Context: an optimization exercise on an open-source flow, tuned for small area. The choices shown serve that exercise and are no tape-out recipe. The RTL was checked by simulation tests, not by an equivalence proof against the original design. Not every run is shown, and edits may drop behaviour that the tests do not exercise.

==> flow/design.v, too long to show whole: its modules and the start of the top module <==
// module fa: 4 lines
// module ha: 4 lines
// module filter: 9206 lines
module filter (
  input  wire               clk,
  input  wire               reset,
  input  wire signed [15:0] data_in,
  output wire signed [34:0] data_out
);
  // ...
==> flow/flow/run.sh <==
#!/bin/bash
# The standard layout (standard.sh, every step unchanged) with two
# settings of its own:
#  - clock tree: sinks clustered in groups of at most 12 within 80 um, each
#    cluster driven by a clkbuf_8, and no dummy balancing loads;
#  - port buffers: buf_1 cells.
# The make output goes to standard.log; each step's log is under orfs/logs.
set -euo pipefail
export CTS_ARGS="-sink_clustering_enable -repair_clock_nets -dont_use_dummy_load -buf_list sky130_fd_sc_hd__clkbuf_8 -sink_clustering_size 12 -sink_clustering_max_diameter 80"
export BUFFER_PORTS_ARGS="-buffer_cell sky130_fd_sc_hd__buf_1"
bash standard.sh > standard.log 2>&1
==> flow/standard.sh <==
#!/bin/bash
# synth_recipe.tcl (not shown) runs the flow's synth.tcl, then flattens the netlist and writes it again
# the make line also repeats each setting of config.mk as NAME=value (left out here)
make -C /OpenROAD-flow-scripts/flow DESIGN_CONFIG=/design/flow/config.mk WORK_HOME=/design/flow/orfs CLKGATE_MAP_FILE= SYNTH_SCRIPT=/design/flow/synth_recipe.tcl "${@:-finish}"
==> flow/config.mk <==
export PLATFORM = sky130hd
export DESIGN_NAME = filter
export DESIGN_NICKNAME = filter
export VERILOG_FILES = /design/flow/design.v
export SDC_FILE = /design/flow/constraint.sdc
export NUM_CORES = 4
export LEC_CHECK = 0
export ABC_AREA = 1
export CAP_MARGIN = 20
export CORE_MARGIN = 2
export CORE_UTILIZATION = 50
export SLEW_MARGIN = 20
export SYNTH_HIERARCHICAL = 1
export SYNTH_MINIMUM_KEEP_SIZE = 0
==> flow/constraint.sdc <==
create_clock -name core_clock -period 20.0 [get_ports {clk}]
set_input_delay 4.0000 -clock core_clock [delete_from_list [all_inputs] [get_ports {clk}]]
set_output_delay 4.0000 -clock core_clock [all_outputs]
set_load 0.01 [all_outputs]
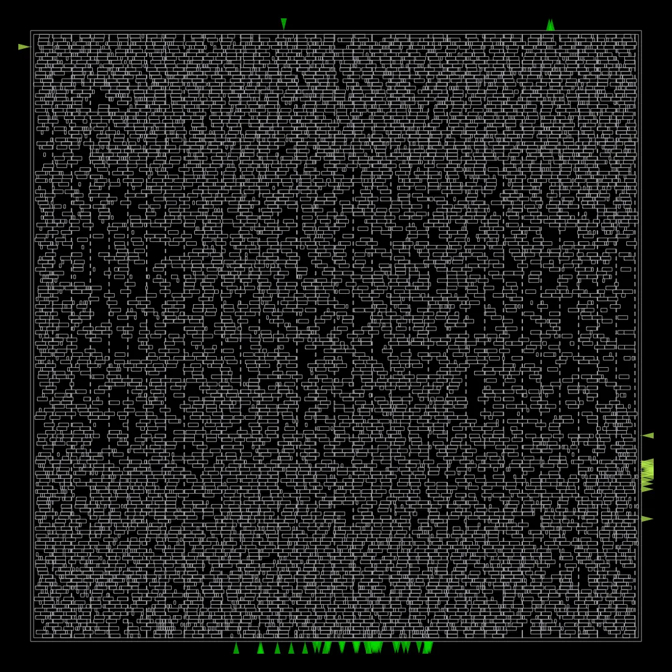
Run 1: cell placement
core footprint: 197000 um^2
final standard cell count with taps included and fillers excluded: 9814
fraction of the core area covered by cells at the end of the flow: 53.3%
fraction of standard cell area that is sequential: 31.5%

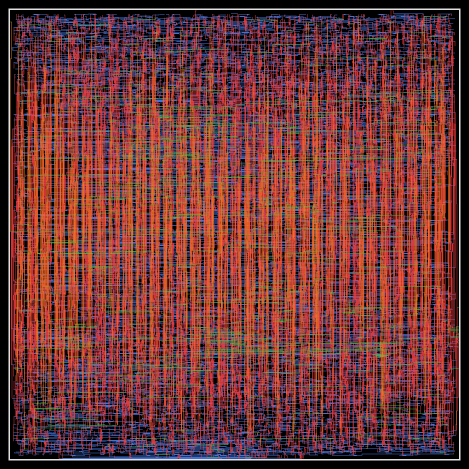
Run 1: metal layers overlaid
Drawn at 1 px/um.
Blue is M1, wire length 136 mm. Orange is M4, wire length 51.9 mm. Green is M3, wire length 15400 um. Red is M2, wire length 199 mm.
routed vias: 52900
All-Layer GR Usage: 41.7%
Avg WL per Cell: 41.1 um
Routed Wire Length: 403000 um

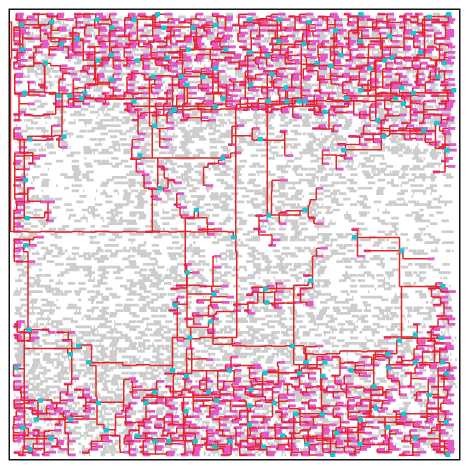
Run 1: clock distribution
Drawn at 1 px/um.
Red is clock wires, length 20.3 mm. Magenta is flip-flops, count 1653. Cyan is clock-net drivers, count 167.
There are 168 routed clock nets. Position of the flops: widely spread.
clock latency on the worst-skew pair: 0.96 ns
largest clock skew in the final design: 0.113 ns

==> run summary, run 1 <==
- Result of the run: complete, no violations
* Critical Path Fanout Max: 2
- The die is 449 um wide.
* Post-route DRC: 0
* Share of final layout cell area taken by clock buffers and inverters: 2.19%
- Top-count cell post-synth: sky130_fd_sc_hd__fa_1
- Std-Cell Rows: 163
- Hold Buf Count CTS: 0
* Synth Area in XOR/XNOR: 0.133%
* Netlist area before placement: 99000 um^2
- The final layout contains 10100 nets.
- Worst EP required: 20.74 ns
* Most used flip-flop cell after synthesis: sky130_fd_sc_hd__dfxtp_1
- In this run, distinct cell masters in the synthesized netlist total 15.
- Relative area change from synthesis to final layout: 6.06%
* Non-clock buffer share: 1.47%
- Summing the sequential cell areas from Yosys gives 33.4% of the chip area.
- Count of synthesis-stage warnings from yosys: 7
- Fraction of synthesis flops using an asynchronous set or reset pin: 0%
- Fill cells: 16700
- Cts bufs inserted: 167
* Slowest stage delay, CP: 0.75 ns
- The layout has 576 inverters outside the clock class.
* Max Buffers Root-to-Sink: 3
- The final-report hold violation count came to 0.
- Antenna fix cells: 8
* TritonCTS clock tree: built
- Fraction of the mapped netlist area in adder cells: 56.6%
* Sink count of the clock tree: 1653
- Share of cell area taken by muxes after synthesis: 0%
* Placed inst area: 103000 um^2
- Buffer and inverter count on the worst path: 3
- Worst-Margin Slew: 1.12 ns
- The first global-routing pass estimated 546000 um of wire.
* Gate Count Post-Synth: 6994
- By area, the combinational part of the netlist is dominated by adder cells.
* Fraction of synthesized cell area taken by the top area cell type: 54.3%
- HP Class: flop to flop
- After synthesis, the mean cell area works out to 14.1 um^2.
- Before antenna repair, the detailed router went through 5 iterations.
* Buffer type at the clock tree root: sky130_fd_sc_hd__clkbuf_8
* Number of nets with antenna violations after detailed routing: 0
- # Max-Cap Violations: 0
* Critical Path End Type: flop
- Tcrit/Tclk final: 97.8%
- Count of cells along the worst hold path: 1
* Port Buffers: 52
- Library cell occupying the most area in the post-synthesis netlist: sky130_fd_sc_hd__fa_1
- Ranked by total cell area, the synthesized netlist is headed by sky130_fd_sc_hd__fa_1 (54%), sky130_fd_sc_hd__dfxtp_1 (33%), sky130_fd_sc_hd__nor2_1 (3.1%).
- When the netlist entered floorplanning its net count stood at 9883.
- Min Tclk post-route: 19.55 ns
- The commonest cells after synthesis are sky130_fd_sc_hd__fa_1 (2682), sky130_fd_sc_hd__dfxtp_1 (1653), sky130_fd_sc_hd__nor2_1 (828).
* R2R setup slack: 0.45 ns
- Multi-input combinational cells in the finished layout were counted as 4552.
- The die is 449 um tall.
- Clock buffer cells: 167
* Type of the worst setup path: flop to flop
- Slew HR: 25.2%
- Biggest cell category by area in the final layout: multi-input combinational cells
- Post-detail-place hpwl: 368000 um
- The number of global-route vias before repair was 61600.
* Congestion Overflow GR: 0
- Total area of multi-input combinational cells: 62500 um^2
- For this design the top-level I/O count stands at 53.
- The synthesized design contains 0 enable-type register cells.
- For this floorplan the total number of well-tap instances is 2640.
- Num sequential: 1653
- Simple-gate portion of the synthesized area: 6.34%
* Share of the synthesized area in compound gates (AO/OA/AOI/OAI): 0%
* Dominant cell type by count on the critical path: sky130_fd_sc_hd__fa_1
- Endpoints failing setup: 0
- Initial antenna violation count: 10
- FF+latch area: 33100 um^2
[run 1: cells in the final DEF, fill, tap and decap left out, drive strengths merged]
cell and n:
fa 2682, dfxtp 1653, nor2 828, nand2 827, inv 576, buf 217
ha 189, clkbuf 168, or2 9, diode 8, xnor2 8, xor2 7
nand3 2
[run 1: metal layers]
layer | vias to the layer above | GRT usage [%] | share of wire [%]
met4 | 0 | 40.9 | 13
met1 | 29000 | 46.3 | 34
met5 | - | 0.0237 | 0
met3 | 1008 | 4.93 | 3.8
met2 | 2014 | 69.1 | 49
li1 | 20900 | - | -
[run 1: metrics by stage]
stage | hold slack (ns) | setup WS [ns] | instances | TNS (ns)
final | 0.361 | 0.448 | 9814 | 0
after global routing | 0.364 | -0.00650 | 9813 | -0.00650
after CTS | 0.353 | 0.201 | 9805 | 0
after detailed placement | 0.378 | 0.344 | 9638 | 0
after global placement | 0.376 | 0.320 | 9638 | 0
after floorplan | 0.369 | 1.40 | 6994 | 0
--- run 2 (diff from run 1) ---
==> flow/flow/run.sh (replaced) <==
#!/bin/bash
# The standard layout (standard.sh, every step unchanged) with one
# settings of its own:
#  - clock tree: sinks clustered in groups of at most 12 within 80 um, each
#    cluster driven by a clkbuf_8, and no dummy balancing loads;

# The make output goes to standard.log; each step's log is under orfs/logs.
set -euo pipefail
export CTS_ARGS="-sink_clustering_enable -repair_clock_nets -dont_use_dummy_load -buf_list sky130_fd_sc_hd__clkbuf_8 -sink_clustering_size 12 -sink_clustering_max_diameter 80"
bash standard.sh > standard.log 2>&1
--- a/flow/config.mk
+++ b/flow/config.mk
@@ -9,6 +9,7 @@
 export CAP_MARGIN = 20
 export CORE_MARGIN = 2
 export CORE_UTILIZATION = 50
+export GPL_TIMING_DRIVEN = 0
 export SLEW_MARGIN = 20
 export SYNTH_HIERARCHICAL = 1
 export SYNTH_MINIMUM_KEEP_SIZE = 0
==> run 2 against run 1 <==
Against the previous run:
- worst hold slack worse by 0.013 ns
- worst setup slack worse by 0.067 ns
- global-route usage is 4.0 points higher
- wire length is 9.8% higher
- fmax shrank 0.34%
- non-clock buffer count is 76 higher
- clock skew shrank 0.020 ns
- sequential share of layout area is 0.23 points lower
- first-iteration DRC count up 40%
==> run summary, run 2 <==
- Result of the run: complete, no violations
- Number of enable flip-flop cells after synthesis: 0 (unchanged)
- Global-route wire length before repair: 586000 um (+7.4%)
- The largest buffer count on any clock path is 3 (unchanged).
- The routed length on met3 came to 29600 um (+93%).
* Ports: 53 (unchanged)
- STA classifies the critical path endpoint as a flop.
- Commonest cells in the netlist: sky130_fd_sc_hd__fa_1 (2682), sky130_fd_sc_hd__dfxtp_1 (1653), sky130_fd_sc_hd__nor2_1 (828)
- Fraction of synthesized cell area taken by the top area cell type: 54.3% (unchanged)
- The global-route met3 utilization was 7.83% (+2.9 points).
- The multiplexer share of the synthesized area came to 0% (unchanged).
- Number of nets in the finished design: 10100 (+0.73%)
- Chip height: 449 um (unchanged)
* Count of placed standard cells including taps: 9686 (+0.50%)
- Cell types with the largest area share after synthesis: sky130_fd_sc_hd__fa_1 (54%), sky130_fd_sc_hd__dfxtp_1 (33%), sky130_fd_sc_hd__nor2_1 (3.1%)
* Netlist area before placement: 99000 um^2 (unchanged)
* Worst EP required: 20.89 ns (+0.15 ns)
- Std-Cell Rows: 163 (unchanged)
* Gate Count Post-Synth: 6994 (unchanged)
* Post-detail-place hpwl: 410000 um (+11%)
- Post-route DRC: 0 (unchanged)
* Fraction of the mapped netlist area in adder cells: 56.6% (unchanged)
- The count of port buffers added during placement came to 51 (-1.9%).
* Most common library cell in the layout ignoring fill and taps: sky130_fd_sc_hd__fa_1
* Core footprint: 197000 um^2 (unchanged)
- sky130_fd_sc_hd__fa_1 takes more of the synthesized area than any other cell.
- Share of the synthesized area in compound gates (AO/OA/AOI/OAI): 0% (unchanged)
* Number of nets with antenna violations after detailed routing: 0 (unchanged)
- TritonCTS built the clock tree.
* Count of distinct cell types in the synthesized netlist: 15 (unchanged)
* Avg WL per Cell: 44.7 um (+8.8%)
- Dominant cell type by count on the critical path: sky130_fd_sc_hd__fa_1
- By area, the combinational part of the netlist is dominated by adder cells.
- Buffer type at the clock tree root: sky130_fd_sc_hd__clkbuf_8
- Detail Route met2 WL: 197000 um (-1.1%)
* Global-route layer with the greatest usage: met2
* Slew HR: 24.1% (-1.1 points)
* R2R setup slack: 0.38 ns (-0.07 ns)
- Count of synthesis-stage warnings from yosys: 7 (unchanged)
* Relative area change from synthesis to final layout: 6.84%
- Clock latency on the worst-skew pair: 1.05 ns (+0.09 ns)
- Sequential fraction of the synthesis area: 33.4% (unchanged)
* Sink count of the clock tree: 1653 (unchanged)
- Simple-gate portion of the synthesized area: 6.34% (unchanged)
* Largest clock skew in the final design: 0.0931 ns (-0.0202 ns)
==> run 2: final cells by class <==
cell class | count | area [um^2]
Buffer | 213 | 1240
Sequential cell | 1653 | 33100
Tap cell | 2640 | 3300
Timing Repair Buffer | 81 | 761
Antenna cell | 23 | 57.6
Clock buffer | 164 | 2260
Inverter | 576 | 2160
Multi-Input combinational cell | 4552 | 62800
Fill cell | 16800 | 91300
==> run 2: worst register-to-register path, delay by kind of cell (launching register included) <==
family	cells	cell delay (ns)
simple gates	1	0.28
flops	1	0.32
buf+inv	3	0.19
fa+ha+maj	38	18.71
==> run 2: cells by family after synthesis <==
family | Yosys count
adder cells (fa/ha/maj) | 2871
AND/OR/NAND/NOR | 1666
flip-flops | 1653
buffers and inverters | 789
XOR/XNOR | 15
==> run 2: what timing repair did <==
action | CTS | global route
pin swaps | 9 | 36
setup buffers | 7 | 22
endpoints found under the setup margin | 9 | 5
resized for setup | 40 | 103
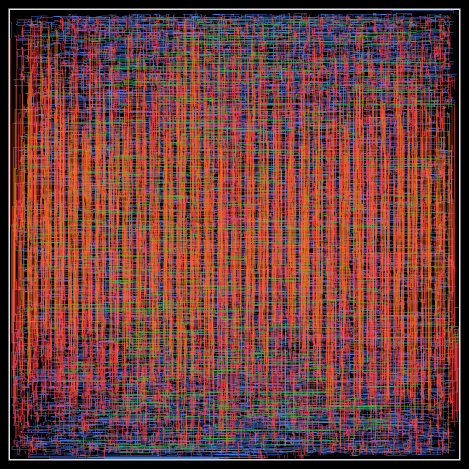
Run 2: metal layers overlaid
Drawn at 1 px/um.
Blue is M1, wire length 157 mm. Red is M2, wire length 197 mm. Purple is M5, wire length 13.8 um. Orange is M4, wire length 58.8 mm. Green is M3, wire length 29.6 mm.
All-Layer GR Usage: 45.6%
Routed Wire Length: 442000 um
routed vias: 55700

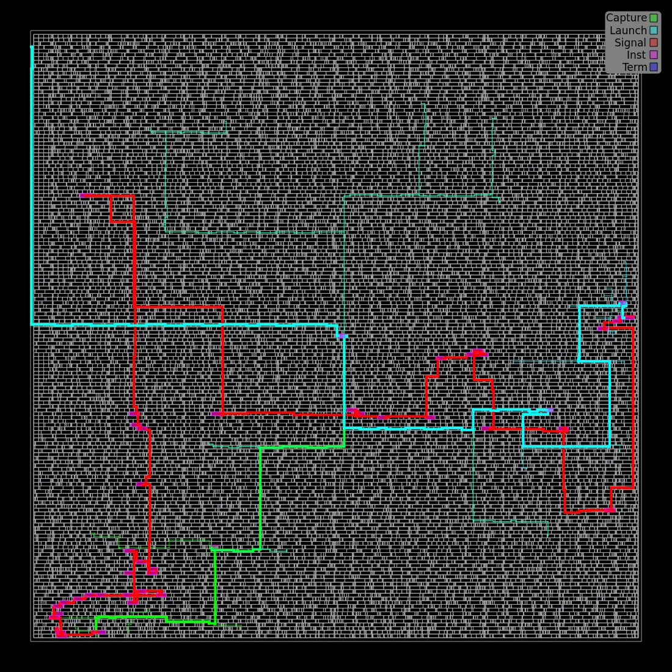
Run 2: the worst timing path
Worst Setup Slack, final: 0.381 ns
fraction of the core area covered by cells at the end of the flow: 53.7%
min Tclk post-route: 19.62 ns
final standard cell count with taps included and fillers excluded: 9902

--- run 3 (diff from run 2) ---
==> flow/run.sh (new file) <==
#!/bin/bash
# synth_recipe.tcl (not shown) runs the flow's synth.tcl, then flattens the netlist and writes it again
# the make line also repeats each setting of config.mk as NAME=value (left out here)
make -C /OpenROAD-flow-scripts/flow DESIGN_CONFIG=/design/flow/config.mk WORK_HOME=/design/flow/orfs CLKGATE_MAP_FILE= SYNTH_SCRIPT=/design/flow/synth_recipe.tcl finish
--- a/flow/config.mk
+++ b/flow/config.mk
@@ -9,7 +9,6 @@
 export CAP_MARGIN = 20
 export CORE_MARGIN = 2
 export CORE_UTILIZATION = 50
-export GPL_TIMING_DRIVEN = 0
 export SLEW_MARGIN = 20
 export SYNTH_HIERARCHICAL = 1
 export SYNTH_MINIMUM_KEEP_SIZE = 0
removed: flow/flow/run.sh
removed: flow/standard.sh
==> run 3 against run 2 <==
Against the previous run:
- still clean
- wire length is 10% lower
- first-iteration DRC count fell by 27%
- global-route usage fell by 4.5 points
- register-to-register slack better by 0.03 ns
- non-clock buffer count decreased by 126
- fmax up 0.14%
- die area did not move
- sequential share of layout area fell by 0.93 points
- flip-flop and latch count did not move
==> run summary, run 3 <==
* Buffer type at the clock tree root: sky130_fd_sc_hd__clkbuf_16
* Worst EP required: 20.68 ns (-0.21 ns)
- Relative area change from synthesis to final layout: 10.1%
* Commonest cells in the netlist: sky130_fd_sc_hd__fa_1 (2682), sky130_fd_sc_hd__dfxtp_1 (1653), sky130_fd_sc_hd__nor2_1 (828)
- FF+latch area: 33100 um^2 (about the same)
* Die area: 201000 um^2
- Chip height: 449 um (unchanged)
- Type of the worst setup path: flop to flop
* Cell types with the largest area share after synthesis: sky130_fd_sc_hd__fa_1 (54%), sky130_fd_sc_hd__dfxtp_1 (33%), sky130_fd_sc_hd__nor2_1 (3.1%)
* Worst Setup Slack, final: 0.409 ns (+0.0284 ns)
- Fraction of synthesized cell area taken by the top area cell type: 54.3% (unchanged)
* Min Tclk post-route: 19.59 ns (-0.0284 ns)
- The core region area came to 197000 um^2 (unchanged).
- STA classifies the critical path endpoint as a flop.
- Library cell occupying the most area in the post-synthesis netlist: sky130_fd_sc_hd__fa_1
* Ports: 53 (unchanged)
- The per-cell routed wire length was 40.0 um (-10%).
- Among the stages of the critical path, the cell type that occurs most often is sky130_fd_sc_hd__fa_1.
- Total area of multi-input combinational cells: 62500 um^2 (-0.53%)
- Port Buffers: 52 (+2.0%)
- The number of standard-cell rows in the floorplan was 163 (unchanged).
- Smallest hold slack: 0.366 ns
* Netlist area before placement: 99000 um^2 (unchanged)
* Count of distinct cell types in the synthesized netlist: 15 (unchanged)
- Number of nets with antenna violations after detailed routing: 0 (unchanged)
* Arrival time reported for the critical path endpoint: 20.27 ns
- Leaving out fill and tap cells, the most frequent cell in the layout is sky130_fd_sc_hd__fa_1.
- Result of the run: complete, no violations
- TritonCTS built the clock tree.
* Largest clock skew in the final design: 0.0576 ns (-0.0355 ns)
- Post-detail-place hpwl: 360000 um (-12%)
- Post-route DRC: 0 (unchanged)
- The total clock sinks was 1653 (unchanged).
- Fill cells: 16300 (-2.8%)
- The setup slack on the worst flop-to-flop path was 0.41 ns (+0.03 ns).
- Count of placed standard cells including taps: 9588 (-1.0%)
- Number of enable flip-flop cells after synthesis: 0 (unchanged)
* Slew HR: 29.9% (+5.9 points)
- Gate Count Post-Synth: 6994 (unchanged)
* Count of synthesis-stage warnings from yosys: 7 (unchanged)
- Sequential fraction of the synthesis area: 33.4% (unchanged)
- The largest buffer count on any clock path was 3 (unchanged).
- The share of the core filled with cells came to 55.3% (+1.6 points).
[run 3: final cells by class]
type / count / area share [%]
Multi-Input combinational cell: 4552 / 57.4
Clock inverter: 71 / 1.02
Antenna cell: 3 / 0.00689
Timing Repair Buffer: 168 / 1.38
Inverter: 576 / 1.99
Clock buffer: 259 / 4.81
Sequential cell: 1653 / 30.4
Tap cell: 2640 / 3.03
[run 3: metal layers]
metal	up-vias	wire length [um]	global-route usage, %
met5	-	0	0
met4	0	49900	39.3
met3	938	17100	5.36
met2	2044	193000	67.1
met1	29300	137000	46.9
li1	21000	-	-
[run 3: critical path: cells and delay by family (launching register included)]
kind,cells,cell delay [ns]
fa+ha+maj,39,18.50
flops,1,0.33
buf+inv,3,0.32
simple gates,1,0.28
[run 3: cells by family (layout without fill, tap and decap cells)]
kind of cell	count (synthesis)	count (layout)	share of synthesized area, %
adder cells (fa/ha/maj)	2871	2871	56.6
AND/OR/NAND/NOR	1666	1666	6.34
flip-flops	1653	1653	33.4
buffers and inverters	789	1074	3.44
XOR/XNOR	15	15	0.133
other	0	3	0
[run 3: repair_timing]
action,4_1_cts,5_1_grt
setup buffers,0,1
hold endpoints to repair,0,0
setup endpoints to repair,0,4
resized for setup,0,18
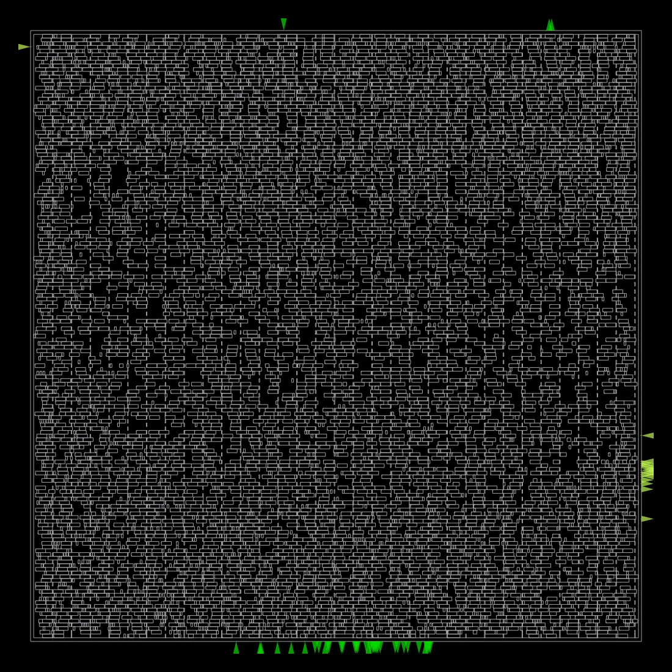
Run 3: cell placement
final standard cell count with taps included and fillers excluded: 9922
num sequential: 1653

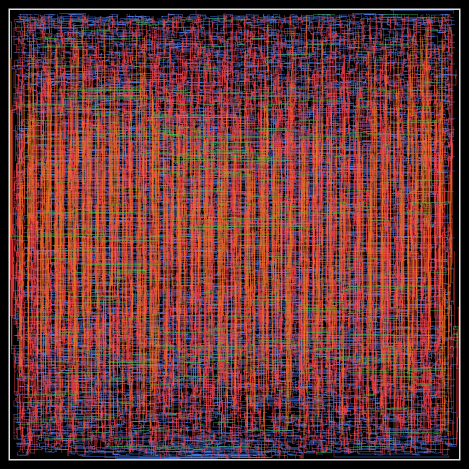
Run 3: metal layers overlaid
Drawn at 1 px/um.
Blue is M1, wire length 137 mm. Orange is M4, wire length 49.9 mm. Red is M2, wire length 193 mm. Green is M3, wire length 17100 um.
routed vias: 53200
All-Layer GR Usage: 41.1%
Routed Wire Length: 397000 um

--- run 4: outline of the changes from run 3 ---
flow/design.v: 9214 -> 9347 lines; modules unchanged: 2
  filter: edited, 9206 -> 9339 lines
==> run 4 against run 3 <==
Against the previous run:
- still clean
- count of clock-buffer cells in the layout down 21
- utilization down 0.36 points
- fmax up 8.7%
- flip-flop and latch count up 4
- worst hold slack better by 0.013 ns
- clock skew up 0.020 ns
- non-clock buffer count down 101
- wire length up 6.8%
- critical path type unchanged
- largest cell class unchanged
- highest routed layer is now met5
==> run summary, run 4 <==
* Count of cells along the worst hold path: 1
- Cell class contributing the biggest share of worst-path delay: adder cells
* Global-route layer with the greatest usage: met1
- Relative area change from synthesis to final layout: 9.07%
- Dominant cell type by count on the critical path: sky130_fd_sc_hd__fa_1
- The fill cell instance count of the final layout came to 16200 (-0.72%).
- Fraction of the core area covered by cells at the end of the flow: 54.9% (-0.36 points)
- Detailed-routed wire length on met3: 74000 um (+330%)
- The global-route usage over all layers is 42.8% (+1.7 points).
* Number of nets with antenna violations after detailed routing: 0 (unchanged)
- Smallest hold slack: 0.379 ns (+0.0128 ns)
- Pins Over Slew Limit: 0
- The detailed-routing wirelength on met1 is 185000 um (+36%).
* Grt met2 use: 51.5% (-16 points)
- Post-detail-place hpwl: 378000 um (+5.0%)
* Result of the run: complete, no violations
- Cell types with the largest area share after synthesis: sky130_fd_sc_hd__fa_1 (54%), sky130_fd_sc_hd__dfxtp_1 (33%), sky130_fd_sc_hd__nand2_1 (3.1%)
* Netlist area before placement: 99400 um^2 (+0.47%)
* Global-route track usage on met3: 26.8% (+21 points)
- Largest clock skew in the final design: 0.0771 ns (+0.0196 ns)
- The overall routed net length is 424000 um (+6.8%).
- Core footprint: 197000 um^2 (+0.21%)
- The placed cell count is 9513 (-0.78%).
- Port Buffers: 52 (unchanged)
- The post-CTS repair timing setup buffer count is 0 (unchanged).
* Library cell occupying the most area in the post-synthesis netlist: sky130_fd_sc_hd__fa_1
- The detailed route wirelength on metal2 came to 156000 um (-20%).
* Critical Path End Type: flop
* TritonCTS clock tree: built
- Commonest cells in the netlist: sky130_fd_sc_hd__fa_1 (2698), sky130_fd_sc_hd__dfxtp_1 (1657), sky130_fd_sc_hd__nand2_1 (834)
- Sink count of the clock tree: 1657 (+0.24%)
* Buffer and inverter count on the worst path: 0 (-3)
- Count of synthesis-stage warnings from yosys: 7 (unchanged)
* Count of distinct cell types in the synthesized netlist: 16 (+1)
- The chip height came to 450 um (+0.23%).
* Min Tclk post-route: 18.02 ns (-1.57 ns)
- The logic depth of the worst setup path including buffers was 38 (-12%).
- Die area: 202000 um^2 (+0.46%)
- Arrival time reported for the critical path endpoint: 18.74 ns (-1.53 ns)
- Most common library cell in the layout ignoring fill and taps: sky130_fd_sc_hd__fa_1
- Routed vias: 56400 (+6.0%)
- Ports: 53 (unchanged)
- Type of the worst setup path: flop to flop
- CTS resizes: 0 (unchanged)
- The cell count after synthesis was 7018 (+0.34%).
* Sequential fraction of the synthesis area: 33.4% (-0.075 points)
- Final standard cell count with taps included and fillers excluded: 9839 (-0.84%)
- Highest layer used for signal routing: met5
- Worst EP required: 20.71 ns (+0.03 ns)
- The worst-case headroom to the max-slew limit is 13.7% (-16 points).
* Post-route DRC: 0 (unchanged)
- Avg WL per Cell: 43.1 um (+7.7%)
- GR Layer Usage met1: 64.5% (+18 points)
run 4: cell count changes after synthesis, sizes merged, moves of 4 or more:
| cell | previous run | this run |
|---|---|---|
| nand2 | 827 | 834 |
| or2 | 9 | 17 |
| inv | 576 | 551 |
| ha | 189 | 200 |
| dfxtp | 1653 | 1657 |
| xnor2 | 8 | 14 |
| fa | 2682 | 2698 |
| buf | 212 | 208 |
run 4: area by class of cell:
type | instances | area (um^2) | area share [%]
Multi-Input combinational cell | 4598 | 63000 | 58.1
Sequential cell | 1657 | 33200 | 30.6
Clock buffer | 238 | 4990 | 4.60
Tap cell | 2640 | 3300 | 3.05
Inverter | 551 | 2080 | 1.91
Clock inverter | 81 | 1150 | 1.06
Timing Repair Buffer | 67 | 688 | 0.635
Antenna cell | 7 | 17.5 | 0.0162
run 4: cells by family after synthesis:
group	Yosys count	synth area share, %
XOR/XNOR	19	0.167
flip-flops	1657	33.4
buffers and inverters	763	3.23
AND/OR/NAND/NOR	1680	6.39
AO/OA/AOI/OAI	1	0.00503
adder cells (fa/ha/maj)	2898	56.8
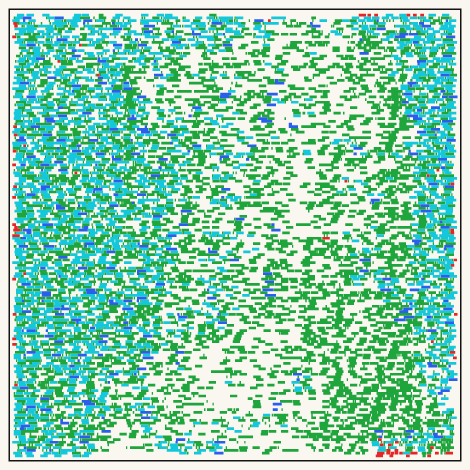
Run 4: placement by cell class
Drawn at 1 px/um.
Green is remaining logic cells, cells 5149. Red is remaining buffers and delay cells, cells 67. Blue is clock drivers and dummy loads, cells 319. Cyan is sequential cells, cells 1657.

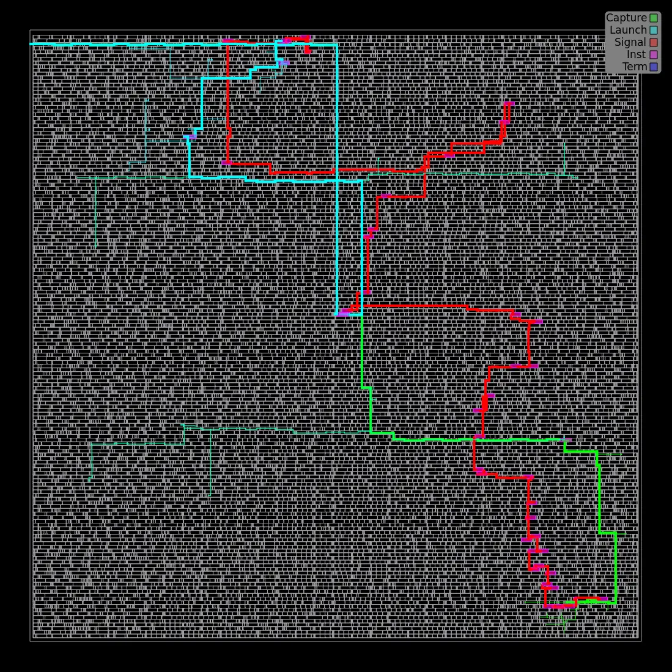
Run 4: the worst timing path
Fin Setup TNS: 0 ns
Worst Setup Slack, final: 1.98 ns

--- run 5 (diff from run 4) ---
==> flow/flow/run.sh (new file) <==
#!/bin/bash
# The standard layout, except for the clock tree: sinks are clustered in
# groups of at most 16 within 100 um, driven by clkbuf_8 leaf buffers, and no
# dummy balancing loads are added.  Everything else (synthesis, floorplan,
# placement, routing) is the standard flow.
set -euo pipefail
export CTS_ARGS="-sink_clustering_enable -repair_clock_nets -dont_use_dummy_load -buf_list sky130_fd_sc_hd__clkbuf_8 -sink_clustering_size 16 -sink_clustering_max_diameter 100"
bash standard.sh > standard.log 2>&1
==> flow/standard.sh (new file) <==
#!/bin/bash
# synth_recipe.tcl (not shown) runs the flow's synth.tcl, then flattens the netlist and writes it again
# the make line also repeats each setting of config.mk as NAME=value (left out here)
make -C /OpenROAD-flow-scripts/flow DESIGN_CONFIG=/design/flow/config.mk WORK_HOME=/design/flow/orfs CLKGATE_MAP_FILE= SYNTH_SCRIPT=/design/flow/synth_recipe.tcl "${@:-finish}"
removed: flow/run.sh
==> run 5 against run 4 <==
Against the previous run:
- still clean on timing, DRC and antenna
- count of clock-buffer cells in the layout decreased by 108
- fmax about the same
- die area unchanged
- utilization decreased by 2.2 points
- worst setup slack improved by 0.017 ns
- synthesized cell count unchanged
- highest routed layer unchanged
==> run summary, run 5 <==
- All-Layer GR Usage: 42.6% (-0.25 points)
* Via density per instance: 5.78
* Top-count cell post-synth: sky130_fd_sc_hd__fa_1
- The per-cell routed wire length is 43.7 um (+1.4%).
- Post-route DRC: 0 (unchanged)
* Share of cell area taken by muxes after synthesis: 0% (unchanged)
- The total negative setup slack is 0 ns (unchanged).
- The global-route met3 utilization is 26.9% (+0.048 points).
* Count of synthesis-stage warnings from yosys: 7 (unchanged)
- The critical path data required time was 20.81 ns (+0.10 ns).
* Critical Path Fanout Max: 2
* Count of cells along the worst hold path: 1 (unchanged)
- R2R setup slack: 1.99 ns
- On the worst path, the slowest cell contributes a delay of 0.91 ns.
- Buffer and inverter count on the worst path: 0 (unchanged)
* Count of distinct cell types in the synthesized netlist: 16 (unchanged)
* Number of enable flip-flop cells after synthesis: 0
- Cts bufs inserted: 130
- Largest clock skew in the final design: 0.109 ns (+0.0315 ns)
* Most used flip-flop cell after synthesis: sky130_fd_sc_hd__dfxtp_1
- Commonest cells in the netlist: sky130_fd_sc_hd__fa_1 (2698), sky130_fd_sc_hd__dfxtp_1 (1657), sky130_fd_sc_hd__nand2_1 (834)
- TritonCTS built the clock tree.
* Proportion of layout cells with a drive suffix above 1: 2.34%
- H-Tree Depth: 4
- Synth Area in XOR/XNOR: 0.167% (unchanged)
* Share of the synthesized area in compound gates (AO/OA/AOI/OAI): 0.00503% (unchanged)
* Gate Count Post-Synth: 7018 (unchanged)
- Die area: 202000 um^2 (unchanged)
- The data arrival time of the worst path was 18.82 ns (+0.08 ns).
* Register clock-pin slew on the reported worst setup and hold paths: 0.11 ns
* Fill cells: 16700 (+3.3%)
- Cell class contributing the biggest share of worst-path delay: adder cells
- Type of the worst setup path: flop to flop
* Most common library cell in the layout ignoring fill and taps: sky130_fd_sc_hd__fa_1
- Global-route layer with the greatest usage: met1
- Chip height: 450 um (unchanged)
* X dimension of the die: 450 um
- Tcrit/Tclk final: 90.0%
- The most numerous cell type found on the critical path is sky130_fd_sc_hd__fa_1.
* Max Buffers Root-to-Sink: 3
- At the pin with the least slew margin, the transition time is 1.31 ns.
* Placed inst area: 102000 um^2
- Commonest cells after routing, fill and taps aside: sky130_fd_sc_hd__fa_1 (2698), sky130_fd_sc_hd__dfxtp_1 (1657), sky130_fd_sc_hd__nand2_1 (834)
* Fraction of the mapped netlist area in adder cells: 56.8% (unchanged)
- Port Buffers: 52 (unchanged)
- Count of TritonRoute iterations in the first routing pass: 8
- Dividing the synthesized area by the synthesized cell count gives 14.2 um^2.
* Pins Over Slew Limit: 0 (unchanged)
- Congestion Overflow GR: 0
* Startpoint Class: flop
- The logic depth of the worst setup path including buffers came to 38 (unchanged).
- The area of the mapped netlist was 99400 um^2 (unchanged).
- Number of nets with antenna violations after detailed routing: 0 (unchanged)
- The first global-routing pass estimated 550000 um of wire.
* Std-Cell Rows: 163
- Static timing analysis puts the maximum clock frequency at 0.0555 GHz.
- GR Layer Usage met1: 64.2% (-0.32 points)
- The core region area came to 197000 um^2 (unchanged).
- Ports: 53 (unchanged)
* Initial antenna violation count: 21
* Post-detail-place hpwl: 378000 um (unchanged)
- Combinational family with the most area after synthesis: adder cells
- Library cell occupying the most area in the post-synthesis netlist: sky130_fd_sc_hd__fa_1
* Sink count of the clock tree: 1657 (unchanged)
* Largest net degree at the start of global routing: 205
- The basic-gate share of the synthesized area counting and, or, nand and nor cells was 6.39% (unchanged).
- Ranked by total cell area, the synthesized netlist is headed by sky130_fd_sc_hd__fa_1 (54%), sky130_fd_sc_hd__dfxtp_1 (33%), sky130_fd_sc_hd__nand2_1 (3.1%).
- Routed vias: 55800 (-1.1%)
* Slew HR: 12.2% (-1.5 points)
- Hold Vio Cnt, Final: 0
- Count of placed standard cells including taps: 9513 (unchanged)
- The flow ran to the end and the layout has no timing, DRC or antenna violations.
- Grt met2 use: 51.1% (-0.37 points)
- The area growth from synthesis to layout is 4.70%.
* Setup Buffers After CTS: 0 (unchanged)
- Routed Wire Length: 422000 um (-0.56%)
- Initial Util: 50.4%
- With fillers left out, the area of the finished cells amounts to 104000 um^2.
- In the synthesized netlist the async set-or-reset flop fraction comes to 0%.
* Number of cells traversed by the worst register-to-register path: 38
- The part of the Yosys area used for sequential elements is 33.4% (unchanged).
- Critical Path End Type: flop
* Number of design-rule violations left by the first detailed-router iteration: 7750
- CTS resizes: 0 (unchanged)
==> run 5: cell families after synthesis <==
family	after synthesis
AO/OA/AOI/OAI	1
XOR/XNOR	19
adder cells (fa/ha/maj)	2898
buffers and inverters	763
flip-flops	1657
AND/OR/NAND/NOR	1680
==> run 5: area by class of cell <==
| cell class | instances | area [um^2] | share of cell area [%] |
|---|---|---|---|
| Clock buffer | 130 | 1790 | 1.72 |
| Tap cell | 2640 | 3300 | 3.17 |
| Antenna cell | 10 | 25.0 | 0.0240 |
| Sequential cell | 1657 | 33200 | 31.9 |
| Timing Repair Buffer | 67 | 688 | 0.661 |
| Multi-Input combinational cell | 4598 | 63000 | 60.6 |
| Inverter | 551 | 2080 | 1.99 |
==> run 5: stage by stage <==
stage                     worst slack (ns)  utilization (%)  hold slack, ns
after global placement                2.12             51.8           0.376
final                                 1.99             52.7           0.358
after detailed placement              2.09             51.8           0.378
after CTS                             2.05             52.7           0.361
after global routing                  1.71             52.7           0.374
after floorplan                       3.46                -           0.370
==> run 5: metal layers <==
metal | wire, um | vias up
met1 | 183000 | 31500
li1 | - | 20600
met4 | 9030 | 22
met5 | 159 | -
met2 | 154000 | 3322
met3 | 75400 | 384
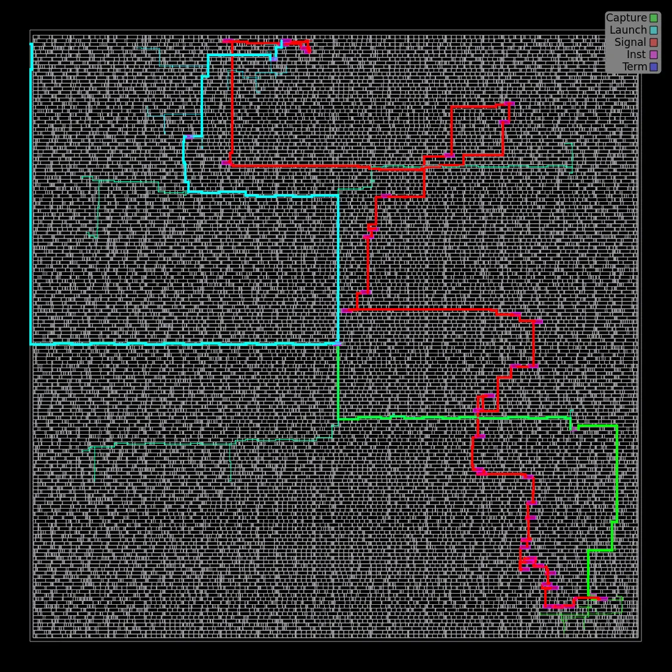
Run 5: the worst timing path
Worst Setup Slack, final: 1.99 ns
fraction of the core area covered by cells at the end of the flow: 52.7%
min Tclk post-route: 18.01 ns
final standard cell count with taps included and fillers excluded: 9653

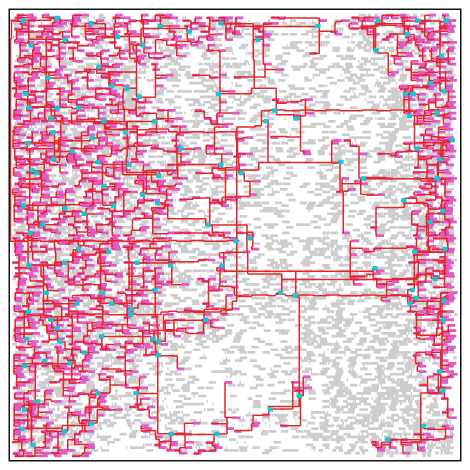
Run 5: clock distribution
Drawn at 1 px/um.
Magenta is flip-flops, count 1657. Cyan is clock-net drivers, count 130. Red is clock wires, length 20.3 mm.
There are 131 routed clock nets.

--- run 6 (diff from run 5) ---
==> flow/flow/run.sh (replaced) <==
#!/bin/bash
# The standard layout (standard.sh, every step unchanged) with one
# setting of its own:
#  - clock tree: sinks clustered in groups of at most 12 within 80 um, each
#    cluster driven by a clkbuf_8, and no dummy balancing loads;

# The make output goes to standard.log; each step's log is under orfs/logs.
set -euo pipefail
export CTS_ARGS="-sink_clustering_enable -repair_clock_nets -dont_use_dummy_load -buf_list sky130_fd_sc_hd__clkbuf_8 -sink_clustering_size 12 -sink_clustering_max_diameter 80"
bash standard.sh > standard.log 2>&1
==> run 6 against run 5 <==
Against the previous run:
- wire length hardly changed
- flip-flop and latch count stayed put
- design area is 0.52% higher
- critical path type unchanged
==> run summary, run 6 <==
- TritonCTS built the clock tree.
* Count of distinct cell types in the synthesized netlist: 16 (unchanged)
- Count of TritonRoute iterations in the first routing pass: 6 (-2)
- The global-route usage over all layers came to 42.6% (+0.074 points).
- Number of enable flip-flop cells after synthesis: 0 (unchanged)
* FF+latch area: 33200 um^2 (unchanged)
- The delay of the slowest cell on the worst path came to 0.89 ns (-0.02 ns).
- Number of cells traversed by the worst register-to-register path: 38 (unchanged)
- The critical path in this run is classified as flop to flop.
* H-Tree Depth: 4 (unchanged)
- The total number of tap cells was 2640 (unchanged).
* Routed Wire Length: 422000 um (about the same)
- The maximum clock frequency is 0.0555 GHz (about the same).
* Hold Vio Cnt, Final: 0 (unchanged)
- The post-CTS repair timing setup buffer count came to 0 (unchanged).
- Commonest cells in the netlist: sky130_fd_sc_hd__fa_1 (2698), sky130_fd_sc_hd__dfxtp_1 (1657), sky130_fd_sc_hd__nand2_1 (834)
- The number of clock-tree buffers in the layout came to 169 (+30%).
- Antenna fix cells: 9 (-1)
- Post-route DRC: 0 (unchanged)
- Smallest hold slack: 0.338 ns (-0.0197 ns)
* Std-Cell Rows: 163 (unchanged)
- Number of design-rule violations left by the first detailed-router iteration: 7569 (-2.3%)
- R2R setup slack: 1.99 ns (about the same)
- The clock-pin slew on the worst setup and hold paths came to 0.09 ns (-0.02 ns).
- The clock network contribution to total cell area was 2.22% (+0.50 points).
* Most common library cell in the layout ignoring fill and taps: sky130_fd_sc_hd__fa_1
- Among the stages of the critical path, the cell type that occurs most often is sky130_fd_sc_hd__fa_1.
- Fin Setup TNS: 0 ns (unchanged)
* Fraction of area in multi-input gates: 60.3% (-0.31 points)
- Ports: 53 (unchanged)
* Placed inst area: 102000 um^2 (unchanged)
* Initial Util: 50.4% (unchanged)
- Top-count cell post-synth: sky130_fd_sc_hd__fa_1
- The overall overflow remaining after global route came to 0 (unchanged).
- Max Buffers Root-to-Sink: 3 (unchanged)
- The post-detailed-placement half-perimeter wirelength is 378000 um (unchanged).
- Biggest cell category by area in the final layout: multi-input combinational cells
- Global-route wire length before repair: 552000 um (+0.20%)
- The area of the mapped netlist came to 99400 um^2 (unchanged).
- Critical Path Fanout Max: 2 (unchanged)
- Initial antenna violation count: 16 (-24%)
- Result of the run: complete, no violations
- Commonest cells after routing, fill and taps aside: sky130_fd_sc_hd__fa_1 (2698), sky130_fd_sc_hd__dfxtp_1 (1657), sky130_fd_sc_hd__nand2_1 (834)
- The chip height came to 450 um (unchanged).
- Total non-filler cell area in the finished layout: 105000 um^2 (+0.52%)
- The combined area of the multi-input logic cells is 63000 um^2 (about the same).
- STA classifies the critical path endpoint as a flop.
* Port Buffers: 52 (unchanged)
* Mean instance size in the synthesized netlist: 14.2 um^2 (unchanged)
- The part of the Yosys area used for sequential elements came to 33.4% (unchanged).
* Nonclk buf count: 67 (unchanged)
- The full die area came to 202000 um^2 (unchanged).
## run 6: cell counts after synthesis
Identical to the previous run, type by type.
## run 6: worst max-delay path, delay by kind of cell, from the launching register on
family / cells / cell delay, ns
adders and majority gates: 37 / 17.18
DFF: 1 / 0.33
and+or+nand+nor: 1 / 0.29
## run 6: cell families (layout without fill, tap and decap cells)
family	after synthesis	count (layout)	synth area share, %
AND/OR/NAND/NOR	1680	1680	6.39
other	0	9	0
flip-flops	1657	1657	33.4
AO/OA/AOI/OAI	1	1	0.00503
buffers and inverters	763	787	3.23
XOR/XNOR	19	19	0.167
adder cells (fa/ha/maj)	2898	2898	56.8
## run 6: through the flow
step	worst slack (ns)	std cells
after global placement	2.12	9513
after CTS	2.03	9682
final	1.99	9691
after global routing	1.74	9684
after floorplan	3.46	7018
after detailed placement	2.09	9513
## run 6: layer usage
metal	global-route usage, %	share of wire, %
met1	64.5	44
met2	51.2	37
met3	26.7	18
met4	7.85	2.0
met5	0	0.022
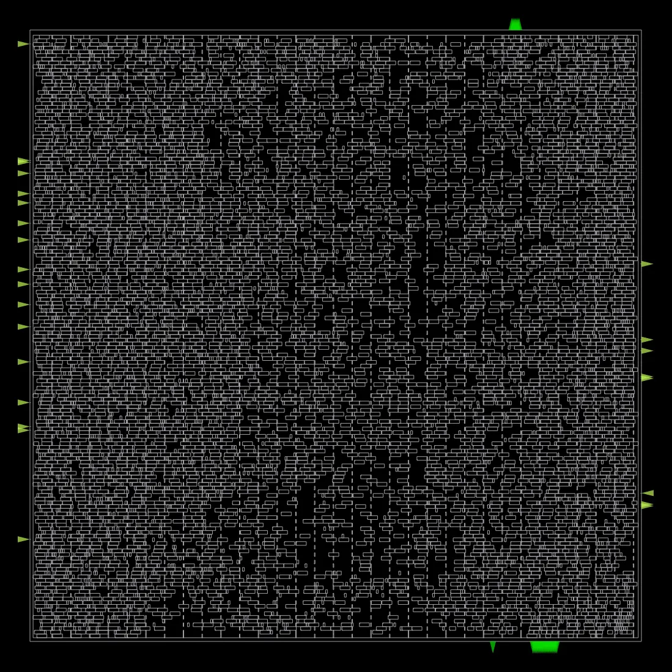
Run 6: cell placement
Fill cells: 16700
core footprint: 197000 um^2
final standard cell count with taps included and fillers excluded: 9691
fraction of standard cell area that is sequential: 31.7%

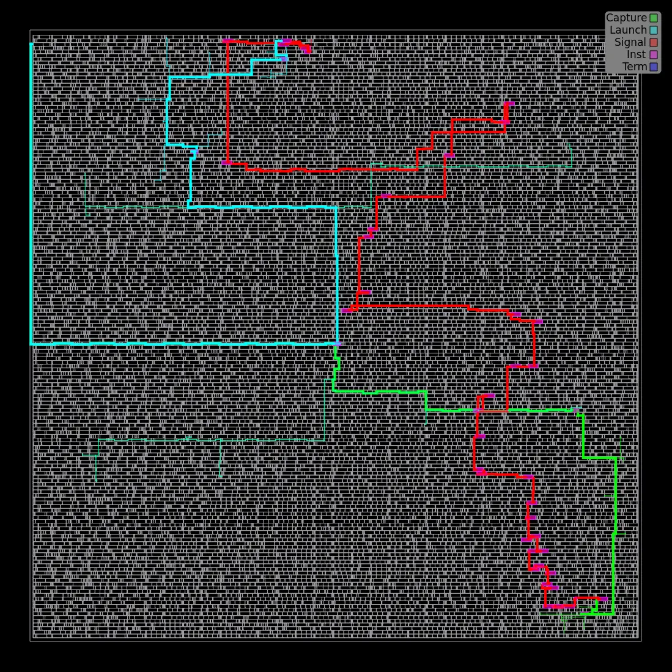
Run 6: the worst timing path
Worst Setup Slack, final: 1.99 ns
min Tclk post-route: 18.01 ns
fraction of the core area covered by cells at the end of the flow: 53.0%

## Run 7: large edit since run 6, in outline
flow/design.v: 9347 -> 9320 lines; modules unchanged: 2
  filter: edited, 9339 -> 9312 lines
==> flow/flow/run.sh (replaced) <==
#!/bin/bash
# The standard layout (standard.sh, every step unchanged) with one
# setting of its own: the clock tree clusters its sinks in groups of at most
# 14 within 70 um, drives each cluster with a clkbuf_8, and adds no dummy
# balancing loads.
# The make output goes to standard.log; each step's log is under orfs/logs.
set -euo pipefail
export CTS_ARGS="-sink_clustering_enable -repair_clock_nets -dont_use_dummy_load -buf_list sky130_fd_sc_hd__clkbuf_8 -sink_clustering_size 14 -sink_clustering_max_diameter 70"
bash standard.sh > standard.log 2>&1
==> run 7 against run 6 <==
Against the previous run:
- still clean
- non-clock buffer count increased by 6
- global-route usage decreased by 0.78 points
- wire length decreased by 2.5%
- count of clock-buffer cells in the layout decreased by 20
- utilization decreased by 0.23 points
- critical path depth increased by 5
- worst setup slack got worse by 0.92 ns
- critical path type unchanged
- highest routed layer unchanged
==> run summary, run 7 <==
- Result of the run: complete, no violations
- Tcrit/Tclk final: 94.7%
- The xor and xnor area share after synthesis was 0.115% (-0.053 points).
- After synthesis, the largest family of logic cells by area is adder cells.
- Routed Wire Length: 412000 um (-2.5%)
- The pre-CTS setup slack came to 1.32 ns (-0.772 ns).
* Global-route layer with the greatest usage: met1
- In the final design, more cell area goes to multi-input combinational cells than to any other class.
- Antenna fix cells: 6 (-3)
- The detailed route wirelength on metal2 is 157000 um (+1.4%).
- Entering global routing, the biggest net connects 170 pins.
* Pins Over Slew Limit: 0
* Worst Setup Slack, final: 1.06 ns (-0.925 ns)
- Global-route track usage on met3: 25.4% (-1.3 points)
* Hold Buf Count CTS: 0
- Initial antenna violation count: 15 (-1)
- Fraction of the mapped netlist area in adder cells: 56.8% (-0.057 points)
- Share of the synthesized area in compound gates (AO/OA/AOI/OAI): 0.0202% (+0.015 points)
- Sequential fraction of the synthesis area: 33.4% (+0.037 points)
- From synthesis to final layout, the design area changed by 4.92%.
- X dimension of the die: 449 um
* Total area of multi-input combinational cells: 62800 um^2 (-0.33%)
* Commonest cells after routing, fill and taps aside: sky130_fd_sc_hd__fa_1 (2688), sky130_fd_sc_hd__dfxtp_1 (1655), sky130_fd_sc_hd__nand2_1 (840)
* Total stage count of the critical path: 43 (+13%)
- Dividing the detail-routed via count by the number of cells gives 5.70.
- The share of the final layout cell area in multi-input gates was 60.4% (+0.13 points).
- At the end of the flow, the number of nets in the layout was 9920.
* Initial Util: 50.3% (-0.065 points)
- The fill cell instance count of the final layout was 16900 (+1.4%).
- Sorting the synthesized cells by area gives the leading types as sky130_fd_sc_hd__fa_1 (54%), sky130_fd_sc_hd__dfxtp_1 (33%), sky130_fd_sc_hd__nand2_1 (3.2%).
- Post-detail-place hpwl: 370000 um (-2.2%)
- Slowest stage delay, CP: 0.74 ns (-0.15 ns)
- The overall overflow remaining after global route is 0 (unchanged).
- Grt met2 use: 52.8% (+1.5 points)
* Min Tclk post-route: 18.94 ns (+0.925 ns)
* Simple-gate portion of the synthesized area: 6.43% (+0.039 points)
* Clock buffer cells: 149 (-12%)
- Sink count of the clock tree: 1655
* Fin Setup TNS: 0 ns (unchanged)
* Top-count cell post-synth: sky130_fd_sc_hd__fa_1
- Number of design-rule violations left by the first detailed-router iteration: 7009 (-7.4%)
- Num sequential: 1655
* Global-route wire length before repair: 545000 um (-1.2%)
- Arrival time reported for the critical path endpoint: 19.68 ns
- All-Layer GR Usage: 41.9% (-0.78 points)
- In this run the worst hold path is classified as flop to flop.
* Number of cells traversed by the worst register-to-register path: 43 (+13%)
- The sequential fraction of total cell area was 31.8% (+0.13 points).
- Number of enable flip-flop cells after synthesis: 0 (unchanged)
- Netlist area before placement: 99200 um^2 (-0.23%)
* Largest clock skew in the final design: 0.104 ns
- Port Buffers: 52 (unchanged)
- Share of cell area taken by muxes after synthesis: 0% (unchanged)
- Nonclk buf count: 73 (+9.0%)
- Cell class contributing the biggest share of worst-path delay: adder cells
- The critical path is of the flop to flop type.
* Most common library cell in the layout ignoring fill and taps: sky130_fd_sc_hd__fa_1
- Setup repair after global routing left no endpoint under its margin.
- The cell count after synthesis came out at 7001.
- The detailed router used layers up to and including met5.
* Cell with the largest stage delay on the worst path: sky130_fd_sc_hd__fa_1
- TritonCTS built the clock tree.
- Detailed-routed wire length on met3: 69600 um (-7.2%)
- By instance count, the cell type seen most on the critical path is sky130_fd_sc_hd__fa_1.
- Chip height: 449 um (-0.12%)
* Proportion of layout cells with a drive suffix above 1: 2.55%
* R2R setup slack: 1.06 ns (-0.92 ns)
* Post-route DRC: 0 (unchanged)
* Count of cells along the worst hold path: 1
- For the pin with the worst max-slew slack, the measured transition is 1.20 ns.
- Mean instance size in the synthesized netlist: 14.2 um^2 (about the same)
- The non-clock inverters instantiated in the layout total 537.
* Fraction of synthesis flops using an asynchronous set or reset pin: 0%
* Clock latency on the worst-skew pair: 0.98 ns
- Max Buffers Root-to-Sink: 3 (unchanged)
- The worst setup path is launched from a flop.
- The post-CTS repair timing setup buffer count is 0 (unchanged).
* FF+latch area: 33100 um^2 (-0.12%)
* Critical Path Fanout Max: 3 (+1)
- GR Layer Usage met1: 61.5% (-3.0 points)
* Hold Vio Cnt, Final: 0 (unchanged)
* Fraction of synthesized cell area taken by the top area cell type: 54.3%
- The most used flip-flop cell after synthesis is sky130_fd_sc_hd__dfxtp_1.
- Ports: 53 (unchanged)
- The core region area came to 197000 um^2 (-0.10%).
- The maximum clock frequency came to 0.0528 GHz (-4.9%).
- Count of TritonRoute iterations in the first routing pass: 5 (-1)
- Slew HR: 20.0%
- Vias in the first global route: 61200
- Number of multi-input logic gates: 4597
- Cts bufs inserted: 149
* Non-clock buffer share: 0.680%
- Die area: 202000 um^2 (-0.23%)
* Routed length on met1: 176000 um (-4.2%)
- The H-tree depth was 4 (unchanged).
* Endpoints failing setup: 0
- Count of distinct cell types in the synthesized netlist: 16 (unchanged)
- The number of buffers and inverters on the critical path was 4 (+4).
- Commonest cells in the netlist: sky130_fd_sc_hd__fa_1 (2688), sky130_fd_sc_hd__dfxtp_1 (1655), sky130_fd_sc_hd__nand2_1 (840)
* Register clock-pin slew on the reported worst setup and hold paths: 0.09 ns (about the same)
- Avg WL per Cell: 42.6 um
- Share of final layout cell area taken by clock buffers and inverters: 1.97% (-0.25 points)
- Library cell occupying the most area in the post-synthesis netlist: sky130_fd_sc_hd__fa_1
- The total number of tap cells was 2640 (unchanged).
* Critical Path End Type: flop
[run 7: cell count changes after synthesis, moves of 2 or more]
| cell | delta |
|---|---|
| sky130_fd_sc_hd__inv_1 | -14 |
| sky130_fd_sc_hd__buf_2 | -24 |
| sky130_fd_sc_hd__or2_2 | -10 |
| sky130_fd_sc_hd__nor2_1 | +11 |
| sky130_fd_sc_hd__a21oi_1 | +3 |
| sky130_fd_sc_hd__dfxtp_1 | -2 |
| sky130_fd_sc_hd__buf_4 | +27 |
| sky130_fd_sc_hd__nand3_1 | +3 |
| sky130_fd_sc_hd__clkbuf_1 | -2 |
| sky130_fd_sc_hd__fa_1 | -10 |
| sky130_fd_sc_hd__xnor2_1 | -7 |
| sky130_fd_sc_hd__nand2_1 | +6 |
[run 7: metrics by stage]
stage	hold WS, ns	cells	area [um^2]	util (%)
floorplan	0.369	7001	99200	-
global placement	0.373	9502	102000	51.7
detailed placement	0.377	9502	102000	51.7
CTS	0.359	9651	104000	52.8
global route	0.369	9654	104000	52.8
finish	0.383	9657	104000	52.8
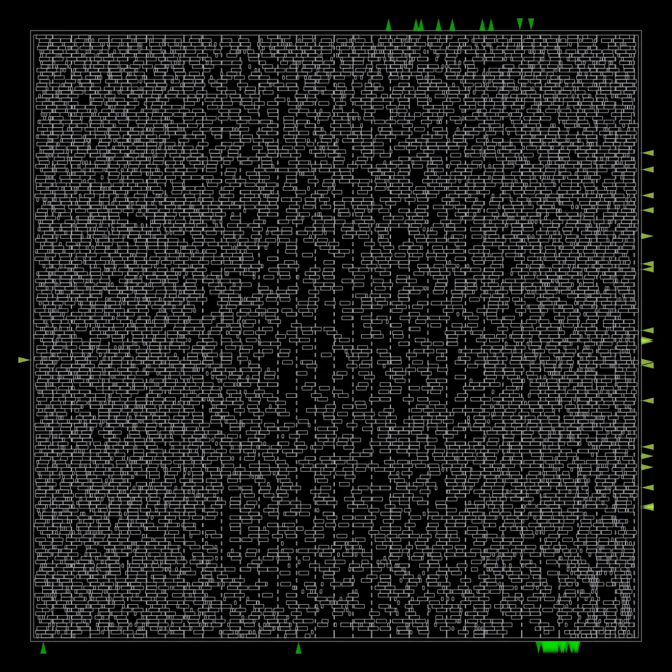
Run 7: cell placement
fraction of the core area covered by cells at the end of the flow: 52.8%
Std-Cell Rows: 163

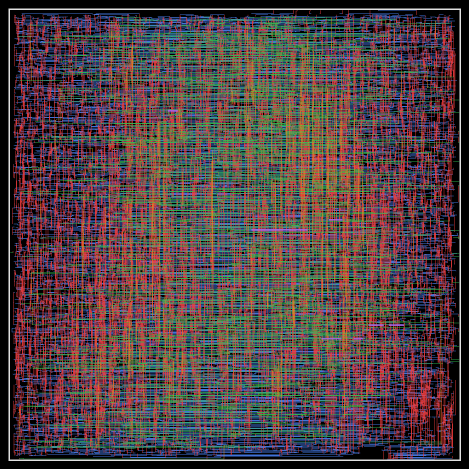
Run 7: metal layers overlaid
Drawn at 1 px/um.
Red is M2, wire length 157 mm. Purple is M5, wire length 128 um. Green is M3, wire length 69.6 mm. Blue is M1, wire length 176 mm. Orange is M4, wire length 8590 um.

--- run 8: outline of the changes from run 7 ---
flow/design.v: 9320 -> 8587 lines; modules unchanged: 2
  filter: edited, 9312 -> 8579 lines
==> run 8 against run 7 <==
Against the previous run:
- clock skew up 0.035 ns
- via count down 4.9%
- synthesized cell count is 0.70% lower
- critical endpoint is now r31_0
- die area decreased by 3.4%
- non-clock buffer count decreased by 4
- fmax decreased by 0.77%
- still clean
==> run summary, run 8 <==
- Result of the run: complete, no violations
- Global-route layer with the greatest usage: met2
* GR Layer Usage met1: 52.0% (-9.5 points)
- The largest individual stage delay along the critical path comes from the cell sky130_fd_sc_hd__fa_1.
- Via density per instance: 5.53 (-3.1%)
- The placed cell count came to 9319 (-1.9%).
- The number of buffers and inverters on the critical path was 0 (-4).
* Mean instance size in the synthesized netlist: 13.8 um^2 (-2.8%)
- The global-route met3 utilization is 16.9% (-8.5 points).
- The setup slack on the worst flop-to-flop path is 0.91 ns (-0.15 ns).
- The final non-filler cell area is 100000 um^2 (-3.5%).
- The data arrival time of the worst path came to 19.90 ns (+0.22 ns).
- Sequential fraction of the synthesis area: 34.6% (+1.2 points)
- The maximum number of pins on one net before global-route repair is 222 (+31%).
* Number of cells traversed by the worst register-to-register path: 43 (unchanged)
* Vias in the first global route: 58100 (-5.1%)
- The min-delay analysis places its worst path in the category flop to flop.
* Sink count of the clock tree: 1655 (unchanged)
- Clock latency on the worst-skew pair: 1.03 ns (+0.05 ns)
- The worst setup path is captured at a flop.
- The number of endpoints failing setup at the final stage came to 0 (unchanged).
- The delay of the slowest cell on the worst path was 0.77 ns (+0.03 ns).
* Fraction of synthesis flops using an asynchronous set or reset pin: 0% (unchanged)
* Worst slack at placement: 1.01 ns (-0.315 ns)
- The number of DRC violations after detailed routing was 0 (unchanged).
- The iteration count of the initial detailed-routing pass is 5 (unchanged).
- The largest buffer count on any clock path was 3 (unchanged).
- The share of the clock period used by the worst path was 95.4% (+0.74 points).
* Critical Path Fanout Max: 3 (unchanged)
* Congestion Overflow GR: 0 (unchanged)
* Largest clock skew in the final design: 0.139 ns (+0.0355 ns)
- Unrepaired setup endpoints after global routing: false
* Global-route wire length before repair: 486000 um (-11%)
- Ranked by total cell area, the synthesized netlist is headed by sky130_fd_sc_hd__fa_1 (53%), sky130_fd_sc_hd__dfxtp_1 (35%), sky130_fd_sc_hd__nand2_1 (3.3%).
* Smallest hold slack: 0.324 ns (-0.0591 ns)
* Count of cells along the worst hold path: 1 (unchanged)
- Initial antenna violation count: 27 (+12)
- Port Buffers: 52 (unchanged)
* Ports: 53 (unchanged)
* Pins Over Slew Limit: 0 (unchanged)
* Cts bufs inserted: 150 (+0.67%)
- The clock-pin slew on the worst setup and hold paths was 0.09 ns (about the same).
- The cell family contributing the most delay on the critical path is adder cells.
- TritonCTS clock tree: built
- Relative area change from synthesis to final layout: 4.91% (about the same)
* Post-detail-place hpwl: 320000 um (-14%)
- Hold Buf Count CTS: 0 (unchanged)
- sky130_fd_sc_hd__fa_1 is the most common cell in the netlist.
- Routed Wire Length: 358000 um (-13%)
- The met2 global-route usage was 54.4% (+1.6 points).
- Detail Route met2 WL: 155000 um (-1.4%)
- Leaving out fill and tap cells, the most frequent cells in the layout are sky130_fd_sc_hd__fa_1 (2518), sky130_fd_sc_hd__dfxtp_1 (1655), sky130_fd_sc_hd__nand2_1 (830).
- Most used flip-flop cell after synthesis: sky130_fd_sc_hd__dfxtp_1
* Routed length on met1: 142000 um (-19%)
- Among the stages of the critical path, the cell type that occurs most often is sky130_fd_sc_hd__fa_1.
- The routed length on met3 came to 44500 um (-36%).
* Fin Setup TNS: 0 ns (unchanged)
* Std-Cell Rows: 160 (-1.8%)
* Setup Buffers After CTS: 0 (unchanged)
* Chip height: 442 um (-1.7%)
- The worst setup path is launched from a flop.
- The worst-case headroom to the max-slew limit is 23.4% (+3.3 points).
- The global-route usage over all layers is 38.3% (-3.6 points).
- Type of the worst setup path: flop to flop
- The cell count after synthesis came to 6952 (-0.70%).
- Number of nets with antenna violations after detailed routing: 0
* Core footprint: 190000 um^2 (-3.6%)
* Library cell occupying the most area in the post-synthesis netlist: sky130_fd_sc_hd__fa_1
- Hold Vio Cnt, Final: 0 (unchanged)
* Avg WL per Cell: 37.8 um (-11%)
- Initial Util: 50.3% (about the same)
- Die area: 195000 um^2 (-3.4%)
* Number of nets in the finished design: 9643 (-2.8%)
* H-Tree Depth: 4 (unchanged)
- Total stage count of the critical path: 43 (unchanged)
- Proportion of layout cells with a drive suffix above 1: 2.62% (+0.063 points)
- Highest attainable clock frequency: 0.0524 GHz (-0.77%)
* Fraction of synthesized cell area taken by the top area cell type: 52.7% (-1.6 points)
- Netlist area before placement: 95700 um^2 (-3.5%)
* Most common library cell in the layout ignoring fill and taps: sky130_fd_sc_hd__fa_1
- Commonest cells in the netlist: sky130_fd_sc_hd__fa_1 (2518), sky130_fd_sc_hd__dfxtp_1 (1655), sky130_fd_sc_hd__nand2_1 (830)
run 8: changes by cell type after synthesis, moves of 6 or more:
cell / before / now
sky130_fd_sc_hd__nor2_1: 836 / 827
sky130_fd_sc_hd__or2_2: 7 / 13
sky130_fd_sc_hd__inv_1: 536 / 740
sky130_fd_sc_hd__nand2_1: 840 / 830
sky130_fd_sc_hd__fa_1: 2688 / 2518
sky130_fd_sc_hd__xnor2_1: 7 / 1
sky130_fd_sc_hd__ha_1: 201 / 147
run 8: cells by family (layout without fill, tap and decap cells):
kind of cell,Yosys count,after routing,share of synthesized area (%)
xor+xnor,3,3,0.0274
simple gates,1675,1675,6.61
buf+inv,954,960,4.18
other cells,0,8,0
fa+ha+maj,2665,2665,54.6
flops,1655,1655,34.6
run 8: cell type report:
| cell class | instances | area (um^2) |
|---|---|---|
| Antenna cell | 8 | 20.0 |
| Clock buffer | 150 | 2060 |
| Fill cell | 16300 | 89700 |
| Inverter | 741 | 2790 |
| Multi-Input combinational cell | 4343 | 58600 |
| Sequential cell | 1655 | 33100 |
| Tap cell | 2511 | 3140 |
| Timing Repair Buffer | 69 | 691 |
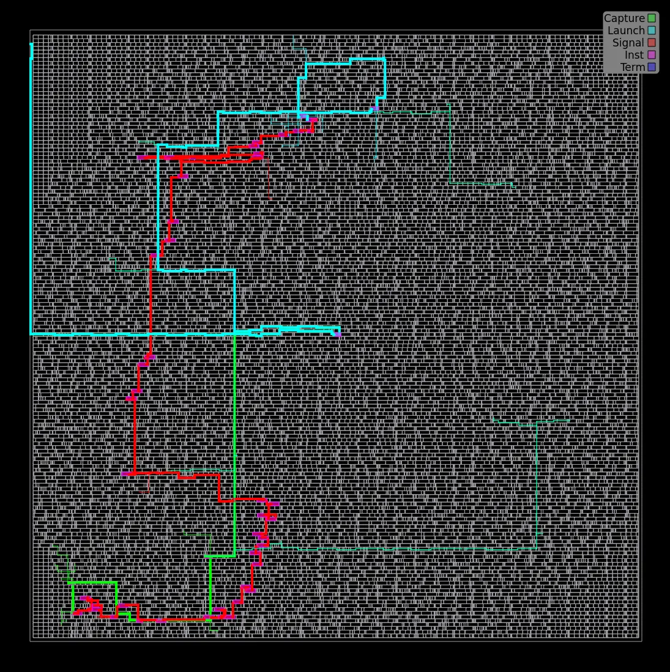
Run 8: the worst timing path
min Tclk post-route: 19.09 ns
final standard cell count with taps included and fillers excluded: 9477
fraction of the core area covered by cells at the end of the flow: 52.8%
Worst Setup Slack, final: 0.913 ns

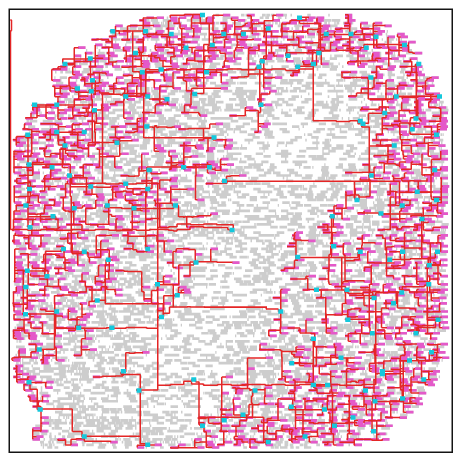
Run 8: clock distribution
Drawn at 1 px/um.
Cyan is clock-net drivers, count 150. Red is clock wires, length 20.4 mm. Magenta is flip-flops, count 1655.
Position of the flops: widely spread.

--- run 9: outline of the changes from run 8 ---
flow/design.v: 8587 -> 8519 lines; modules unchanged: 2
  filter: edited, 8579 -> 8511 lines
--- a/flow/config.mk
+++ b/flow/config.mk
@@ -9,5 +9,5 @@
 export CAP_MARGIN = 20
 export CORE_MARGIN = 2
-export CORE_UTILIZATION = 50
+export CORE_UTILIZATION = 65
 export SLEW_MARGIN = 20
 export SYNTH_HIERARCHICAL = 1
==> run 9 against run 8 <==
Against the previous run:
- synthesized area is 0.70% lower
- design area is 1.4% lower
- cell count is 7.3% lower
- global-route usage is 12 points higher
- highest routed layer unchanged
- clock skew is 0.034 ns higher
- flip-flop and latch count is 2 lower
- critical path type unchanged
==> run summary, run 9 <==
- Detail Route met2 WL: 139000 um (-10%)
- Combinational family with the most area after synthesis: adder cells
* Unrepaired setup endpoints after global routing: false
- The count of nets left with antenna violations after detail routing came to 0 (unchanged).
* Fraction of synthesis flops using an asynchronous set or reset pin: 0% (unchanged)
- The number of global-route vias before repair was 59000 (+1.5%).
- The number of ports placed on the die boundary is 53 (unchanged).
* TritonCTS clock tree: built
- The share of the clock period used by the worst path was 98.2% (+2.7 points).
- Most used flip-flop cell after synthesis: sky130_fd_sc_hd__dfxtp_1
* Post-route DRC: 0 (unchanged)
* Chip height: 386 um (-12%)
- The share of layout cells above drive strength 1 came to 2.71% (+0.094 points).
- Fraction of synthesized cell area taken by the top area cell type: 52.8% (+0.18 points)
- Commonest cells after routing, fill and taps aside: sky130_fd_sc_hd__fa_1 (2505), sky130_fd_sc_hd__dfxtp_1 (1653), sky130_fd_sc_hd__nor2_1 (832)
- Total stage count of the critical path: 48 (+12%)
- The setup clock skew after layout came to 0.173 ns (+0.0337 ns).
- The overall overflow remaining after global route is 0 (unchanged).
* Routed length on met1: 132000 um (-7.0%)
* Hold Buf Count CTS: 0 (unchanged)
- Via density per instance: 6.32 (+14%)
- Most common library cell in the layout ignoring fill and taps: sky130_fd_sc_hd__fa_1
- The setup slack on the worst flop-to-flop path was 0.37 ns (-0.54 ns).
- Result of the run: complete, no violations
- Synth Area in XOR/XNOR: 0.0369% (+0.0094 points)
- Setup Buffers After CTS: 0 (unchanged)
* Max Buffers Root-to-Sink: 3 (unchanged)
- The clock-pin slew on the worst setup and hold paths came to 0.09 ns (about the same).
- The min-delay analysis places its worst path in the category flop to flop.
- sky130_fd_sc_hd__fa_1 takes more of the synthesized area than any other cell.
* Initial Util: 65.4% (+15 points)
- The cell count after synthesis was 6853 (-1.4%).
- The global-route wire length before repair came to 488000 um (+0.50%).
- Avg WL per Cell: 41.5 um (+9.9%)
- The worst-case headroom to the max-slew limit was 27.4% (+4.0 points).
* Largest net degree at the start of global routing: 170 (-23%)
- H-Tree Depth: 4 (unchanged)
- The basic-gate share of the synthesized area counting and, or, nand and nor cells is 6.63% (+0.023 points).
* Dominant cell type by count on the critical path: sky130_fd_sc_hd__fa_1
* Clock latency on the worst-skew pair: 0.97 ns (-0.06 ns)
- The critical path is of the flop to flop type.
- The post-detailed-placement half-perimeter wirelength came to 324000 um (+1.4%).
- Count of cells along the worst hold path: 1 (unchanged)
- All-Layer GR Usage: 50.4% (+12 points)
- Slowest stage delay, CP: 0.89 ns (+0.12 ns)
- The number of pins with negative max-slew slack in the final report is 0 (unchanged).
- Cell with the largest stage delay on the worst path: sky130_fd_sc_hd__fa_1
- Smallest hold slack: 0.336 ns (+0.0120 ns)
* Share of cell area taken by muxes after synthesis: 0% (unchanged)
- Routed Wire Length: 365000 um (+1.9%)
- Detailed-routed wire length on met3: 75200 um (+69%)
- The share of the synthesized area in compound gates (AO/OA/AOI/OAI) came to 0% (unchanged).
- Endpoints failing setup: 0 (unchanged)
* Number of cells traversed by the worst register-to-register path: 48 (+12%)
- The initial antenna violation count came to 22 (-19%).
* Global-route layer with the greatest usage: met1
* Cts bufs inserted: 147 (-2.0%)
- GR Layer Usage met1: 68.8% (+17 points)
- Global-route track usage on met3: 34.4% (+18 points)
==> run 9: cell types whose count changed in the layout (fill, tap and decap cells not counted), moves of 5 or more <==
cell                     before   now
sky130_fd_sc_hd__inv_1      740   664
sky130_fd_sc_hd__ha_1       147   135
sky130_fd_sc_hd__buf_4       14    24
sky130_fd_sc_hd__nor2_1     827   832
sky130_fd_sc_hd__fa_1      2518  2505
sky130_fd_sc_hd__or2_2       13     7
==> run 9: cell type report <==
class	instances	area, um^2
antenna	6	15.0
timing repair buffer	77	726
tap	1917	2400
inverter	665	2500
fill	10200	46300
multi-input combinational	4322	58300
sequential	1653	33100
clock buffer	147	2020
==> run 9: through the flow <==
| stage | setup slack [ns] | instances |
|---|---|---|
| 6_report | 0.370 | 8787 |
| 4_1_cts | 0.371 | 8781 |
| 3_3_place_gp | 0.609 | 8634 |
| 3_5_place_dp | 0.492 | 8634 |
| 5_1_grt | 0.0193 | 8784 |
| 2_1_floorplan | 1.90 | 6853 |
==> run 9: repair_timing <==
action                                  CTS  global route
resized for setup                         0             5
endpoints found under the hold margin     0             0
endpoints found under the setup margin    0             2
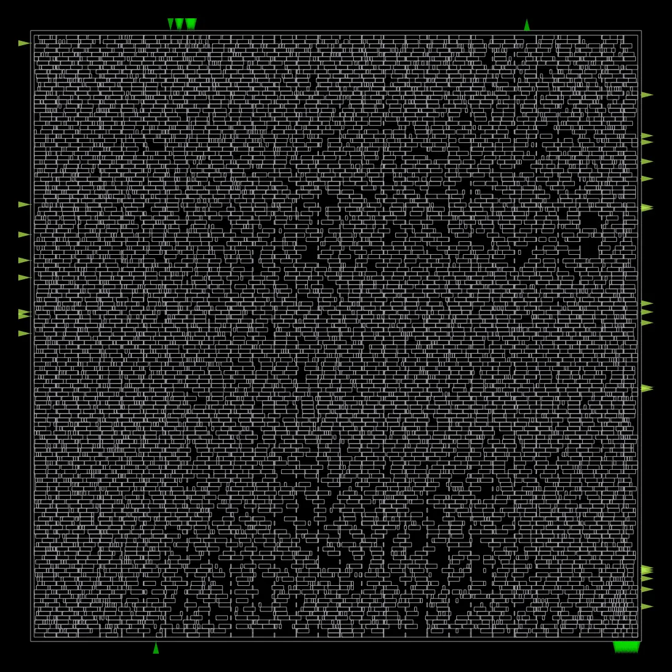
Run 9: cell placement
fraction of the core area covered by cells at the end of the flow: 68.1%
well tap count: 1917
final standard cell count with taps included and fillers excluded: 8787
Fill cells: 10200
Std-Cell Rows: 140

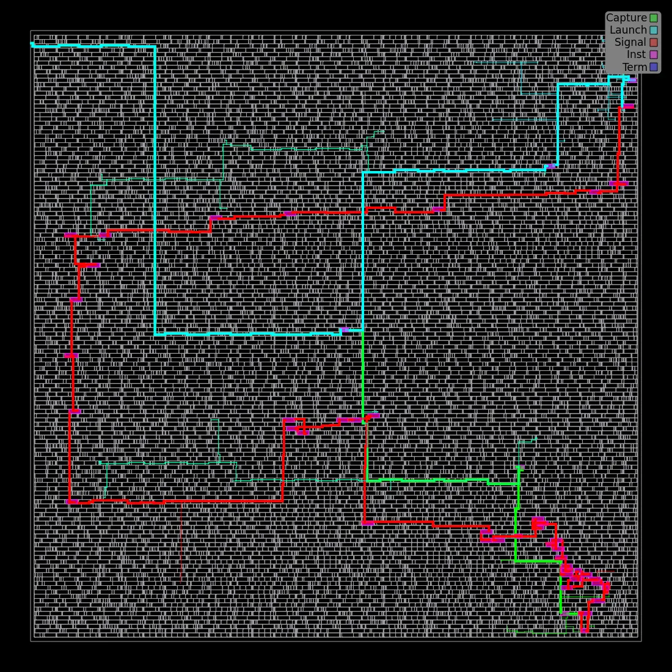
Run 9: the worst timing path
min Tclk post-route: 19.63 ns
Worst Setup Slack, final: 0.370 ns

--- run 10 (diff from run 9) ---
==> flow/flow/run.sh (replaced) <==
#!/bin/bash
# The standard layout (standard.sh, every step unchanged) with two
# settings of its own:
#  - the clock tree clusters its sinks in groups of at most 14 within 70 um,
#    drives each cluster with a clkbuf_8, and adds no dummy balancing loads;
#  - the port buffers are buf_2 cells.
# The make output goes to standard.log; each step's log is under orfs/logs.
set -euo pipefail
export CTS_ARGS="-sink_clustering_enable -repair_clock_nets -dont_use_dummy_load -buf_list sky130_fd_sc_hd__clkbuf_8 -sink_clustering_size 14 -sink_clustering_max_diameter 70"
export BUFFER_PORTS_ARGS="-buffer_cell sky130_fd_sc_hd__buf_2"
bash standard.sh > standard.log 2>&1
==> run 10 against run 9 <==
Against the previous run:
- highest routed layer unchanged
- clock skew decreased by 0.045 ns
- synthesized area unchanged
- worst hold slack improved by 0.023 ns
- cell count increased by 0.19%
- register-to-register slack improved by 0.20 ns
==> run summary, run 10 <==
- The flow ran to the end and the layout has no timing, DRC or antenna violations.
* Total area of multi-input combinational cells: 58300 um^2 (about the same)
- The met1 track demand over resource is 67.9% (-0.89 points).
* Smallest hold slack: 0.359 ns (+0.0234 ns)
* Global-route wire length before repair: 489000 um (about the same)
- Simple-gate portion of the synthesized area: 6.63% (unchanged)
* Congestion Overflow GR: 0 (unchanged)
* Detailed-routed wire length on met3: 78300 um (+4.2%)
* Total stage count of the critical path: 47 (-2.1%)
- TritonCTS built the clock tree.
- Slew HR: 24.4% (-3.0 points)
* FF+latch area: 33100 um^2 (unchanged)
- The multiplexer share of the synthesized area came to 0% (unchanged).
- Worst Setup Slack, final: 0.566 ns (+0.197 ns)
* Post-detail-place hpwl: 325000 um (+0.20%)
- All-Layer GR Usage: 50.4% (+0.076 points)
- Library cell occupying the most area in the post-synthesis netlist: sky130_fd_sc_hd__fa_1
* Number of cells traversed by the worst register-to-register path: 47 (-2.1%)
- R2R setup slack: 0.57 ns (+0.20 ns)
- The cell count after synthesis is 6853 (unchanged).
- Setup repair after global routing left no endpoint under its margin.
* Min Tclk post-route: 19.43 ns (-0.197 ns)
- Avg WL per Cell: 41.5 um (about the same)
- Pins Over Slew Limit: 0 (unchanged)
* Routed length on met1: 132000 um (about the same)
- H-Tree Depth: 4 (unchanged)
* Cell with the largest stage delay on the worst path: sky130_fd_sc_hd__fa_1
* Worst slack at placement: 0.672 ns (+0.180 ns)
- Type of the worst setup path: flop to flop
- Commonest cells after routing, fill and taps aside: sky130_fd_sc_hd__fa_1 (2509), sky130_fd_sc_hd__dfxtp_1 (1653), sky130_fd_sc_hd__nor2_1 (832)
* Share of final layout cell area taken by clock buffers and inverters: 2.06% (+0.018 points)
* Setup Buffers After CTS: 0 (unchanged)
- Dominant cell type by count on the critical path: sky130_fd_sc_hd__fa_1
- Largest net degree at the start of global routing: 174 (+2.4%)
- Number of multi-input logic gates: 4322 (unchanged)
- The number of endpoints failing setup at the final stage was 0 (unchanged).
- The number of standard-cell rows in the floorplan is 140 (unchanged).
- Number of nets with antenna violations after detailed routing: 0 (unchanged)
[run 10: cell types whose count changed in the layout (fill, tap and decap cells not counted)]
cell | previous run | this run
sky130_fd_sc_hd__buf_2 | 0 | 51
sky130_fd_sc_hd__buf_4 | 24 | 23
sky130_fd_sc_hd__clkbuf_8 | 147 | 148
sky130_fd_sc_hd__clkdlybuf4s50_1 | 51 | 0
sky130_fd_sc_hd__diode_2 | 6 | 23
sky130_fd_sc_hd__fa_1 | 2505 | 2509
sky130_fd_sc_hd__fa_2 | 4 | 0
sky130_fd_sc_hd__ha_1 | 135 | 136
sky130_fd_sc_hd__ha_2 | 1 | 0
[run 10: logic make-up after synthesis]
| group | count (synthesis) |
|---|---|
| flip-flops | 1653 |
| adder cells (fa/ha/maj) | 2645 |
| AND/OR/NAND/NOR | 1673 |
| XOR/XNOR | 4 |
| buffers and inverters | 878 |
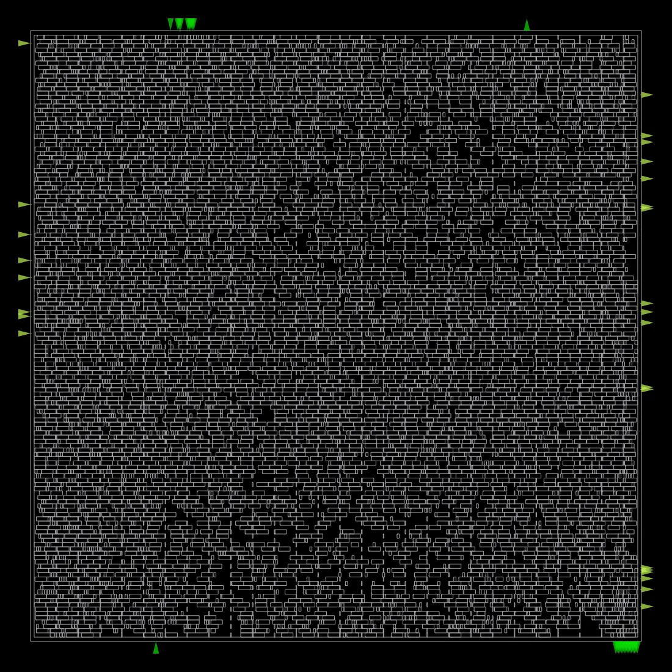
Run 10: cell placement
final standard cell count with taps included and fillers excluded: 8804
fraction of the core area covered by cells at the end of the flow: 68.0%

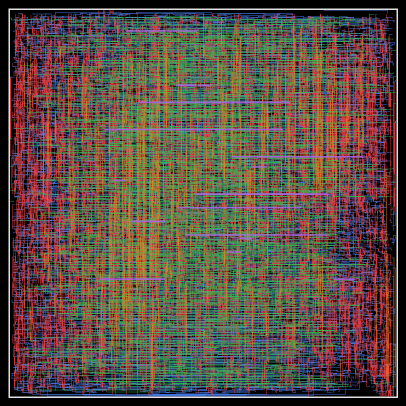
Run 10: metal layers overlaid
Drawn at 1 px/um.
Green is M3, wire length 78.3 mm. Red is M2, wire length 138 mm. Blue is M1, wire length 132 mm. Purple is M5, wire length 1110 um. Orange is M4, wire length 15500 um.

--- run 11 (diff from run 10) ---
--- a/flow/design.v
+++ b/flow/design.v
@@ -5718,53 +5718,20 @@
   wire c5280;
   wire g5281;
   wire g5282;
-  wire g5283;
-  wire g5284;
-  wire g5285;
-  wire g5286;
-  wire g5287;
-  wire g5288;
-  wire g5289;
-  wire g5290;
-  wire g5291;
-  wire g5292;
-  wire g5293;
-  wire g5294;
-  wire g5295;
-  wire g5296;
-  wire g5297;
-  wire g5298;
-  wire g5299;
-  wire g5300;
-  wire g5301;
-  wire g5302;
-  wire g5303;
-  wire g5304;
-  wire g5305;
-  wire g5306;
-  wire g5307;
-  wire g5308;
-  wire g5309;
-  wire g5310;
-  wire g5311;
-  wire g5312;
-  wire g5313;
-  wire g5314;
-  wire g5315;
-  wire g5316;
-  wire g5317;
-  wire g5318;
-  wire g5319;
-  wire g5320;
-  wire g5321;
-  wire g5322;
-  wire g5323;
-  wire g5324;
-  wire g5325;
-  wire g5326;
-  wire g5327;
-  wire g5328;
-  wire g5329;
+  wire s5283;
+  wire c5284;
+  wire s5285;
+  wire c5286;
+  wire s5287;
+  wire c5288;
+  wire s5289;
+  wire c5290;
+  wire s5291;
+  wire c5292;
+  wire s5293;
+  wire c5294;
+  wire s5295;
+  wire c5296;
   ha us1 (.a(x48[0]), .b(x52[0]), .s(s1), .co(c2));
   fa us3 (.a(x48[1]), .b(x52[1]), .c(c2), .s(s3), .co(c4));
   fa us5 (.a(x48[2]), .b(x52[2]), .c(c4), .s(s5), .co(c6));
@@ -8467,53 +8434,14 @@
   fa us5279 (.a(c5274), .b(~c4528), .c(c5276), .s(s5279), .co(c5280));
   assign g5281 = ~(s5279 ^ c5278);
   assign g5282 = s5279 | c5278;
-  assign g5283 = r26_0 & ~r26_1;
-  assign g5284 = r26_0 ^ ~r26_1;
-  assign g5285 = r28_0 & ~r28_1;
-  assign g5286 = r28_0 ^ ~r28_1;
-  assign g5287 = ~r30_0 & r30_1;
-  assign g5288 = ~r30_0 ^ r30_1;
-  assign g5289 = r32_0 & r32_1;
-  assign g5290 = r32_0 ^ r32_1;
-  assign g5291 = r21_0 & r20_0;
-  assign g5292 = r23_0 & r22_0;
-  assign g5293 = r25_0 & r24_0;
-  assign g5294 = r27_0 & g5283;
-  assign g5295 = r27_0 & g5284;
-  assign g5296 = r29_0 & g5285;
-  assign g5297 = r29_0 & g5286;
-  assign g5298 = r31_0 & g5287;
-  assign g5299 = r31_0 & g5288;
-  assign g5300 = r22_0 & g5291;
-  assign g5301 = g5292 & g5291;
-  assign g5302 = g5284 & g5293;
-  assign g5303 = g5295 & g5293;
-  assign g5304 = g5287 | (g5288 & g5296);
-  assign g5305 = g5288 & g5297;
-  assign g5306 = g5298 | (g5299 & g5296);
-  assign g5307 = g5299 & g5297;
-  assign g5308 = r24_0 & g5301;
-  assign g5309 = g5293 & g5301;
-  assign g5310 = g5302 & g5301;
-  assign g5311 = g5303 & g5301;
-  assign g5312 = g5289 | (g5290 & g5306);
-  assign g5313 = g5290 & g5307;
-  assign g5314 = g5285 | (g5286 & g5294);
-  assign g5315 = g5286 & g5311;
-  assign g5316 = g5296 | (g5297 & g5294);
-  assign g5317 = g5297 & g5311;
-  assign g5318 = g5304 | (g5305 & g5294);
-  assign g5319 = g5305 & g5311;
-  assign g5320 = g5306 | (g5307 & g5294);
-  assign g5321 = g5307 & g5311;
-  assign g5322 = g5312 | (g5313 & g5294);
-  assign g5323 = g5313 & g5311;
-  assign g5324 = r27_0 ^ g5283;
-  assign g5325 = g5286 ^ g5294;
-  assign g5326 = r29_0 ^ g5314;
-  assign g5327 = g5288 ^ g5316;
-  assign g5328 = r31_0 ^ g5318;
-  assign g5329 = g5290 ^ g5320;
-  wire [32:0] y = {g5329, g5328, g5327, g5326, g5325, g5324, g5284, r25_0, r24_0, r23_0, r22_0, r21_0, r20_0, r19_0, r18_0, r17_0, r16_0, r15_0, r14_0, ~r13_0, r12_0, ~r11_0, r10_0, r9_0, ~r8_0, r7_0, r6_0, r5_0, r4_0, r3_0, r2_0, ~r1_0, ~r0_0};
+  assign s5283 = r26_0 ^ ~r26_1;
+  assign c5284 = r26_0 & ~r26_1;
+  ha us5285 (.a(r27_0), .b(c5284), .s(s5285), .co(c5286));
+  fa us5287 (.a(r28_0), .b(~r28_1), .c(c5286), .s(s5287), .co(c5288));
+  ha us5289 (.a(r29_0), .b(c5288), .s(s5289), .co(c5290));
+  fa us5291 (.a(r30_1), .b(~r30_0), .c(c5290), .s(s5291), .co(c5292));
+  ha us5293 (.a(r31_0), .b(c5292), .s(s5293), .co(c5294));
+  fa us5295 (.a(r32_1), .b(r32_0), .c(c5294), .s(s5295), .co(c5296));
+  wire [32:0] y = {s5295, s5293, s5291, s5289, s5287, s5285, s5283, r25_0, r24_0, r23_0, r22_0, r21_0, r20_0, r19_0, r18_0, r17_0, r16_0, r15_0, r14_0, ~r13_0, r12_0, ~r11_0, r10_0, r9_0, ~r8_0, r7_0, r6_0, r5_0, r4_0, r3_0, r2_0, ~r1_0, ~r0_0};
   assign data_out = {y[32], y[32], y};
 endmodule
==> run 11 against run 10 <==
Against the previous run:
- wire length increased by 0.23%
- worst hold slack got worse by 0.0078 ns
- flip-flop and latch count unchanged
- non-clock buffer count increased by 7
- synthesized cell count decreased by 0.29%
- clock skew increased by 0.017 ns
- worst setup slack got worse by 0.16 ns
- cell count decreased by 0.25%
- largest cell class unchanged
==> run summary, run 11 <==
- The post-detailed-placement half-perimeter wirelength came to 328000 um (+0.91%).
- The critical path is of the flop to flop type.
- The per-cell routed wire length was 41.7 um (+0.48%).
- The logic depth of the worst register-to-register path is 48 (+2.1%).
- The maximum number of pins on one net before global-route repair came to 166 (-4.6%).
- The routed length on met3 was 68400 um (-13%).
* Std-Cell Rows: 140 (unchanged)
- Cell with the largest stage delay on the worst path: sky130_fd_sc_hd__fa_1
- For this run, the leading register cell type out of synthesis is sky130_fd_sc_hd__dfxtp_1.
- The top cell types in the final layout, fill and taps aside, are sky130_fd_sc_hd__fa_1 (2509), sky130_fd_sc_hd__dfxtp_1 (1653), sky130_fd_sc_hd__nor2_1 (829).
* Setup Buffers After CTS: 0 (unchanged)
- Unrepaired setup endpoints after global routing: false
- Worst slack at placement: 0.574 ns (-0.0976 ns)
* Largest clock skew in the final design: 0.145 ns
- Smallest hold slack: 0.351 ns (-0.00781 ns)
- H-Tree Depth: 4 (unchanged)
- All-Layer GR Usage: 51.2% (+0.75 points)
- The global-route wire length before repair was 490000 um (+0.27%).
* Slew HR: 28.6% (+4.3 points)
- Arrival time reported for the critical path endpoint: 20.37 ns
* Gate Count Post-Synth: 6833 (-0.29%)
- Cts bufs inserted: 149
- The run finished with no timing, DRC or antenna violations.
- The count of nets left with antenna violations after detail routing was 0 (unchanged).
- From left edge to right edge, the die measures 386 um.
- Of all nets on the critical path, the largest fanout is 3.
* Dominant cell type by count on the critical path: sky130_fd_sc_hd__fa_1
- Congestion Overflow GR: 0 (unchanged)
* Endpoints failing setup: 0 (unchanged)
* Critical Path End Type: flop
* Library cell occupying the most area in the post-synthesis netlist: sky130_fd_sc_hd__fa_1
- Pins Over Slew Limit: 0 (unchanged)
* TritonCTS clock tree: built
## run 11: changes by cell type after synthesis, sizes merged
cell / change
nor2: -3
nand3b: -1
nand2: -9
nand3: -3
inv: -1
or2: -1
xor2: -3
xnor2: -1
fa: +2
## run 11: worst max-delay path, delay by kind of cell (launching register included)
family / cells / cell delay [ns]
fa+ha+maj: 42 / 18.61
buf+inv: 5 / 0.45
flops: 1 / 0.34
simple gates: 1 / 0.10
## run 11: per-layer routing
layer,up-vias,GRT usage [%]
li1,19900,-
met1,29700,68.9
met4,22,26.6
met5,-,0.0325
met2,4637,64.6
met3,940,31.0
## run 11: kinds of logic after synthesis
logic type,count (synthesis),synth area share (%)
DFF,1653,34.8
adders and majority gates,2647,54.7
and+or+nand+nor,1656,6.56
buffers and inverters,877,3.90
## run 11: area by class of cell
class                      instances  area [um^2]
timing repair buffer              83          515
multi-input combinational       4303        58200
clock buffer                     149         2050
inverter                         664         2500
tap                             1917         2400
sequential                      1653        33100
fill                           10400        46600
antenna                           13         32.5
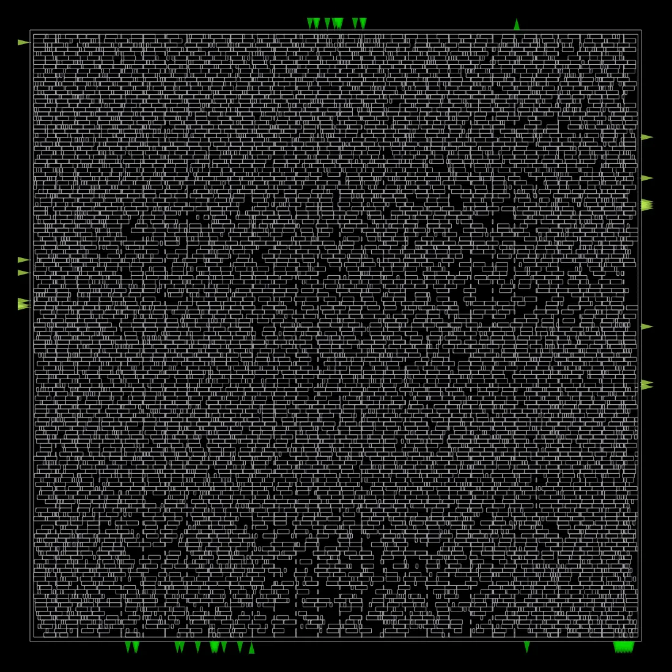
Run 11: cell placement
Fill cells: 10400
fraction of standard cell area that is sequential: 33.5%
final standard cell count with taps included and fillers excluded: 8782
fraction of the core area covered by cells at the end of the flow: 68.0%
core footprint: 145000 um^2

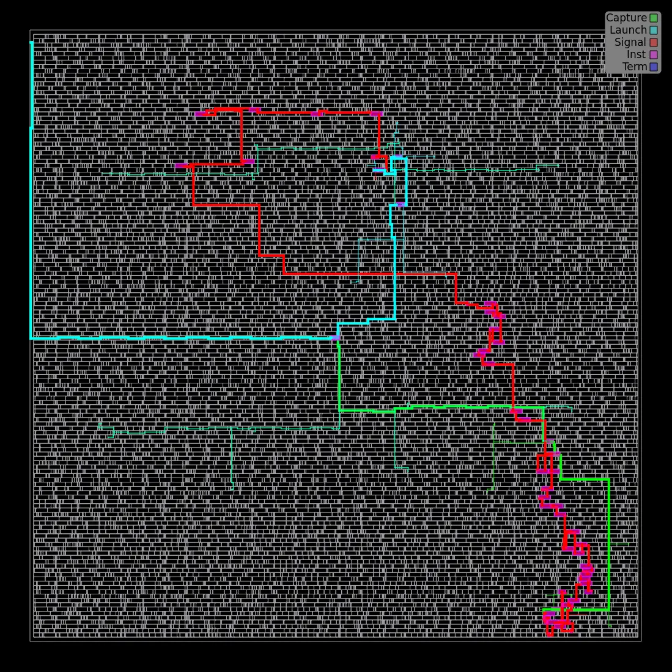
Run 11: the worst timing path
Worst Setup Slack, final: 0.404 ns
min Tclk post-route: 19.60 ns

==> run 12: too many edits to list; what changed since run 11 <==
flow/design.v: 8447 -> 8431 lines; modules unchanged: 2
  filter: edited, 8439 -> 8423 lines
==> run 12 against run 11 <==
Against the previous run:
- wire length fell by 8.8%
- synthesized area rose by 0.53%
- die area rose by 0.52%
- via count fell by 7.1%
==> run summary, run 12 <==
- Synth Area in XOR/XNOR: 0% (unchanged)
- Among all cell types in the netlist, the one instantiated most often is sky130_fd_sc_hd__fa_1.
- The overall die width came to 387 um (+0.26%).
- Chip height: 387 um
* Pins Over Slew Limit: 0 (unchanged)
- # Max-Cap Violations: 0
- The logic depth of the worst setup path including buffers is 45 (-6.3%).
* Global-route track usage on met3: 8.63% (-22 points)
- The flip-flop and latch count was 1656 (+0.18%).
* Vias in the first global route: 58600
- Fin Setup TNS: 0 ns
- The multiplexer share of the synthesized area came to 0% (unchanged).
* Placed inst area: 96500 um^2
* HP Class: flop to flop
- The maximum number of pins on one net before global-route repair came to 176 (+6.0%).
- Simple-gate portion of the synthesized area: 6.55% (-0.0082 points)
- Summed over all layers, the routed wires come to 334000 um.
- The worst-path maximum fanout was 2 (-1).
- Well tap count: 1917 (unchanged)
- The post-CTS repair timing setup buffer count was 0 (unchanged).
- Via density per instance: 5.88
- In the layout the commonest cells are sky130_fd_sc_hd__fa_1 (2509), sky130_fd_sc_hd__dfxtp_1 (1656), sky130_fd_sc_hd__nor2_1 (832).
* Total area of multi-input combinational cells: 58200 um^2 (about the same)
* Post-route DRC: 0
* Global-route wire length before repair: 467000 um (-4.8%)
* Worst EP required: 20.74 ns
- The share of the synthesized area in compound gates (AO/OA/AOI/OAI) came to 0% (unchanged).
- The count of nets left with antenna violations after detail routing came to 0 (unchanged).
* Global-route layer with the greatest usage: met2
- The met2 global-route usage is 73.6% (+8.9 points).
- Unrepaired setup endpoints after global routing: false
- Endpoints failing setup: 0 (unchanged)
* Avg WL per Cell: 38.3 um (-8.2%)
* Clock latency on the worst-skew pair: 0.92 ns
- CTS placed an instance of sky130_fd_sc_hd__clkbuf_8 at the clock tree root.
* Sequential fraction of the synthesis area: 34.7%
* Biggest cell category by area in the final layout: multi-input combinational cells
- Commonest cells in the netlist: sky130_fd_sc_hd__fa_1 (2511), sky130_fd_sc_hd__dfxtp_1 (1656), sky130_fd_sc_hd__nor2_1 (832)
- Relative area change from synthesis to final layout: 3.17%
- The logic depth of the worst register-to-register path was 45 (-6.3%).
- Cts bufs inserted: 143 (-4.0%)
* Buffer and inverter count on the worst path: 1 (-4)
- Summing all non-filler instances in the final layout gives an area of 98500 um^2.
* Count of synthesis-stage warnings from yosys: 7
- Ports: 53
- By instance count, the cell type seen most on the critical path is sky130_fd_sc_hd__fa_1.
- GR Layer Usage met1: 51.7% (-17 points)
- Routed vias: 51300
- The number of standard-cell rows in the floorplan was 140 (unchanged).
* Startpoint Class: flop
* Highest attainable clock frequency: 0.0513 GHz
- The antenna diode instance count was 9 (-4).
- The H-tree depth came to 4 (unchanged).
- For this run, the leading register cell type out of synthesis is sky130_fd_sc_hd__dfxtp_1.
* Sink count of the clock tree: 1656
- Fraction of the mapped netlist area in adder cells: 54.4% (-0.35 points)
- The worst-case headroom to the max-slew limit came to 29.6% (+0.96 points).
- By area, the combinational part of the netlist is dominated by adder cells.
* Slowest stage delay, CP: 0.65 ns
- Gates resized during post-CTS repair numbered 0.
- Post-detail-place hpwl: 297000 um (-9.3%)
- Fraction of synthesis flops using an asynchronous set or reset pin: 0%
- Number of design-rule violations left by the first detailed-router iteration: 5359
* All-Layer GR Usage: 47.3% (-3.9 points)
- The fill cell instance count of the final layout is 10500 (+0.58%).
* Inverter count of the layout excluding clock inverters: 620 (-6.6%)
* Die area: 150000 um^2
- R2R setup slack: 0.50 ns
- Cell class contributing the biggest share of worst-path delay: adder cells
- Share of final layout cell area taken by clock buffers and inverters: 2.00% (-0.078 points)
- Before antenna repair, the detailed router went through 6 iterations.
- The overall overflow remaining after global route came to 0 (unchanged).
- The cell count after synthesis is 6795 (-0.56%).
* Proportion of layout cells with a drive suffix above 1: 3.40%
- The core region area came to 146000 um^2 (+0.24%).
* Initial antenna violation count: 7
- Number of multi-input logic gates: 4304 (+0.023%)
- Nonclk buf count: 76 (-8.4%)
- Result of the run: complete, no violations
* Worst-Margin Slew: 1.06 ns
- The share of the final layout cell area in multi-input gates came to 59.0% (+0.13 points).
- Synthesis instantiated 12 different standard cells from the library.
- Fraction of standard cell area that is sequential: 33.6% (+0.15 points)
* Number of enable flip-flop cells after synthesis: 0
- The worst setup path is of the flop to flop kind.
- The slowest stage of the critical path belongs to the cell sky130_fd_sc_hd__fa_1.
* TritonCTS clock tree: built
* Critical Path End Type: flop
* Clock buffer cells: 143 (-4.0%)
- Routability-driven placement finished with a final weighted congestion of 1.09.
- The final critical path takes up 97.5% of the cycle.
- Count of cells along the worst hold path: 1
- The data arrival time of the worst path came to 20.24 ns (-0.13 ns).
- The clock passes through at most 3 buffers.
* Hold Buf Count CTS: 0
* Cell types with the largest area share after synthesis: sky130_fd_sc_hd__fa_1 (53%), sky130_fd_sc_hd__dfxtp_1 (35%), sky130_fd_sc_hd__nor2_1 (3.3%)
- In the final design database the tool counted 9461 nets.
- Mean instance size in the synthesized netlist: 14.1 um^2
* Port Buffers: 52
- When the netlist entered floorplanning its net count stood at 9455.
- The non-clock buffer contribution to total cell area came to 0.481% (-0.040 points).
* Largest clock skew in the final design: 0.0857 ns (-0.0590 ns)
- FF+latch area: 33200 um^2 (+0.18%)
- Library cell occupying the most area in the post-synthesis netlist: sky130_fd_sc_hd__fa_1
==> run 12: layer usage <==
layer	up-vias	part of all wire [%]
li1	19800	-
met1	27200	31
met2	2965	47
met3	1354	6.6
met4	4	16
met5	-	0.0072
==> run 12: logic make-up (layout without fill, tap and decap cells) <==
| family | Yosys count | count (layout) |
|---|---|---|
| adder cells (fa/ha/maj) | 2642 | 2642 |
| AND/OR/NAND/NOR | 1662 | 1662 |
| flip-flops | 1656 | 1656 |
| buffers and inverters | 835 | 839 |
| other | 0 | 9 |
==> run 12: metrics by stage <==
stage	setup WS [ns]	std cells	hold slack [ns]	util [%]
6_report	0.498	8725	0.317	67.6
3_5_place_dp	0.412	8573	0.378	66.2
2_1_floorplan	1.58	6795	0.369	-
4_1_cts	0.479	8716	0.324	67.6
5_1_grt	0.0147	8717	0.343	67.6
3_3_place_gp	0.586	8573	0.374	66.2
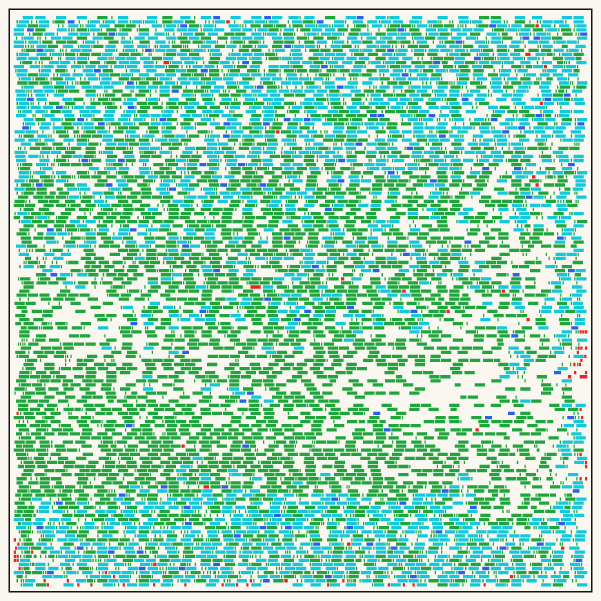
Run 12: placement by cell class
Drawn at 1.5 px/um.
Green is remaining logic cells, cells 4924. Blue is clock-net drivers, cells 143. Red is remaining buffers and delay cells, cells 76. Cyan is sequential cells, cells 1656.

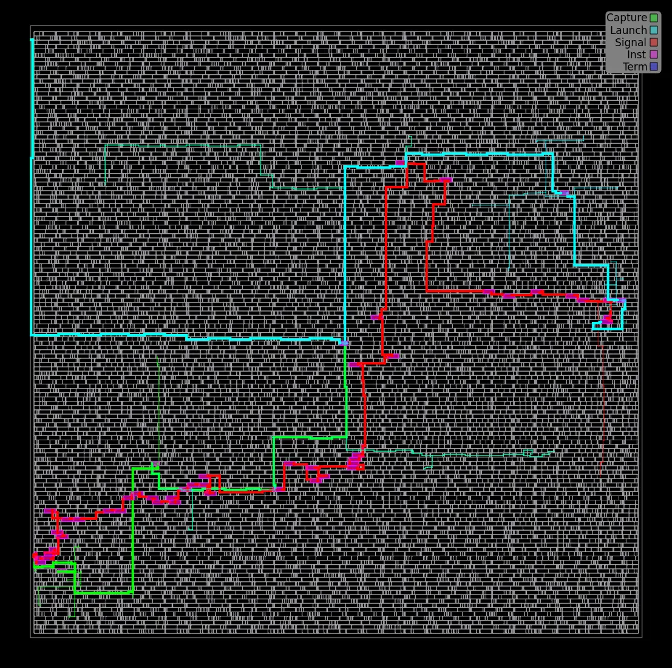
Run 12: the worst timing path
Worst Setup Slack, final: 0.498 ns
final standard cell count with taps included and fillers excluded: 8725
fraction of the core area covered by cells at the end of the flow: 67.6%
min Tclk post-route: 19.50 ns

## Run 13: large edit since run 12, in outline
flow/design.v: 8431 -> 8449 lines; modules unchanged: 2
  filter: edited, 8423 -> 8441 lines
==> run 13 against run 12 <==
Against the previous run:
- still clean
- flip-flop and latch count rose by 2
- wire length up 5.2%
- critical path depth decreased by 4
- die area is 0.32% lower
==> run summary, run 13 <==
- The number of global-route vias before repair was 59200 (+1.1%).
* Number of cells traversed by the worst register-to-register path: 41 (-8.9%)
- Cts bufs inserted: 146 (+2.1%)
- After detailed routing, no signal wire sits above met5.
* Die area: 150000 um^2 (-0.32%)
* Number of nets in the finished design: 9495 (+0.36%)
- Detail Route met2 WL: 131000 um (-16%)
- Post-detail-place hpwl: 311000 um (+4.6%)
- The cell count after synthesis was 6829 (+0.50%).
- The delay of the slowest cell on the worst path was 0.79 ns (+0.14 ns).
* Number of enable flip-flop cells after synthesis: 0 (unchanged)
- The run finished with no timing, DRC or antenna violations.
- Number of nets with antenna violations after detailed routing: 0 (unchanged)
- The yosys synthesis warning count was 7 (unchanged).
- The part of the Yosys area used for sequential elements is 34.9% (+0.15 points).
* Chip height: 387 um (-0.16%)
* Count of cells along the worst hold path: 1 (unchanged)
* Cell types with the largest area share after synthesis: sky130_fd_sc_hd__fa_1 (53%), sky130_fd_sc_hd__dfxtp_1 (35%), sky130_fd_sc_hd__nor2_1 (3.3%)
* Pins Over Slew Limit: 0 (unchanged)
* Hold Buf Count CTS: 0 (unchanged)
- TritonCTS built the clock tree.
* Number of design-rule violations left by the first detailed-router iteration: 7615 (+42%)
- Tcrit/Tclk final: 94.9% (-2.6 points)
* Final standard cell count with taps included and fillers excluded: 8752 (+0.31%)
- The most used flip-flop cell after synthesis is sky130_fd_sc_hd__dfxtp_1.
- STA classifies the critical path endpoint as a flop.
- Setup repair after global routing left no endpoint under its margin.
- Dominant cell type by count on the critical path: sky130_fd_sc_hd__fa_1
- Commonest cells after routing, fill and taps aside: sky130_fd_sc_hd__fa_1 (2514), sky130_fd_sc_hd__dfxtp_1 (1658), sky130_fd_sc_hd__nor2_1 (836)
- Library cell occupying the most area in the post-synthesis netlist: sky130_fd_sc_hd__fa_1
- Initial antenna violation count: 13 (+6)
- The worst-path maximum fanout is 2 (unchanged).
- CTS resizes: 0 (unchanged)
* X dimension of the die: 387 um (-0.16%)
* Mean instance size in the synthesized netlist: 13.9 um^2 (-0.82%)
- The data arrival time of the worst path came to 19.69 ns (-0.55 ns).
- Highest attainable clock frequency: 0.0527 GHz (+2.8%)
- Fraction of synthesis flops using an asynchronous set or reset pin: 0% (unchanged)
* Global-route track usage on met3: 36.1% (+27 points)
- Count of placed standard cells including taps: 8597 (+0.28%)
- The overall overflow remaining after global route is 0 (unchanged).
- Count of TritonRoute iterations in the first routing pass: 8 (+2)
- The post-detailed-placement cell area is 96700 um^2 (+0.18%).
- The post-CTS repair timing setup buffer count was 0 (unchanged).
- H-Tree Depth: 4 (unchanged)
- Grt met2 use: 59.1% (-14 points)
* Worst EP required: 20.71 ns (-0.03 ns)
* Worst slack at placement: 1.32 ns (+0.905 ns)
- Worst Setup Slack, final: 1.02 ns (+0.523 ns)
- Min Tclk post-route: 18.98 ns (-0.523 ns)
* Global-route wire length before repair: 474000 um (+1.6%)
* Cell with the largest stage delay on the worst path: sky130_fd_sc_hd__fa_1
- Top-count cell post-synth: sky130_fd_sc_hd__fa_1
- Detailed-routed wire length on met3: 75600 um (+240%)
- Global-route layer with the greatest usage: met1
- GR Layer Usage met1: 68.4% (+17 points)
- Commonest cells in the netlist: sky130_fd_sc_hd__fa_1 (2514), sky130_fd_sc_hd__dfxtp_1 (1658), sky130_fd_sc_hd__nor2_1 (836)
* Routed length on met1: 133000 um (+29%)
* Count of distinct cell types in the synthesized netlist: 10 (-2)
- Port Buffers: 52 (unchanged)
* Startpoint Class: flop
run 13: cell count changes after synthesis, sizes merged, moves of 3 or more:
cell and delta:
or2 -8, fa +3, nor2 +4, inv +29, ha +3
run 13: logic make-up after synthesis:
logic type                 share of synthesized area [%]
adders and majority gates                           54.6
buffers and inverters                               3.96
DFF                                                 34.9
and+or+nand+nor                                     6.54
run 13: layout make-up:
class	count	area [um^2]
Antenna cell	8	20.0
Tap cell	1917	2400
Inverter	649	2440
Sequential cell	1658	33200
Clock buffer	146	2010
Timing Repair Buffer	68	448
Multi-Input combinational cell	4306	58200
Fill cell	10200	46800
run 13: worst max-delay path, delay by kind of cell, from the launching register on:
kind / cells / cell delay, ns
buffers and inverters: 1 / 0.05
AND/OR/NAND/NOR: 1 / 0.04
flip-flops: 1 / 0.33
adder cells (fa/ha/maj): 39 / 18.32
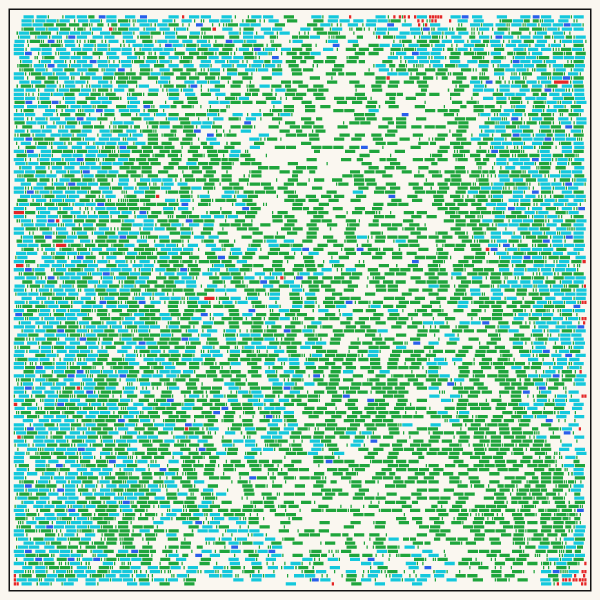
Run 13: placement by cell class
Drawn at 1.5 px/um.
Blue is clock-net drivers, cells 146. Red is remaining buffers and delay cells, cells 68. Green is remaining logic cells, cells 4955. Cyan is sequential cells, cells 1658.

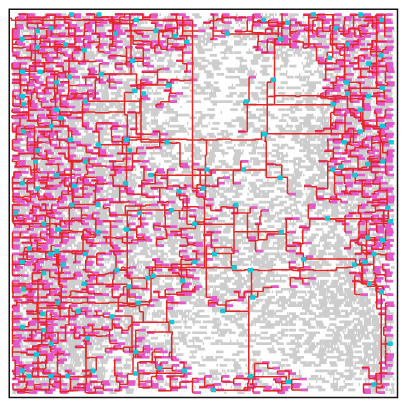
Run 13: clock distribution
Drawn at 1 px/um.
Cyan is clock-net drivers, count 146. Magenta is flip-flops, count 1658. Red is clock wires, length 18700 um.
Position of the flops: widely spread.
clock latency on the worst-skew pair: 0.97 ns
largest clock skew in the final design: 0.143 ns

--- run 14: outline of the changes from run 13 ---
flow/design.v: 8449 -> 8412 lines; modules unchanged: 2
  filter: edited, 8441 -> 8404 lines
==> run 14 against run 13 <==
Against the previous run:
- non-clock buffer count is the same
- sequential share of layout area rose by 0.11 points
- wire length fell by 5.2%
==> run summary, run 14 <==
- The basic-gate share of the synthesized area counting and, or, nand and nor cells is 6.61% (+0.068 points).
- The area taken by flip-flops and latches was 33200 um^2 (unchanged).
- Most used flip-flop cell after synthesis: sky130_fd_sc_hd__dfxtp_1
* Number of cells traversed by the worst register-to-register path: 46 (+12%)
- TritonCTS clock tree: built
- The pre-CTS setup slack is 0.549 ns (-0.768 ns).
- Library cell occupying the most area in the post-synthesis netlist: sky130_fd_sc_hd__fa_1
- Routed length on met1: 103000 um (-23%)
- Slowest stage delay, CP: 0.76 ns (-0.03 ns)
- Clock latency on the worst-skew pair: 0.93 ns (-0.04 ns)
- Commonest cells after routing, fill and taps aside: sky130_fd_sc_hd__fa_1 (2509), sky130_fd_sc_hd__dfxtp_1 (1658), sky130_fd_sc_hd__nor2_1 (830)
- The count of port buffers added during placement was 52 (unchanged).
* Tcrit/Tclk final: 97.6% (+2.7 points)
- The critical path data required time is 20.75 ns (+0.04 ns).
- The post-detailed-placement cell area was 96400 um^2 (-0.30%).
- The maximum clock frequency is 0.0512 GHz (-2.8%).
- Critical Path End Type: flop
* Arrival time reported for the critical path endpoint: 20.27 ns (+0.58 ns)
* Clock buffer cells: 144 (-1.4%)
* Gate Count Post-Synth: 6771 (-0.85%)
- The count of nets after finishing was 9427 (-0.72%).
- Initial antenna violation count: 9 (-4)
* Share of the synthesized area in compound gates (AO/OA/AOI/OAI): 0% (unchanged)
- The yosys synthesis warning count came to 7 (unchanged).
- The antenna diode instance count was 6 (-2).
- The overall die width was 386 um (about the same).
* Cell types with the largest area share after synthesis: sky130_fd_sc_hd__fa_1 (53%), sky130_fd_sc_hd__dfxtp_1 (35%), sky130_fd_sc_hd__nor2_1 (3.3%)
- The number of clock buffers inserted by TritonCTS was 144 (-1.4%).
- Result of the run: complete, no violations
- Sequential fraction of the synthesis area: 34.9% (+0.046 points)
- The share of the final layout cell area in multi-input gates came to 59.1% (+0.087 points).
* Hold Buf Count CTS: 0 (unchanged)
- Number of design-rule violations left by the first detailed-router iteration: 4754 (-38%)
- Critical Path Fanout Max: 2 (unchanged)
* Die area: 149000 um^2 (-0.13%)
- The detailed route wirelength on metal2 was 158000 um (+20%).
- The post-detailed-placement half-perimeter wirelength came to 297000 um (-4.5%).
* Non-clock buffer share: 0.468% (+0.014 points)
- Count of cells along the worst hold path: 1 (unchanged)
- Number of multi-input logic gates: 4303 (-0.070%)
* Fraction of the mapped netlist area in adder cells: 54.5% (-0.098 points)
* Congestion Overflow GR: 0 (unchanged)
- The number of pins with negative max-slew slack in the final report is 0 (unchanged).
- The total of plain and repair buffers excluding clock buffers was 68 (unchanged).
* Largest clock skew in the final design: 0.108 ns (-0.0351 ns)
* Global-route wire length before repair: 468000 um (-1.3%)
- The count of inverters not on the clock network in the layout was 596 (-8.2%).
* Synth Area in XOR/XNOR: 0% (unchanged)
[run 14: changes by cell type after synthesis]
cell                       delta
sky130_fd_sc_hd__or2_1        +2
sky130_fd_sc_hd__clkbuf_1     +1
sky130_fd_sc_hd__buf_6       +38
sky130_fd_sc_hd__ha_1         -5
sky130_fd_sc_hd__nor2_1       -6
sky130_fd_sc_hd__or2_2       +10
sky130_fd_sc_hd__fa_1         -5
sky130_fd_sc_hd__buf_4       -19
sky130_fd_sc_hd__nand2_1      +1
sky130_fd_sc_hd__buf_2       -22
sky130_fd_sc_hd__inv_1       -53
[run 14: through the flow]
step / hold WS, ns / std cells
floorplan: 0.369 / 6771
finish: 0.375 / 8692
global placement: 0.373 / 8541
CTS: 0.363 / 8685
global route: 0.367 / 8688
detailed placement: 0.381 / 8541
[run 14: worst max-delay path, delay by kind of cell, from the launching register on]
| family | cells | cell delay [ns] |
|---|---|---|
| buffers and inverters | 5 | 0.47 |
| DFF | 1 | 0.33 |
| and+or+nand+nor | 1 | 0.27 |
| adders and majority gates | 40 | 18.27 |
[run 14: metal layers]
metal	global-route usage, %	up-vias
met4	53.6	2
met5	0	-
met3	9.57	1303
met2	74.0	2821
li1	-	19700
met1	51.6	27500
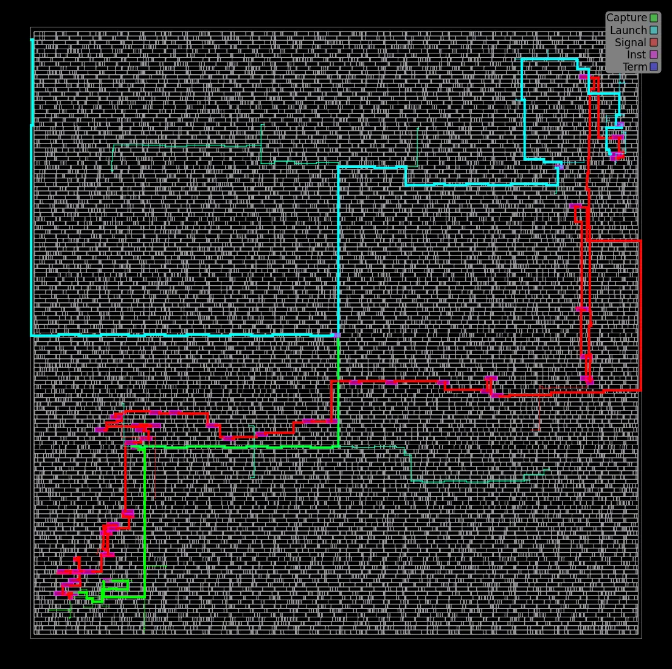
Run 14: the worst timing path
fraction of the core area covered by cells at the end of the flow: 67.7%
Worst Setup Slack, final: 0.478 ns
final standard cell count with taps included and fillers excluded: 8692
min Tclk post-route: 19.52 ns

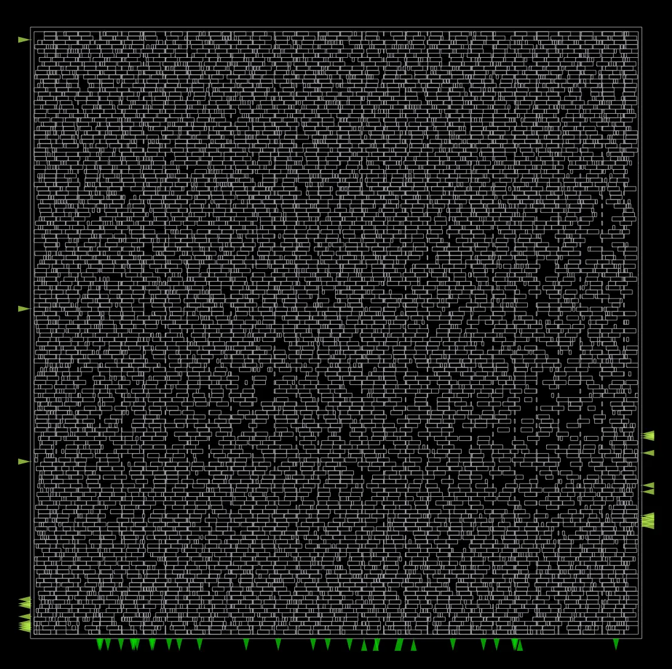
Run 14: cell placement
Fill cells: 10400
num sequential: 1658
fraction of standard cell area that is sequential: 33.7%


==> gallery <==
Placement by cell class.
(a)
Drawn at 1 px/um.
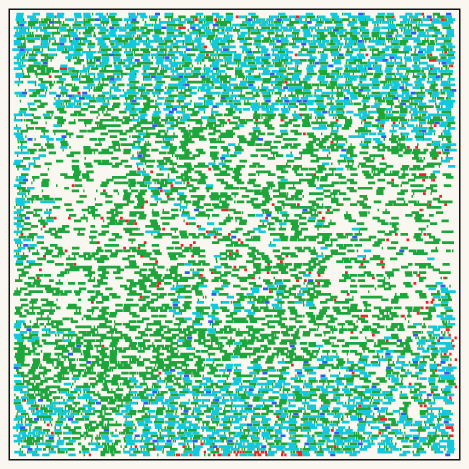
(b)
Drawn at 1 px/um.
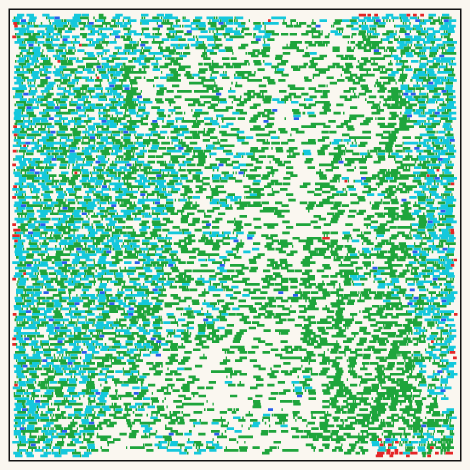
(c)
Drawn at 1.5 px/um.
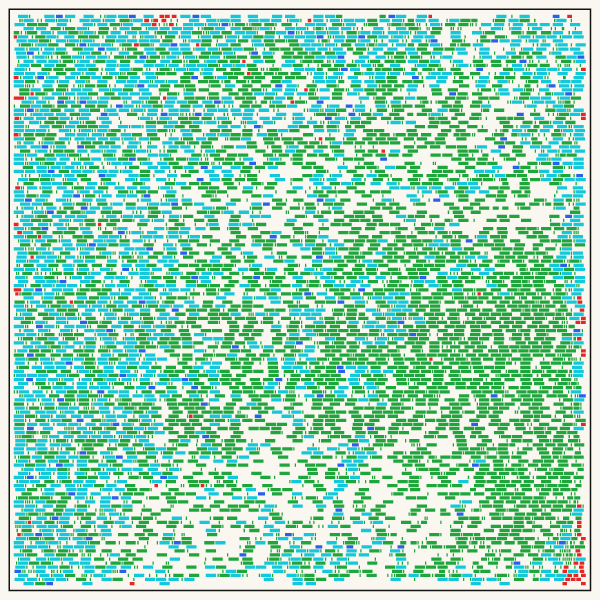
(d)
Drawn at 1 px/um.
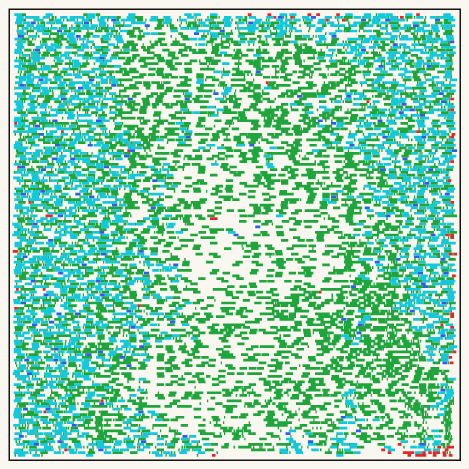
(e)
Drawn at 1 px/um.
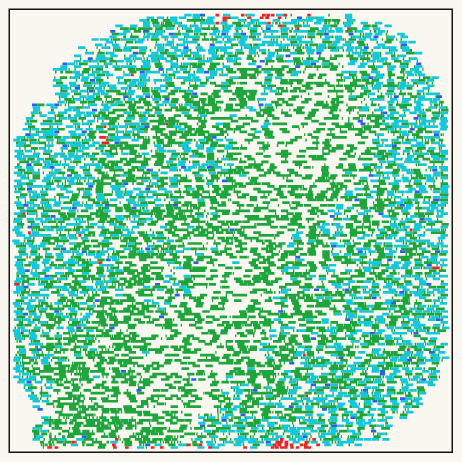
(f)
Drawn at 1 px/um.
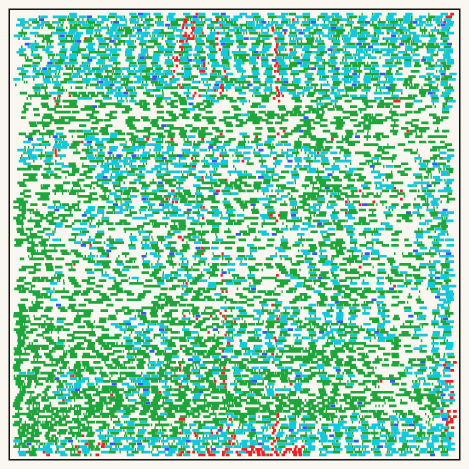
(d) -> run 7
(c) -> run 9
(f) -> run 2
(e) -> run 8
(b) -> run 5
(a) -> run 1
- smallest die: (c)
- highest utilization: (c)


## Gallery

Placement by cell class.
Plate I
Drawn at 1.5 px/um.
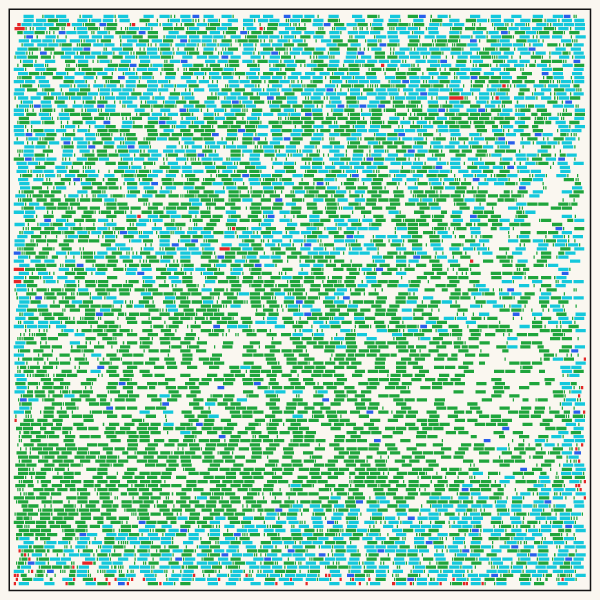
Plate II
Drawn at 1.5 px/um.
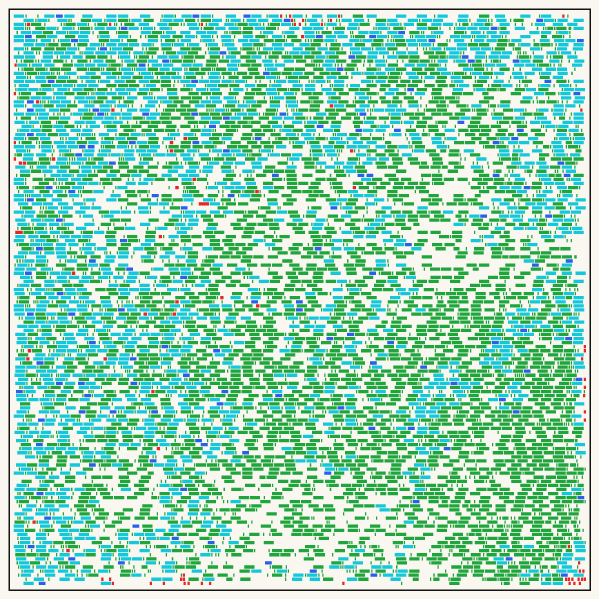
Plate III
Drawn at 1 px/um.
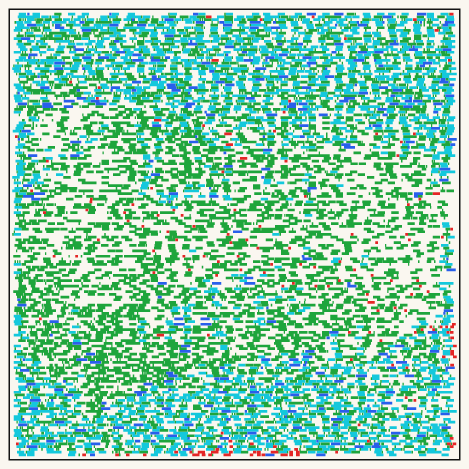
Plate IV
Drawn at 1 px/um.
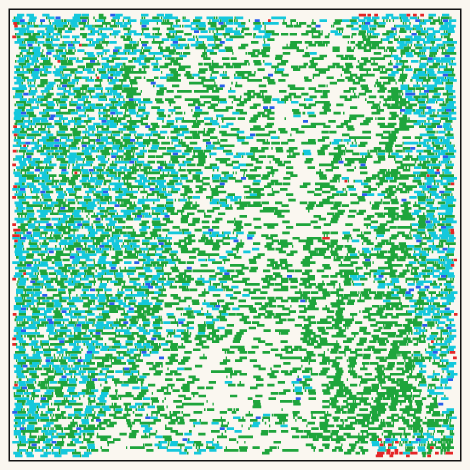
Plate V
Drawn at 1.5 px/um.
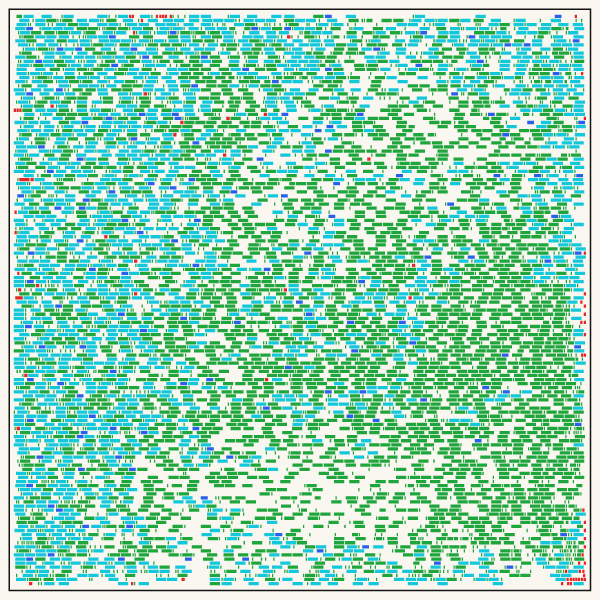
For run 6, see Plate IV.
For run 10, see Plate V.
For run 3, see Plate III.
For run 11, see Plate II.
For run 14, see Plate I.

Key to Plate IV:
Blue is clock-net drivers, cells 169. Green is remaining logic cells, cells 5149. Red is remaining buffers and delay cells, cells 67. Cyan is sequential cells, cells 1657.

[afterwards: timing with drivers on the ports]
The results above use ideal ports. As a check the final layouts listed here were re-extracted and re-timed, cells and wires unchanged. Step 1, drivers: a clkbuf_16 drives clk and a buf_2 each remaining input, both assumed. Step 2 moves the port delays by t, midway between the first and last clock arrival at a register: inputs arrive t later, outputs are due t later. That takes back most of the time a late clock gives input paths. Three values: no drivers, after step 1, after step 2; two values: the first two.
| run | t, ns | setup WS [ns] | worst slew at a driven data input, ns |
|---|---|---|---|
| run 1 | 0.997 | 0.448 / 0.448 / 0.448 | 0.10 |
| run 2 | 1.075 | 0.381 / 0.381 / 0.381 | 0.07 |
| run 3 | 0.921 | 0.409 / 0.409 / 0.409 | 0.11 |
| run 4 | 0.945 | 1.976 / 1.976 / 1.976 | 0.08 |
| run 5 | 1.000 | 1.993 / 1.993 / 1.993 | 0.09 |
| run 6 | 1.022 | 1.985 / 1.985 / 1.985 | 0.09 |
| run 7 | 1.002 | 1.060 / 1.060 / 1.060 | 0.06 |
| run 8 | 1.040 | 0.913 / 0.913 / 0.913 | 0.06 |
| run 9 | 0.981 | 0.370 / 0.370 / 0.370 | 0.07 |
| run 10 | 0.993 | 0.566 / 0.566 / 0.566 | 0.07 |
| run 11 | 0.993 | 0.404 / 0.404 / 0.404 | 0.14 |
| run 12 | 0.958 | 0.498 / 0.498 / 0.498 | 0.06 |
| run 13 | 0.987 | 1.021 / 1.021 / 1.021 | 0.11 |
| run 14 | 0.960 | 0.478 / 0.478 / 0.478 | 0.05 |
After both steps setup and hold are still met in every run listed.
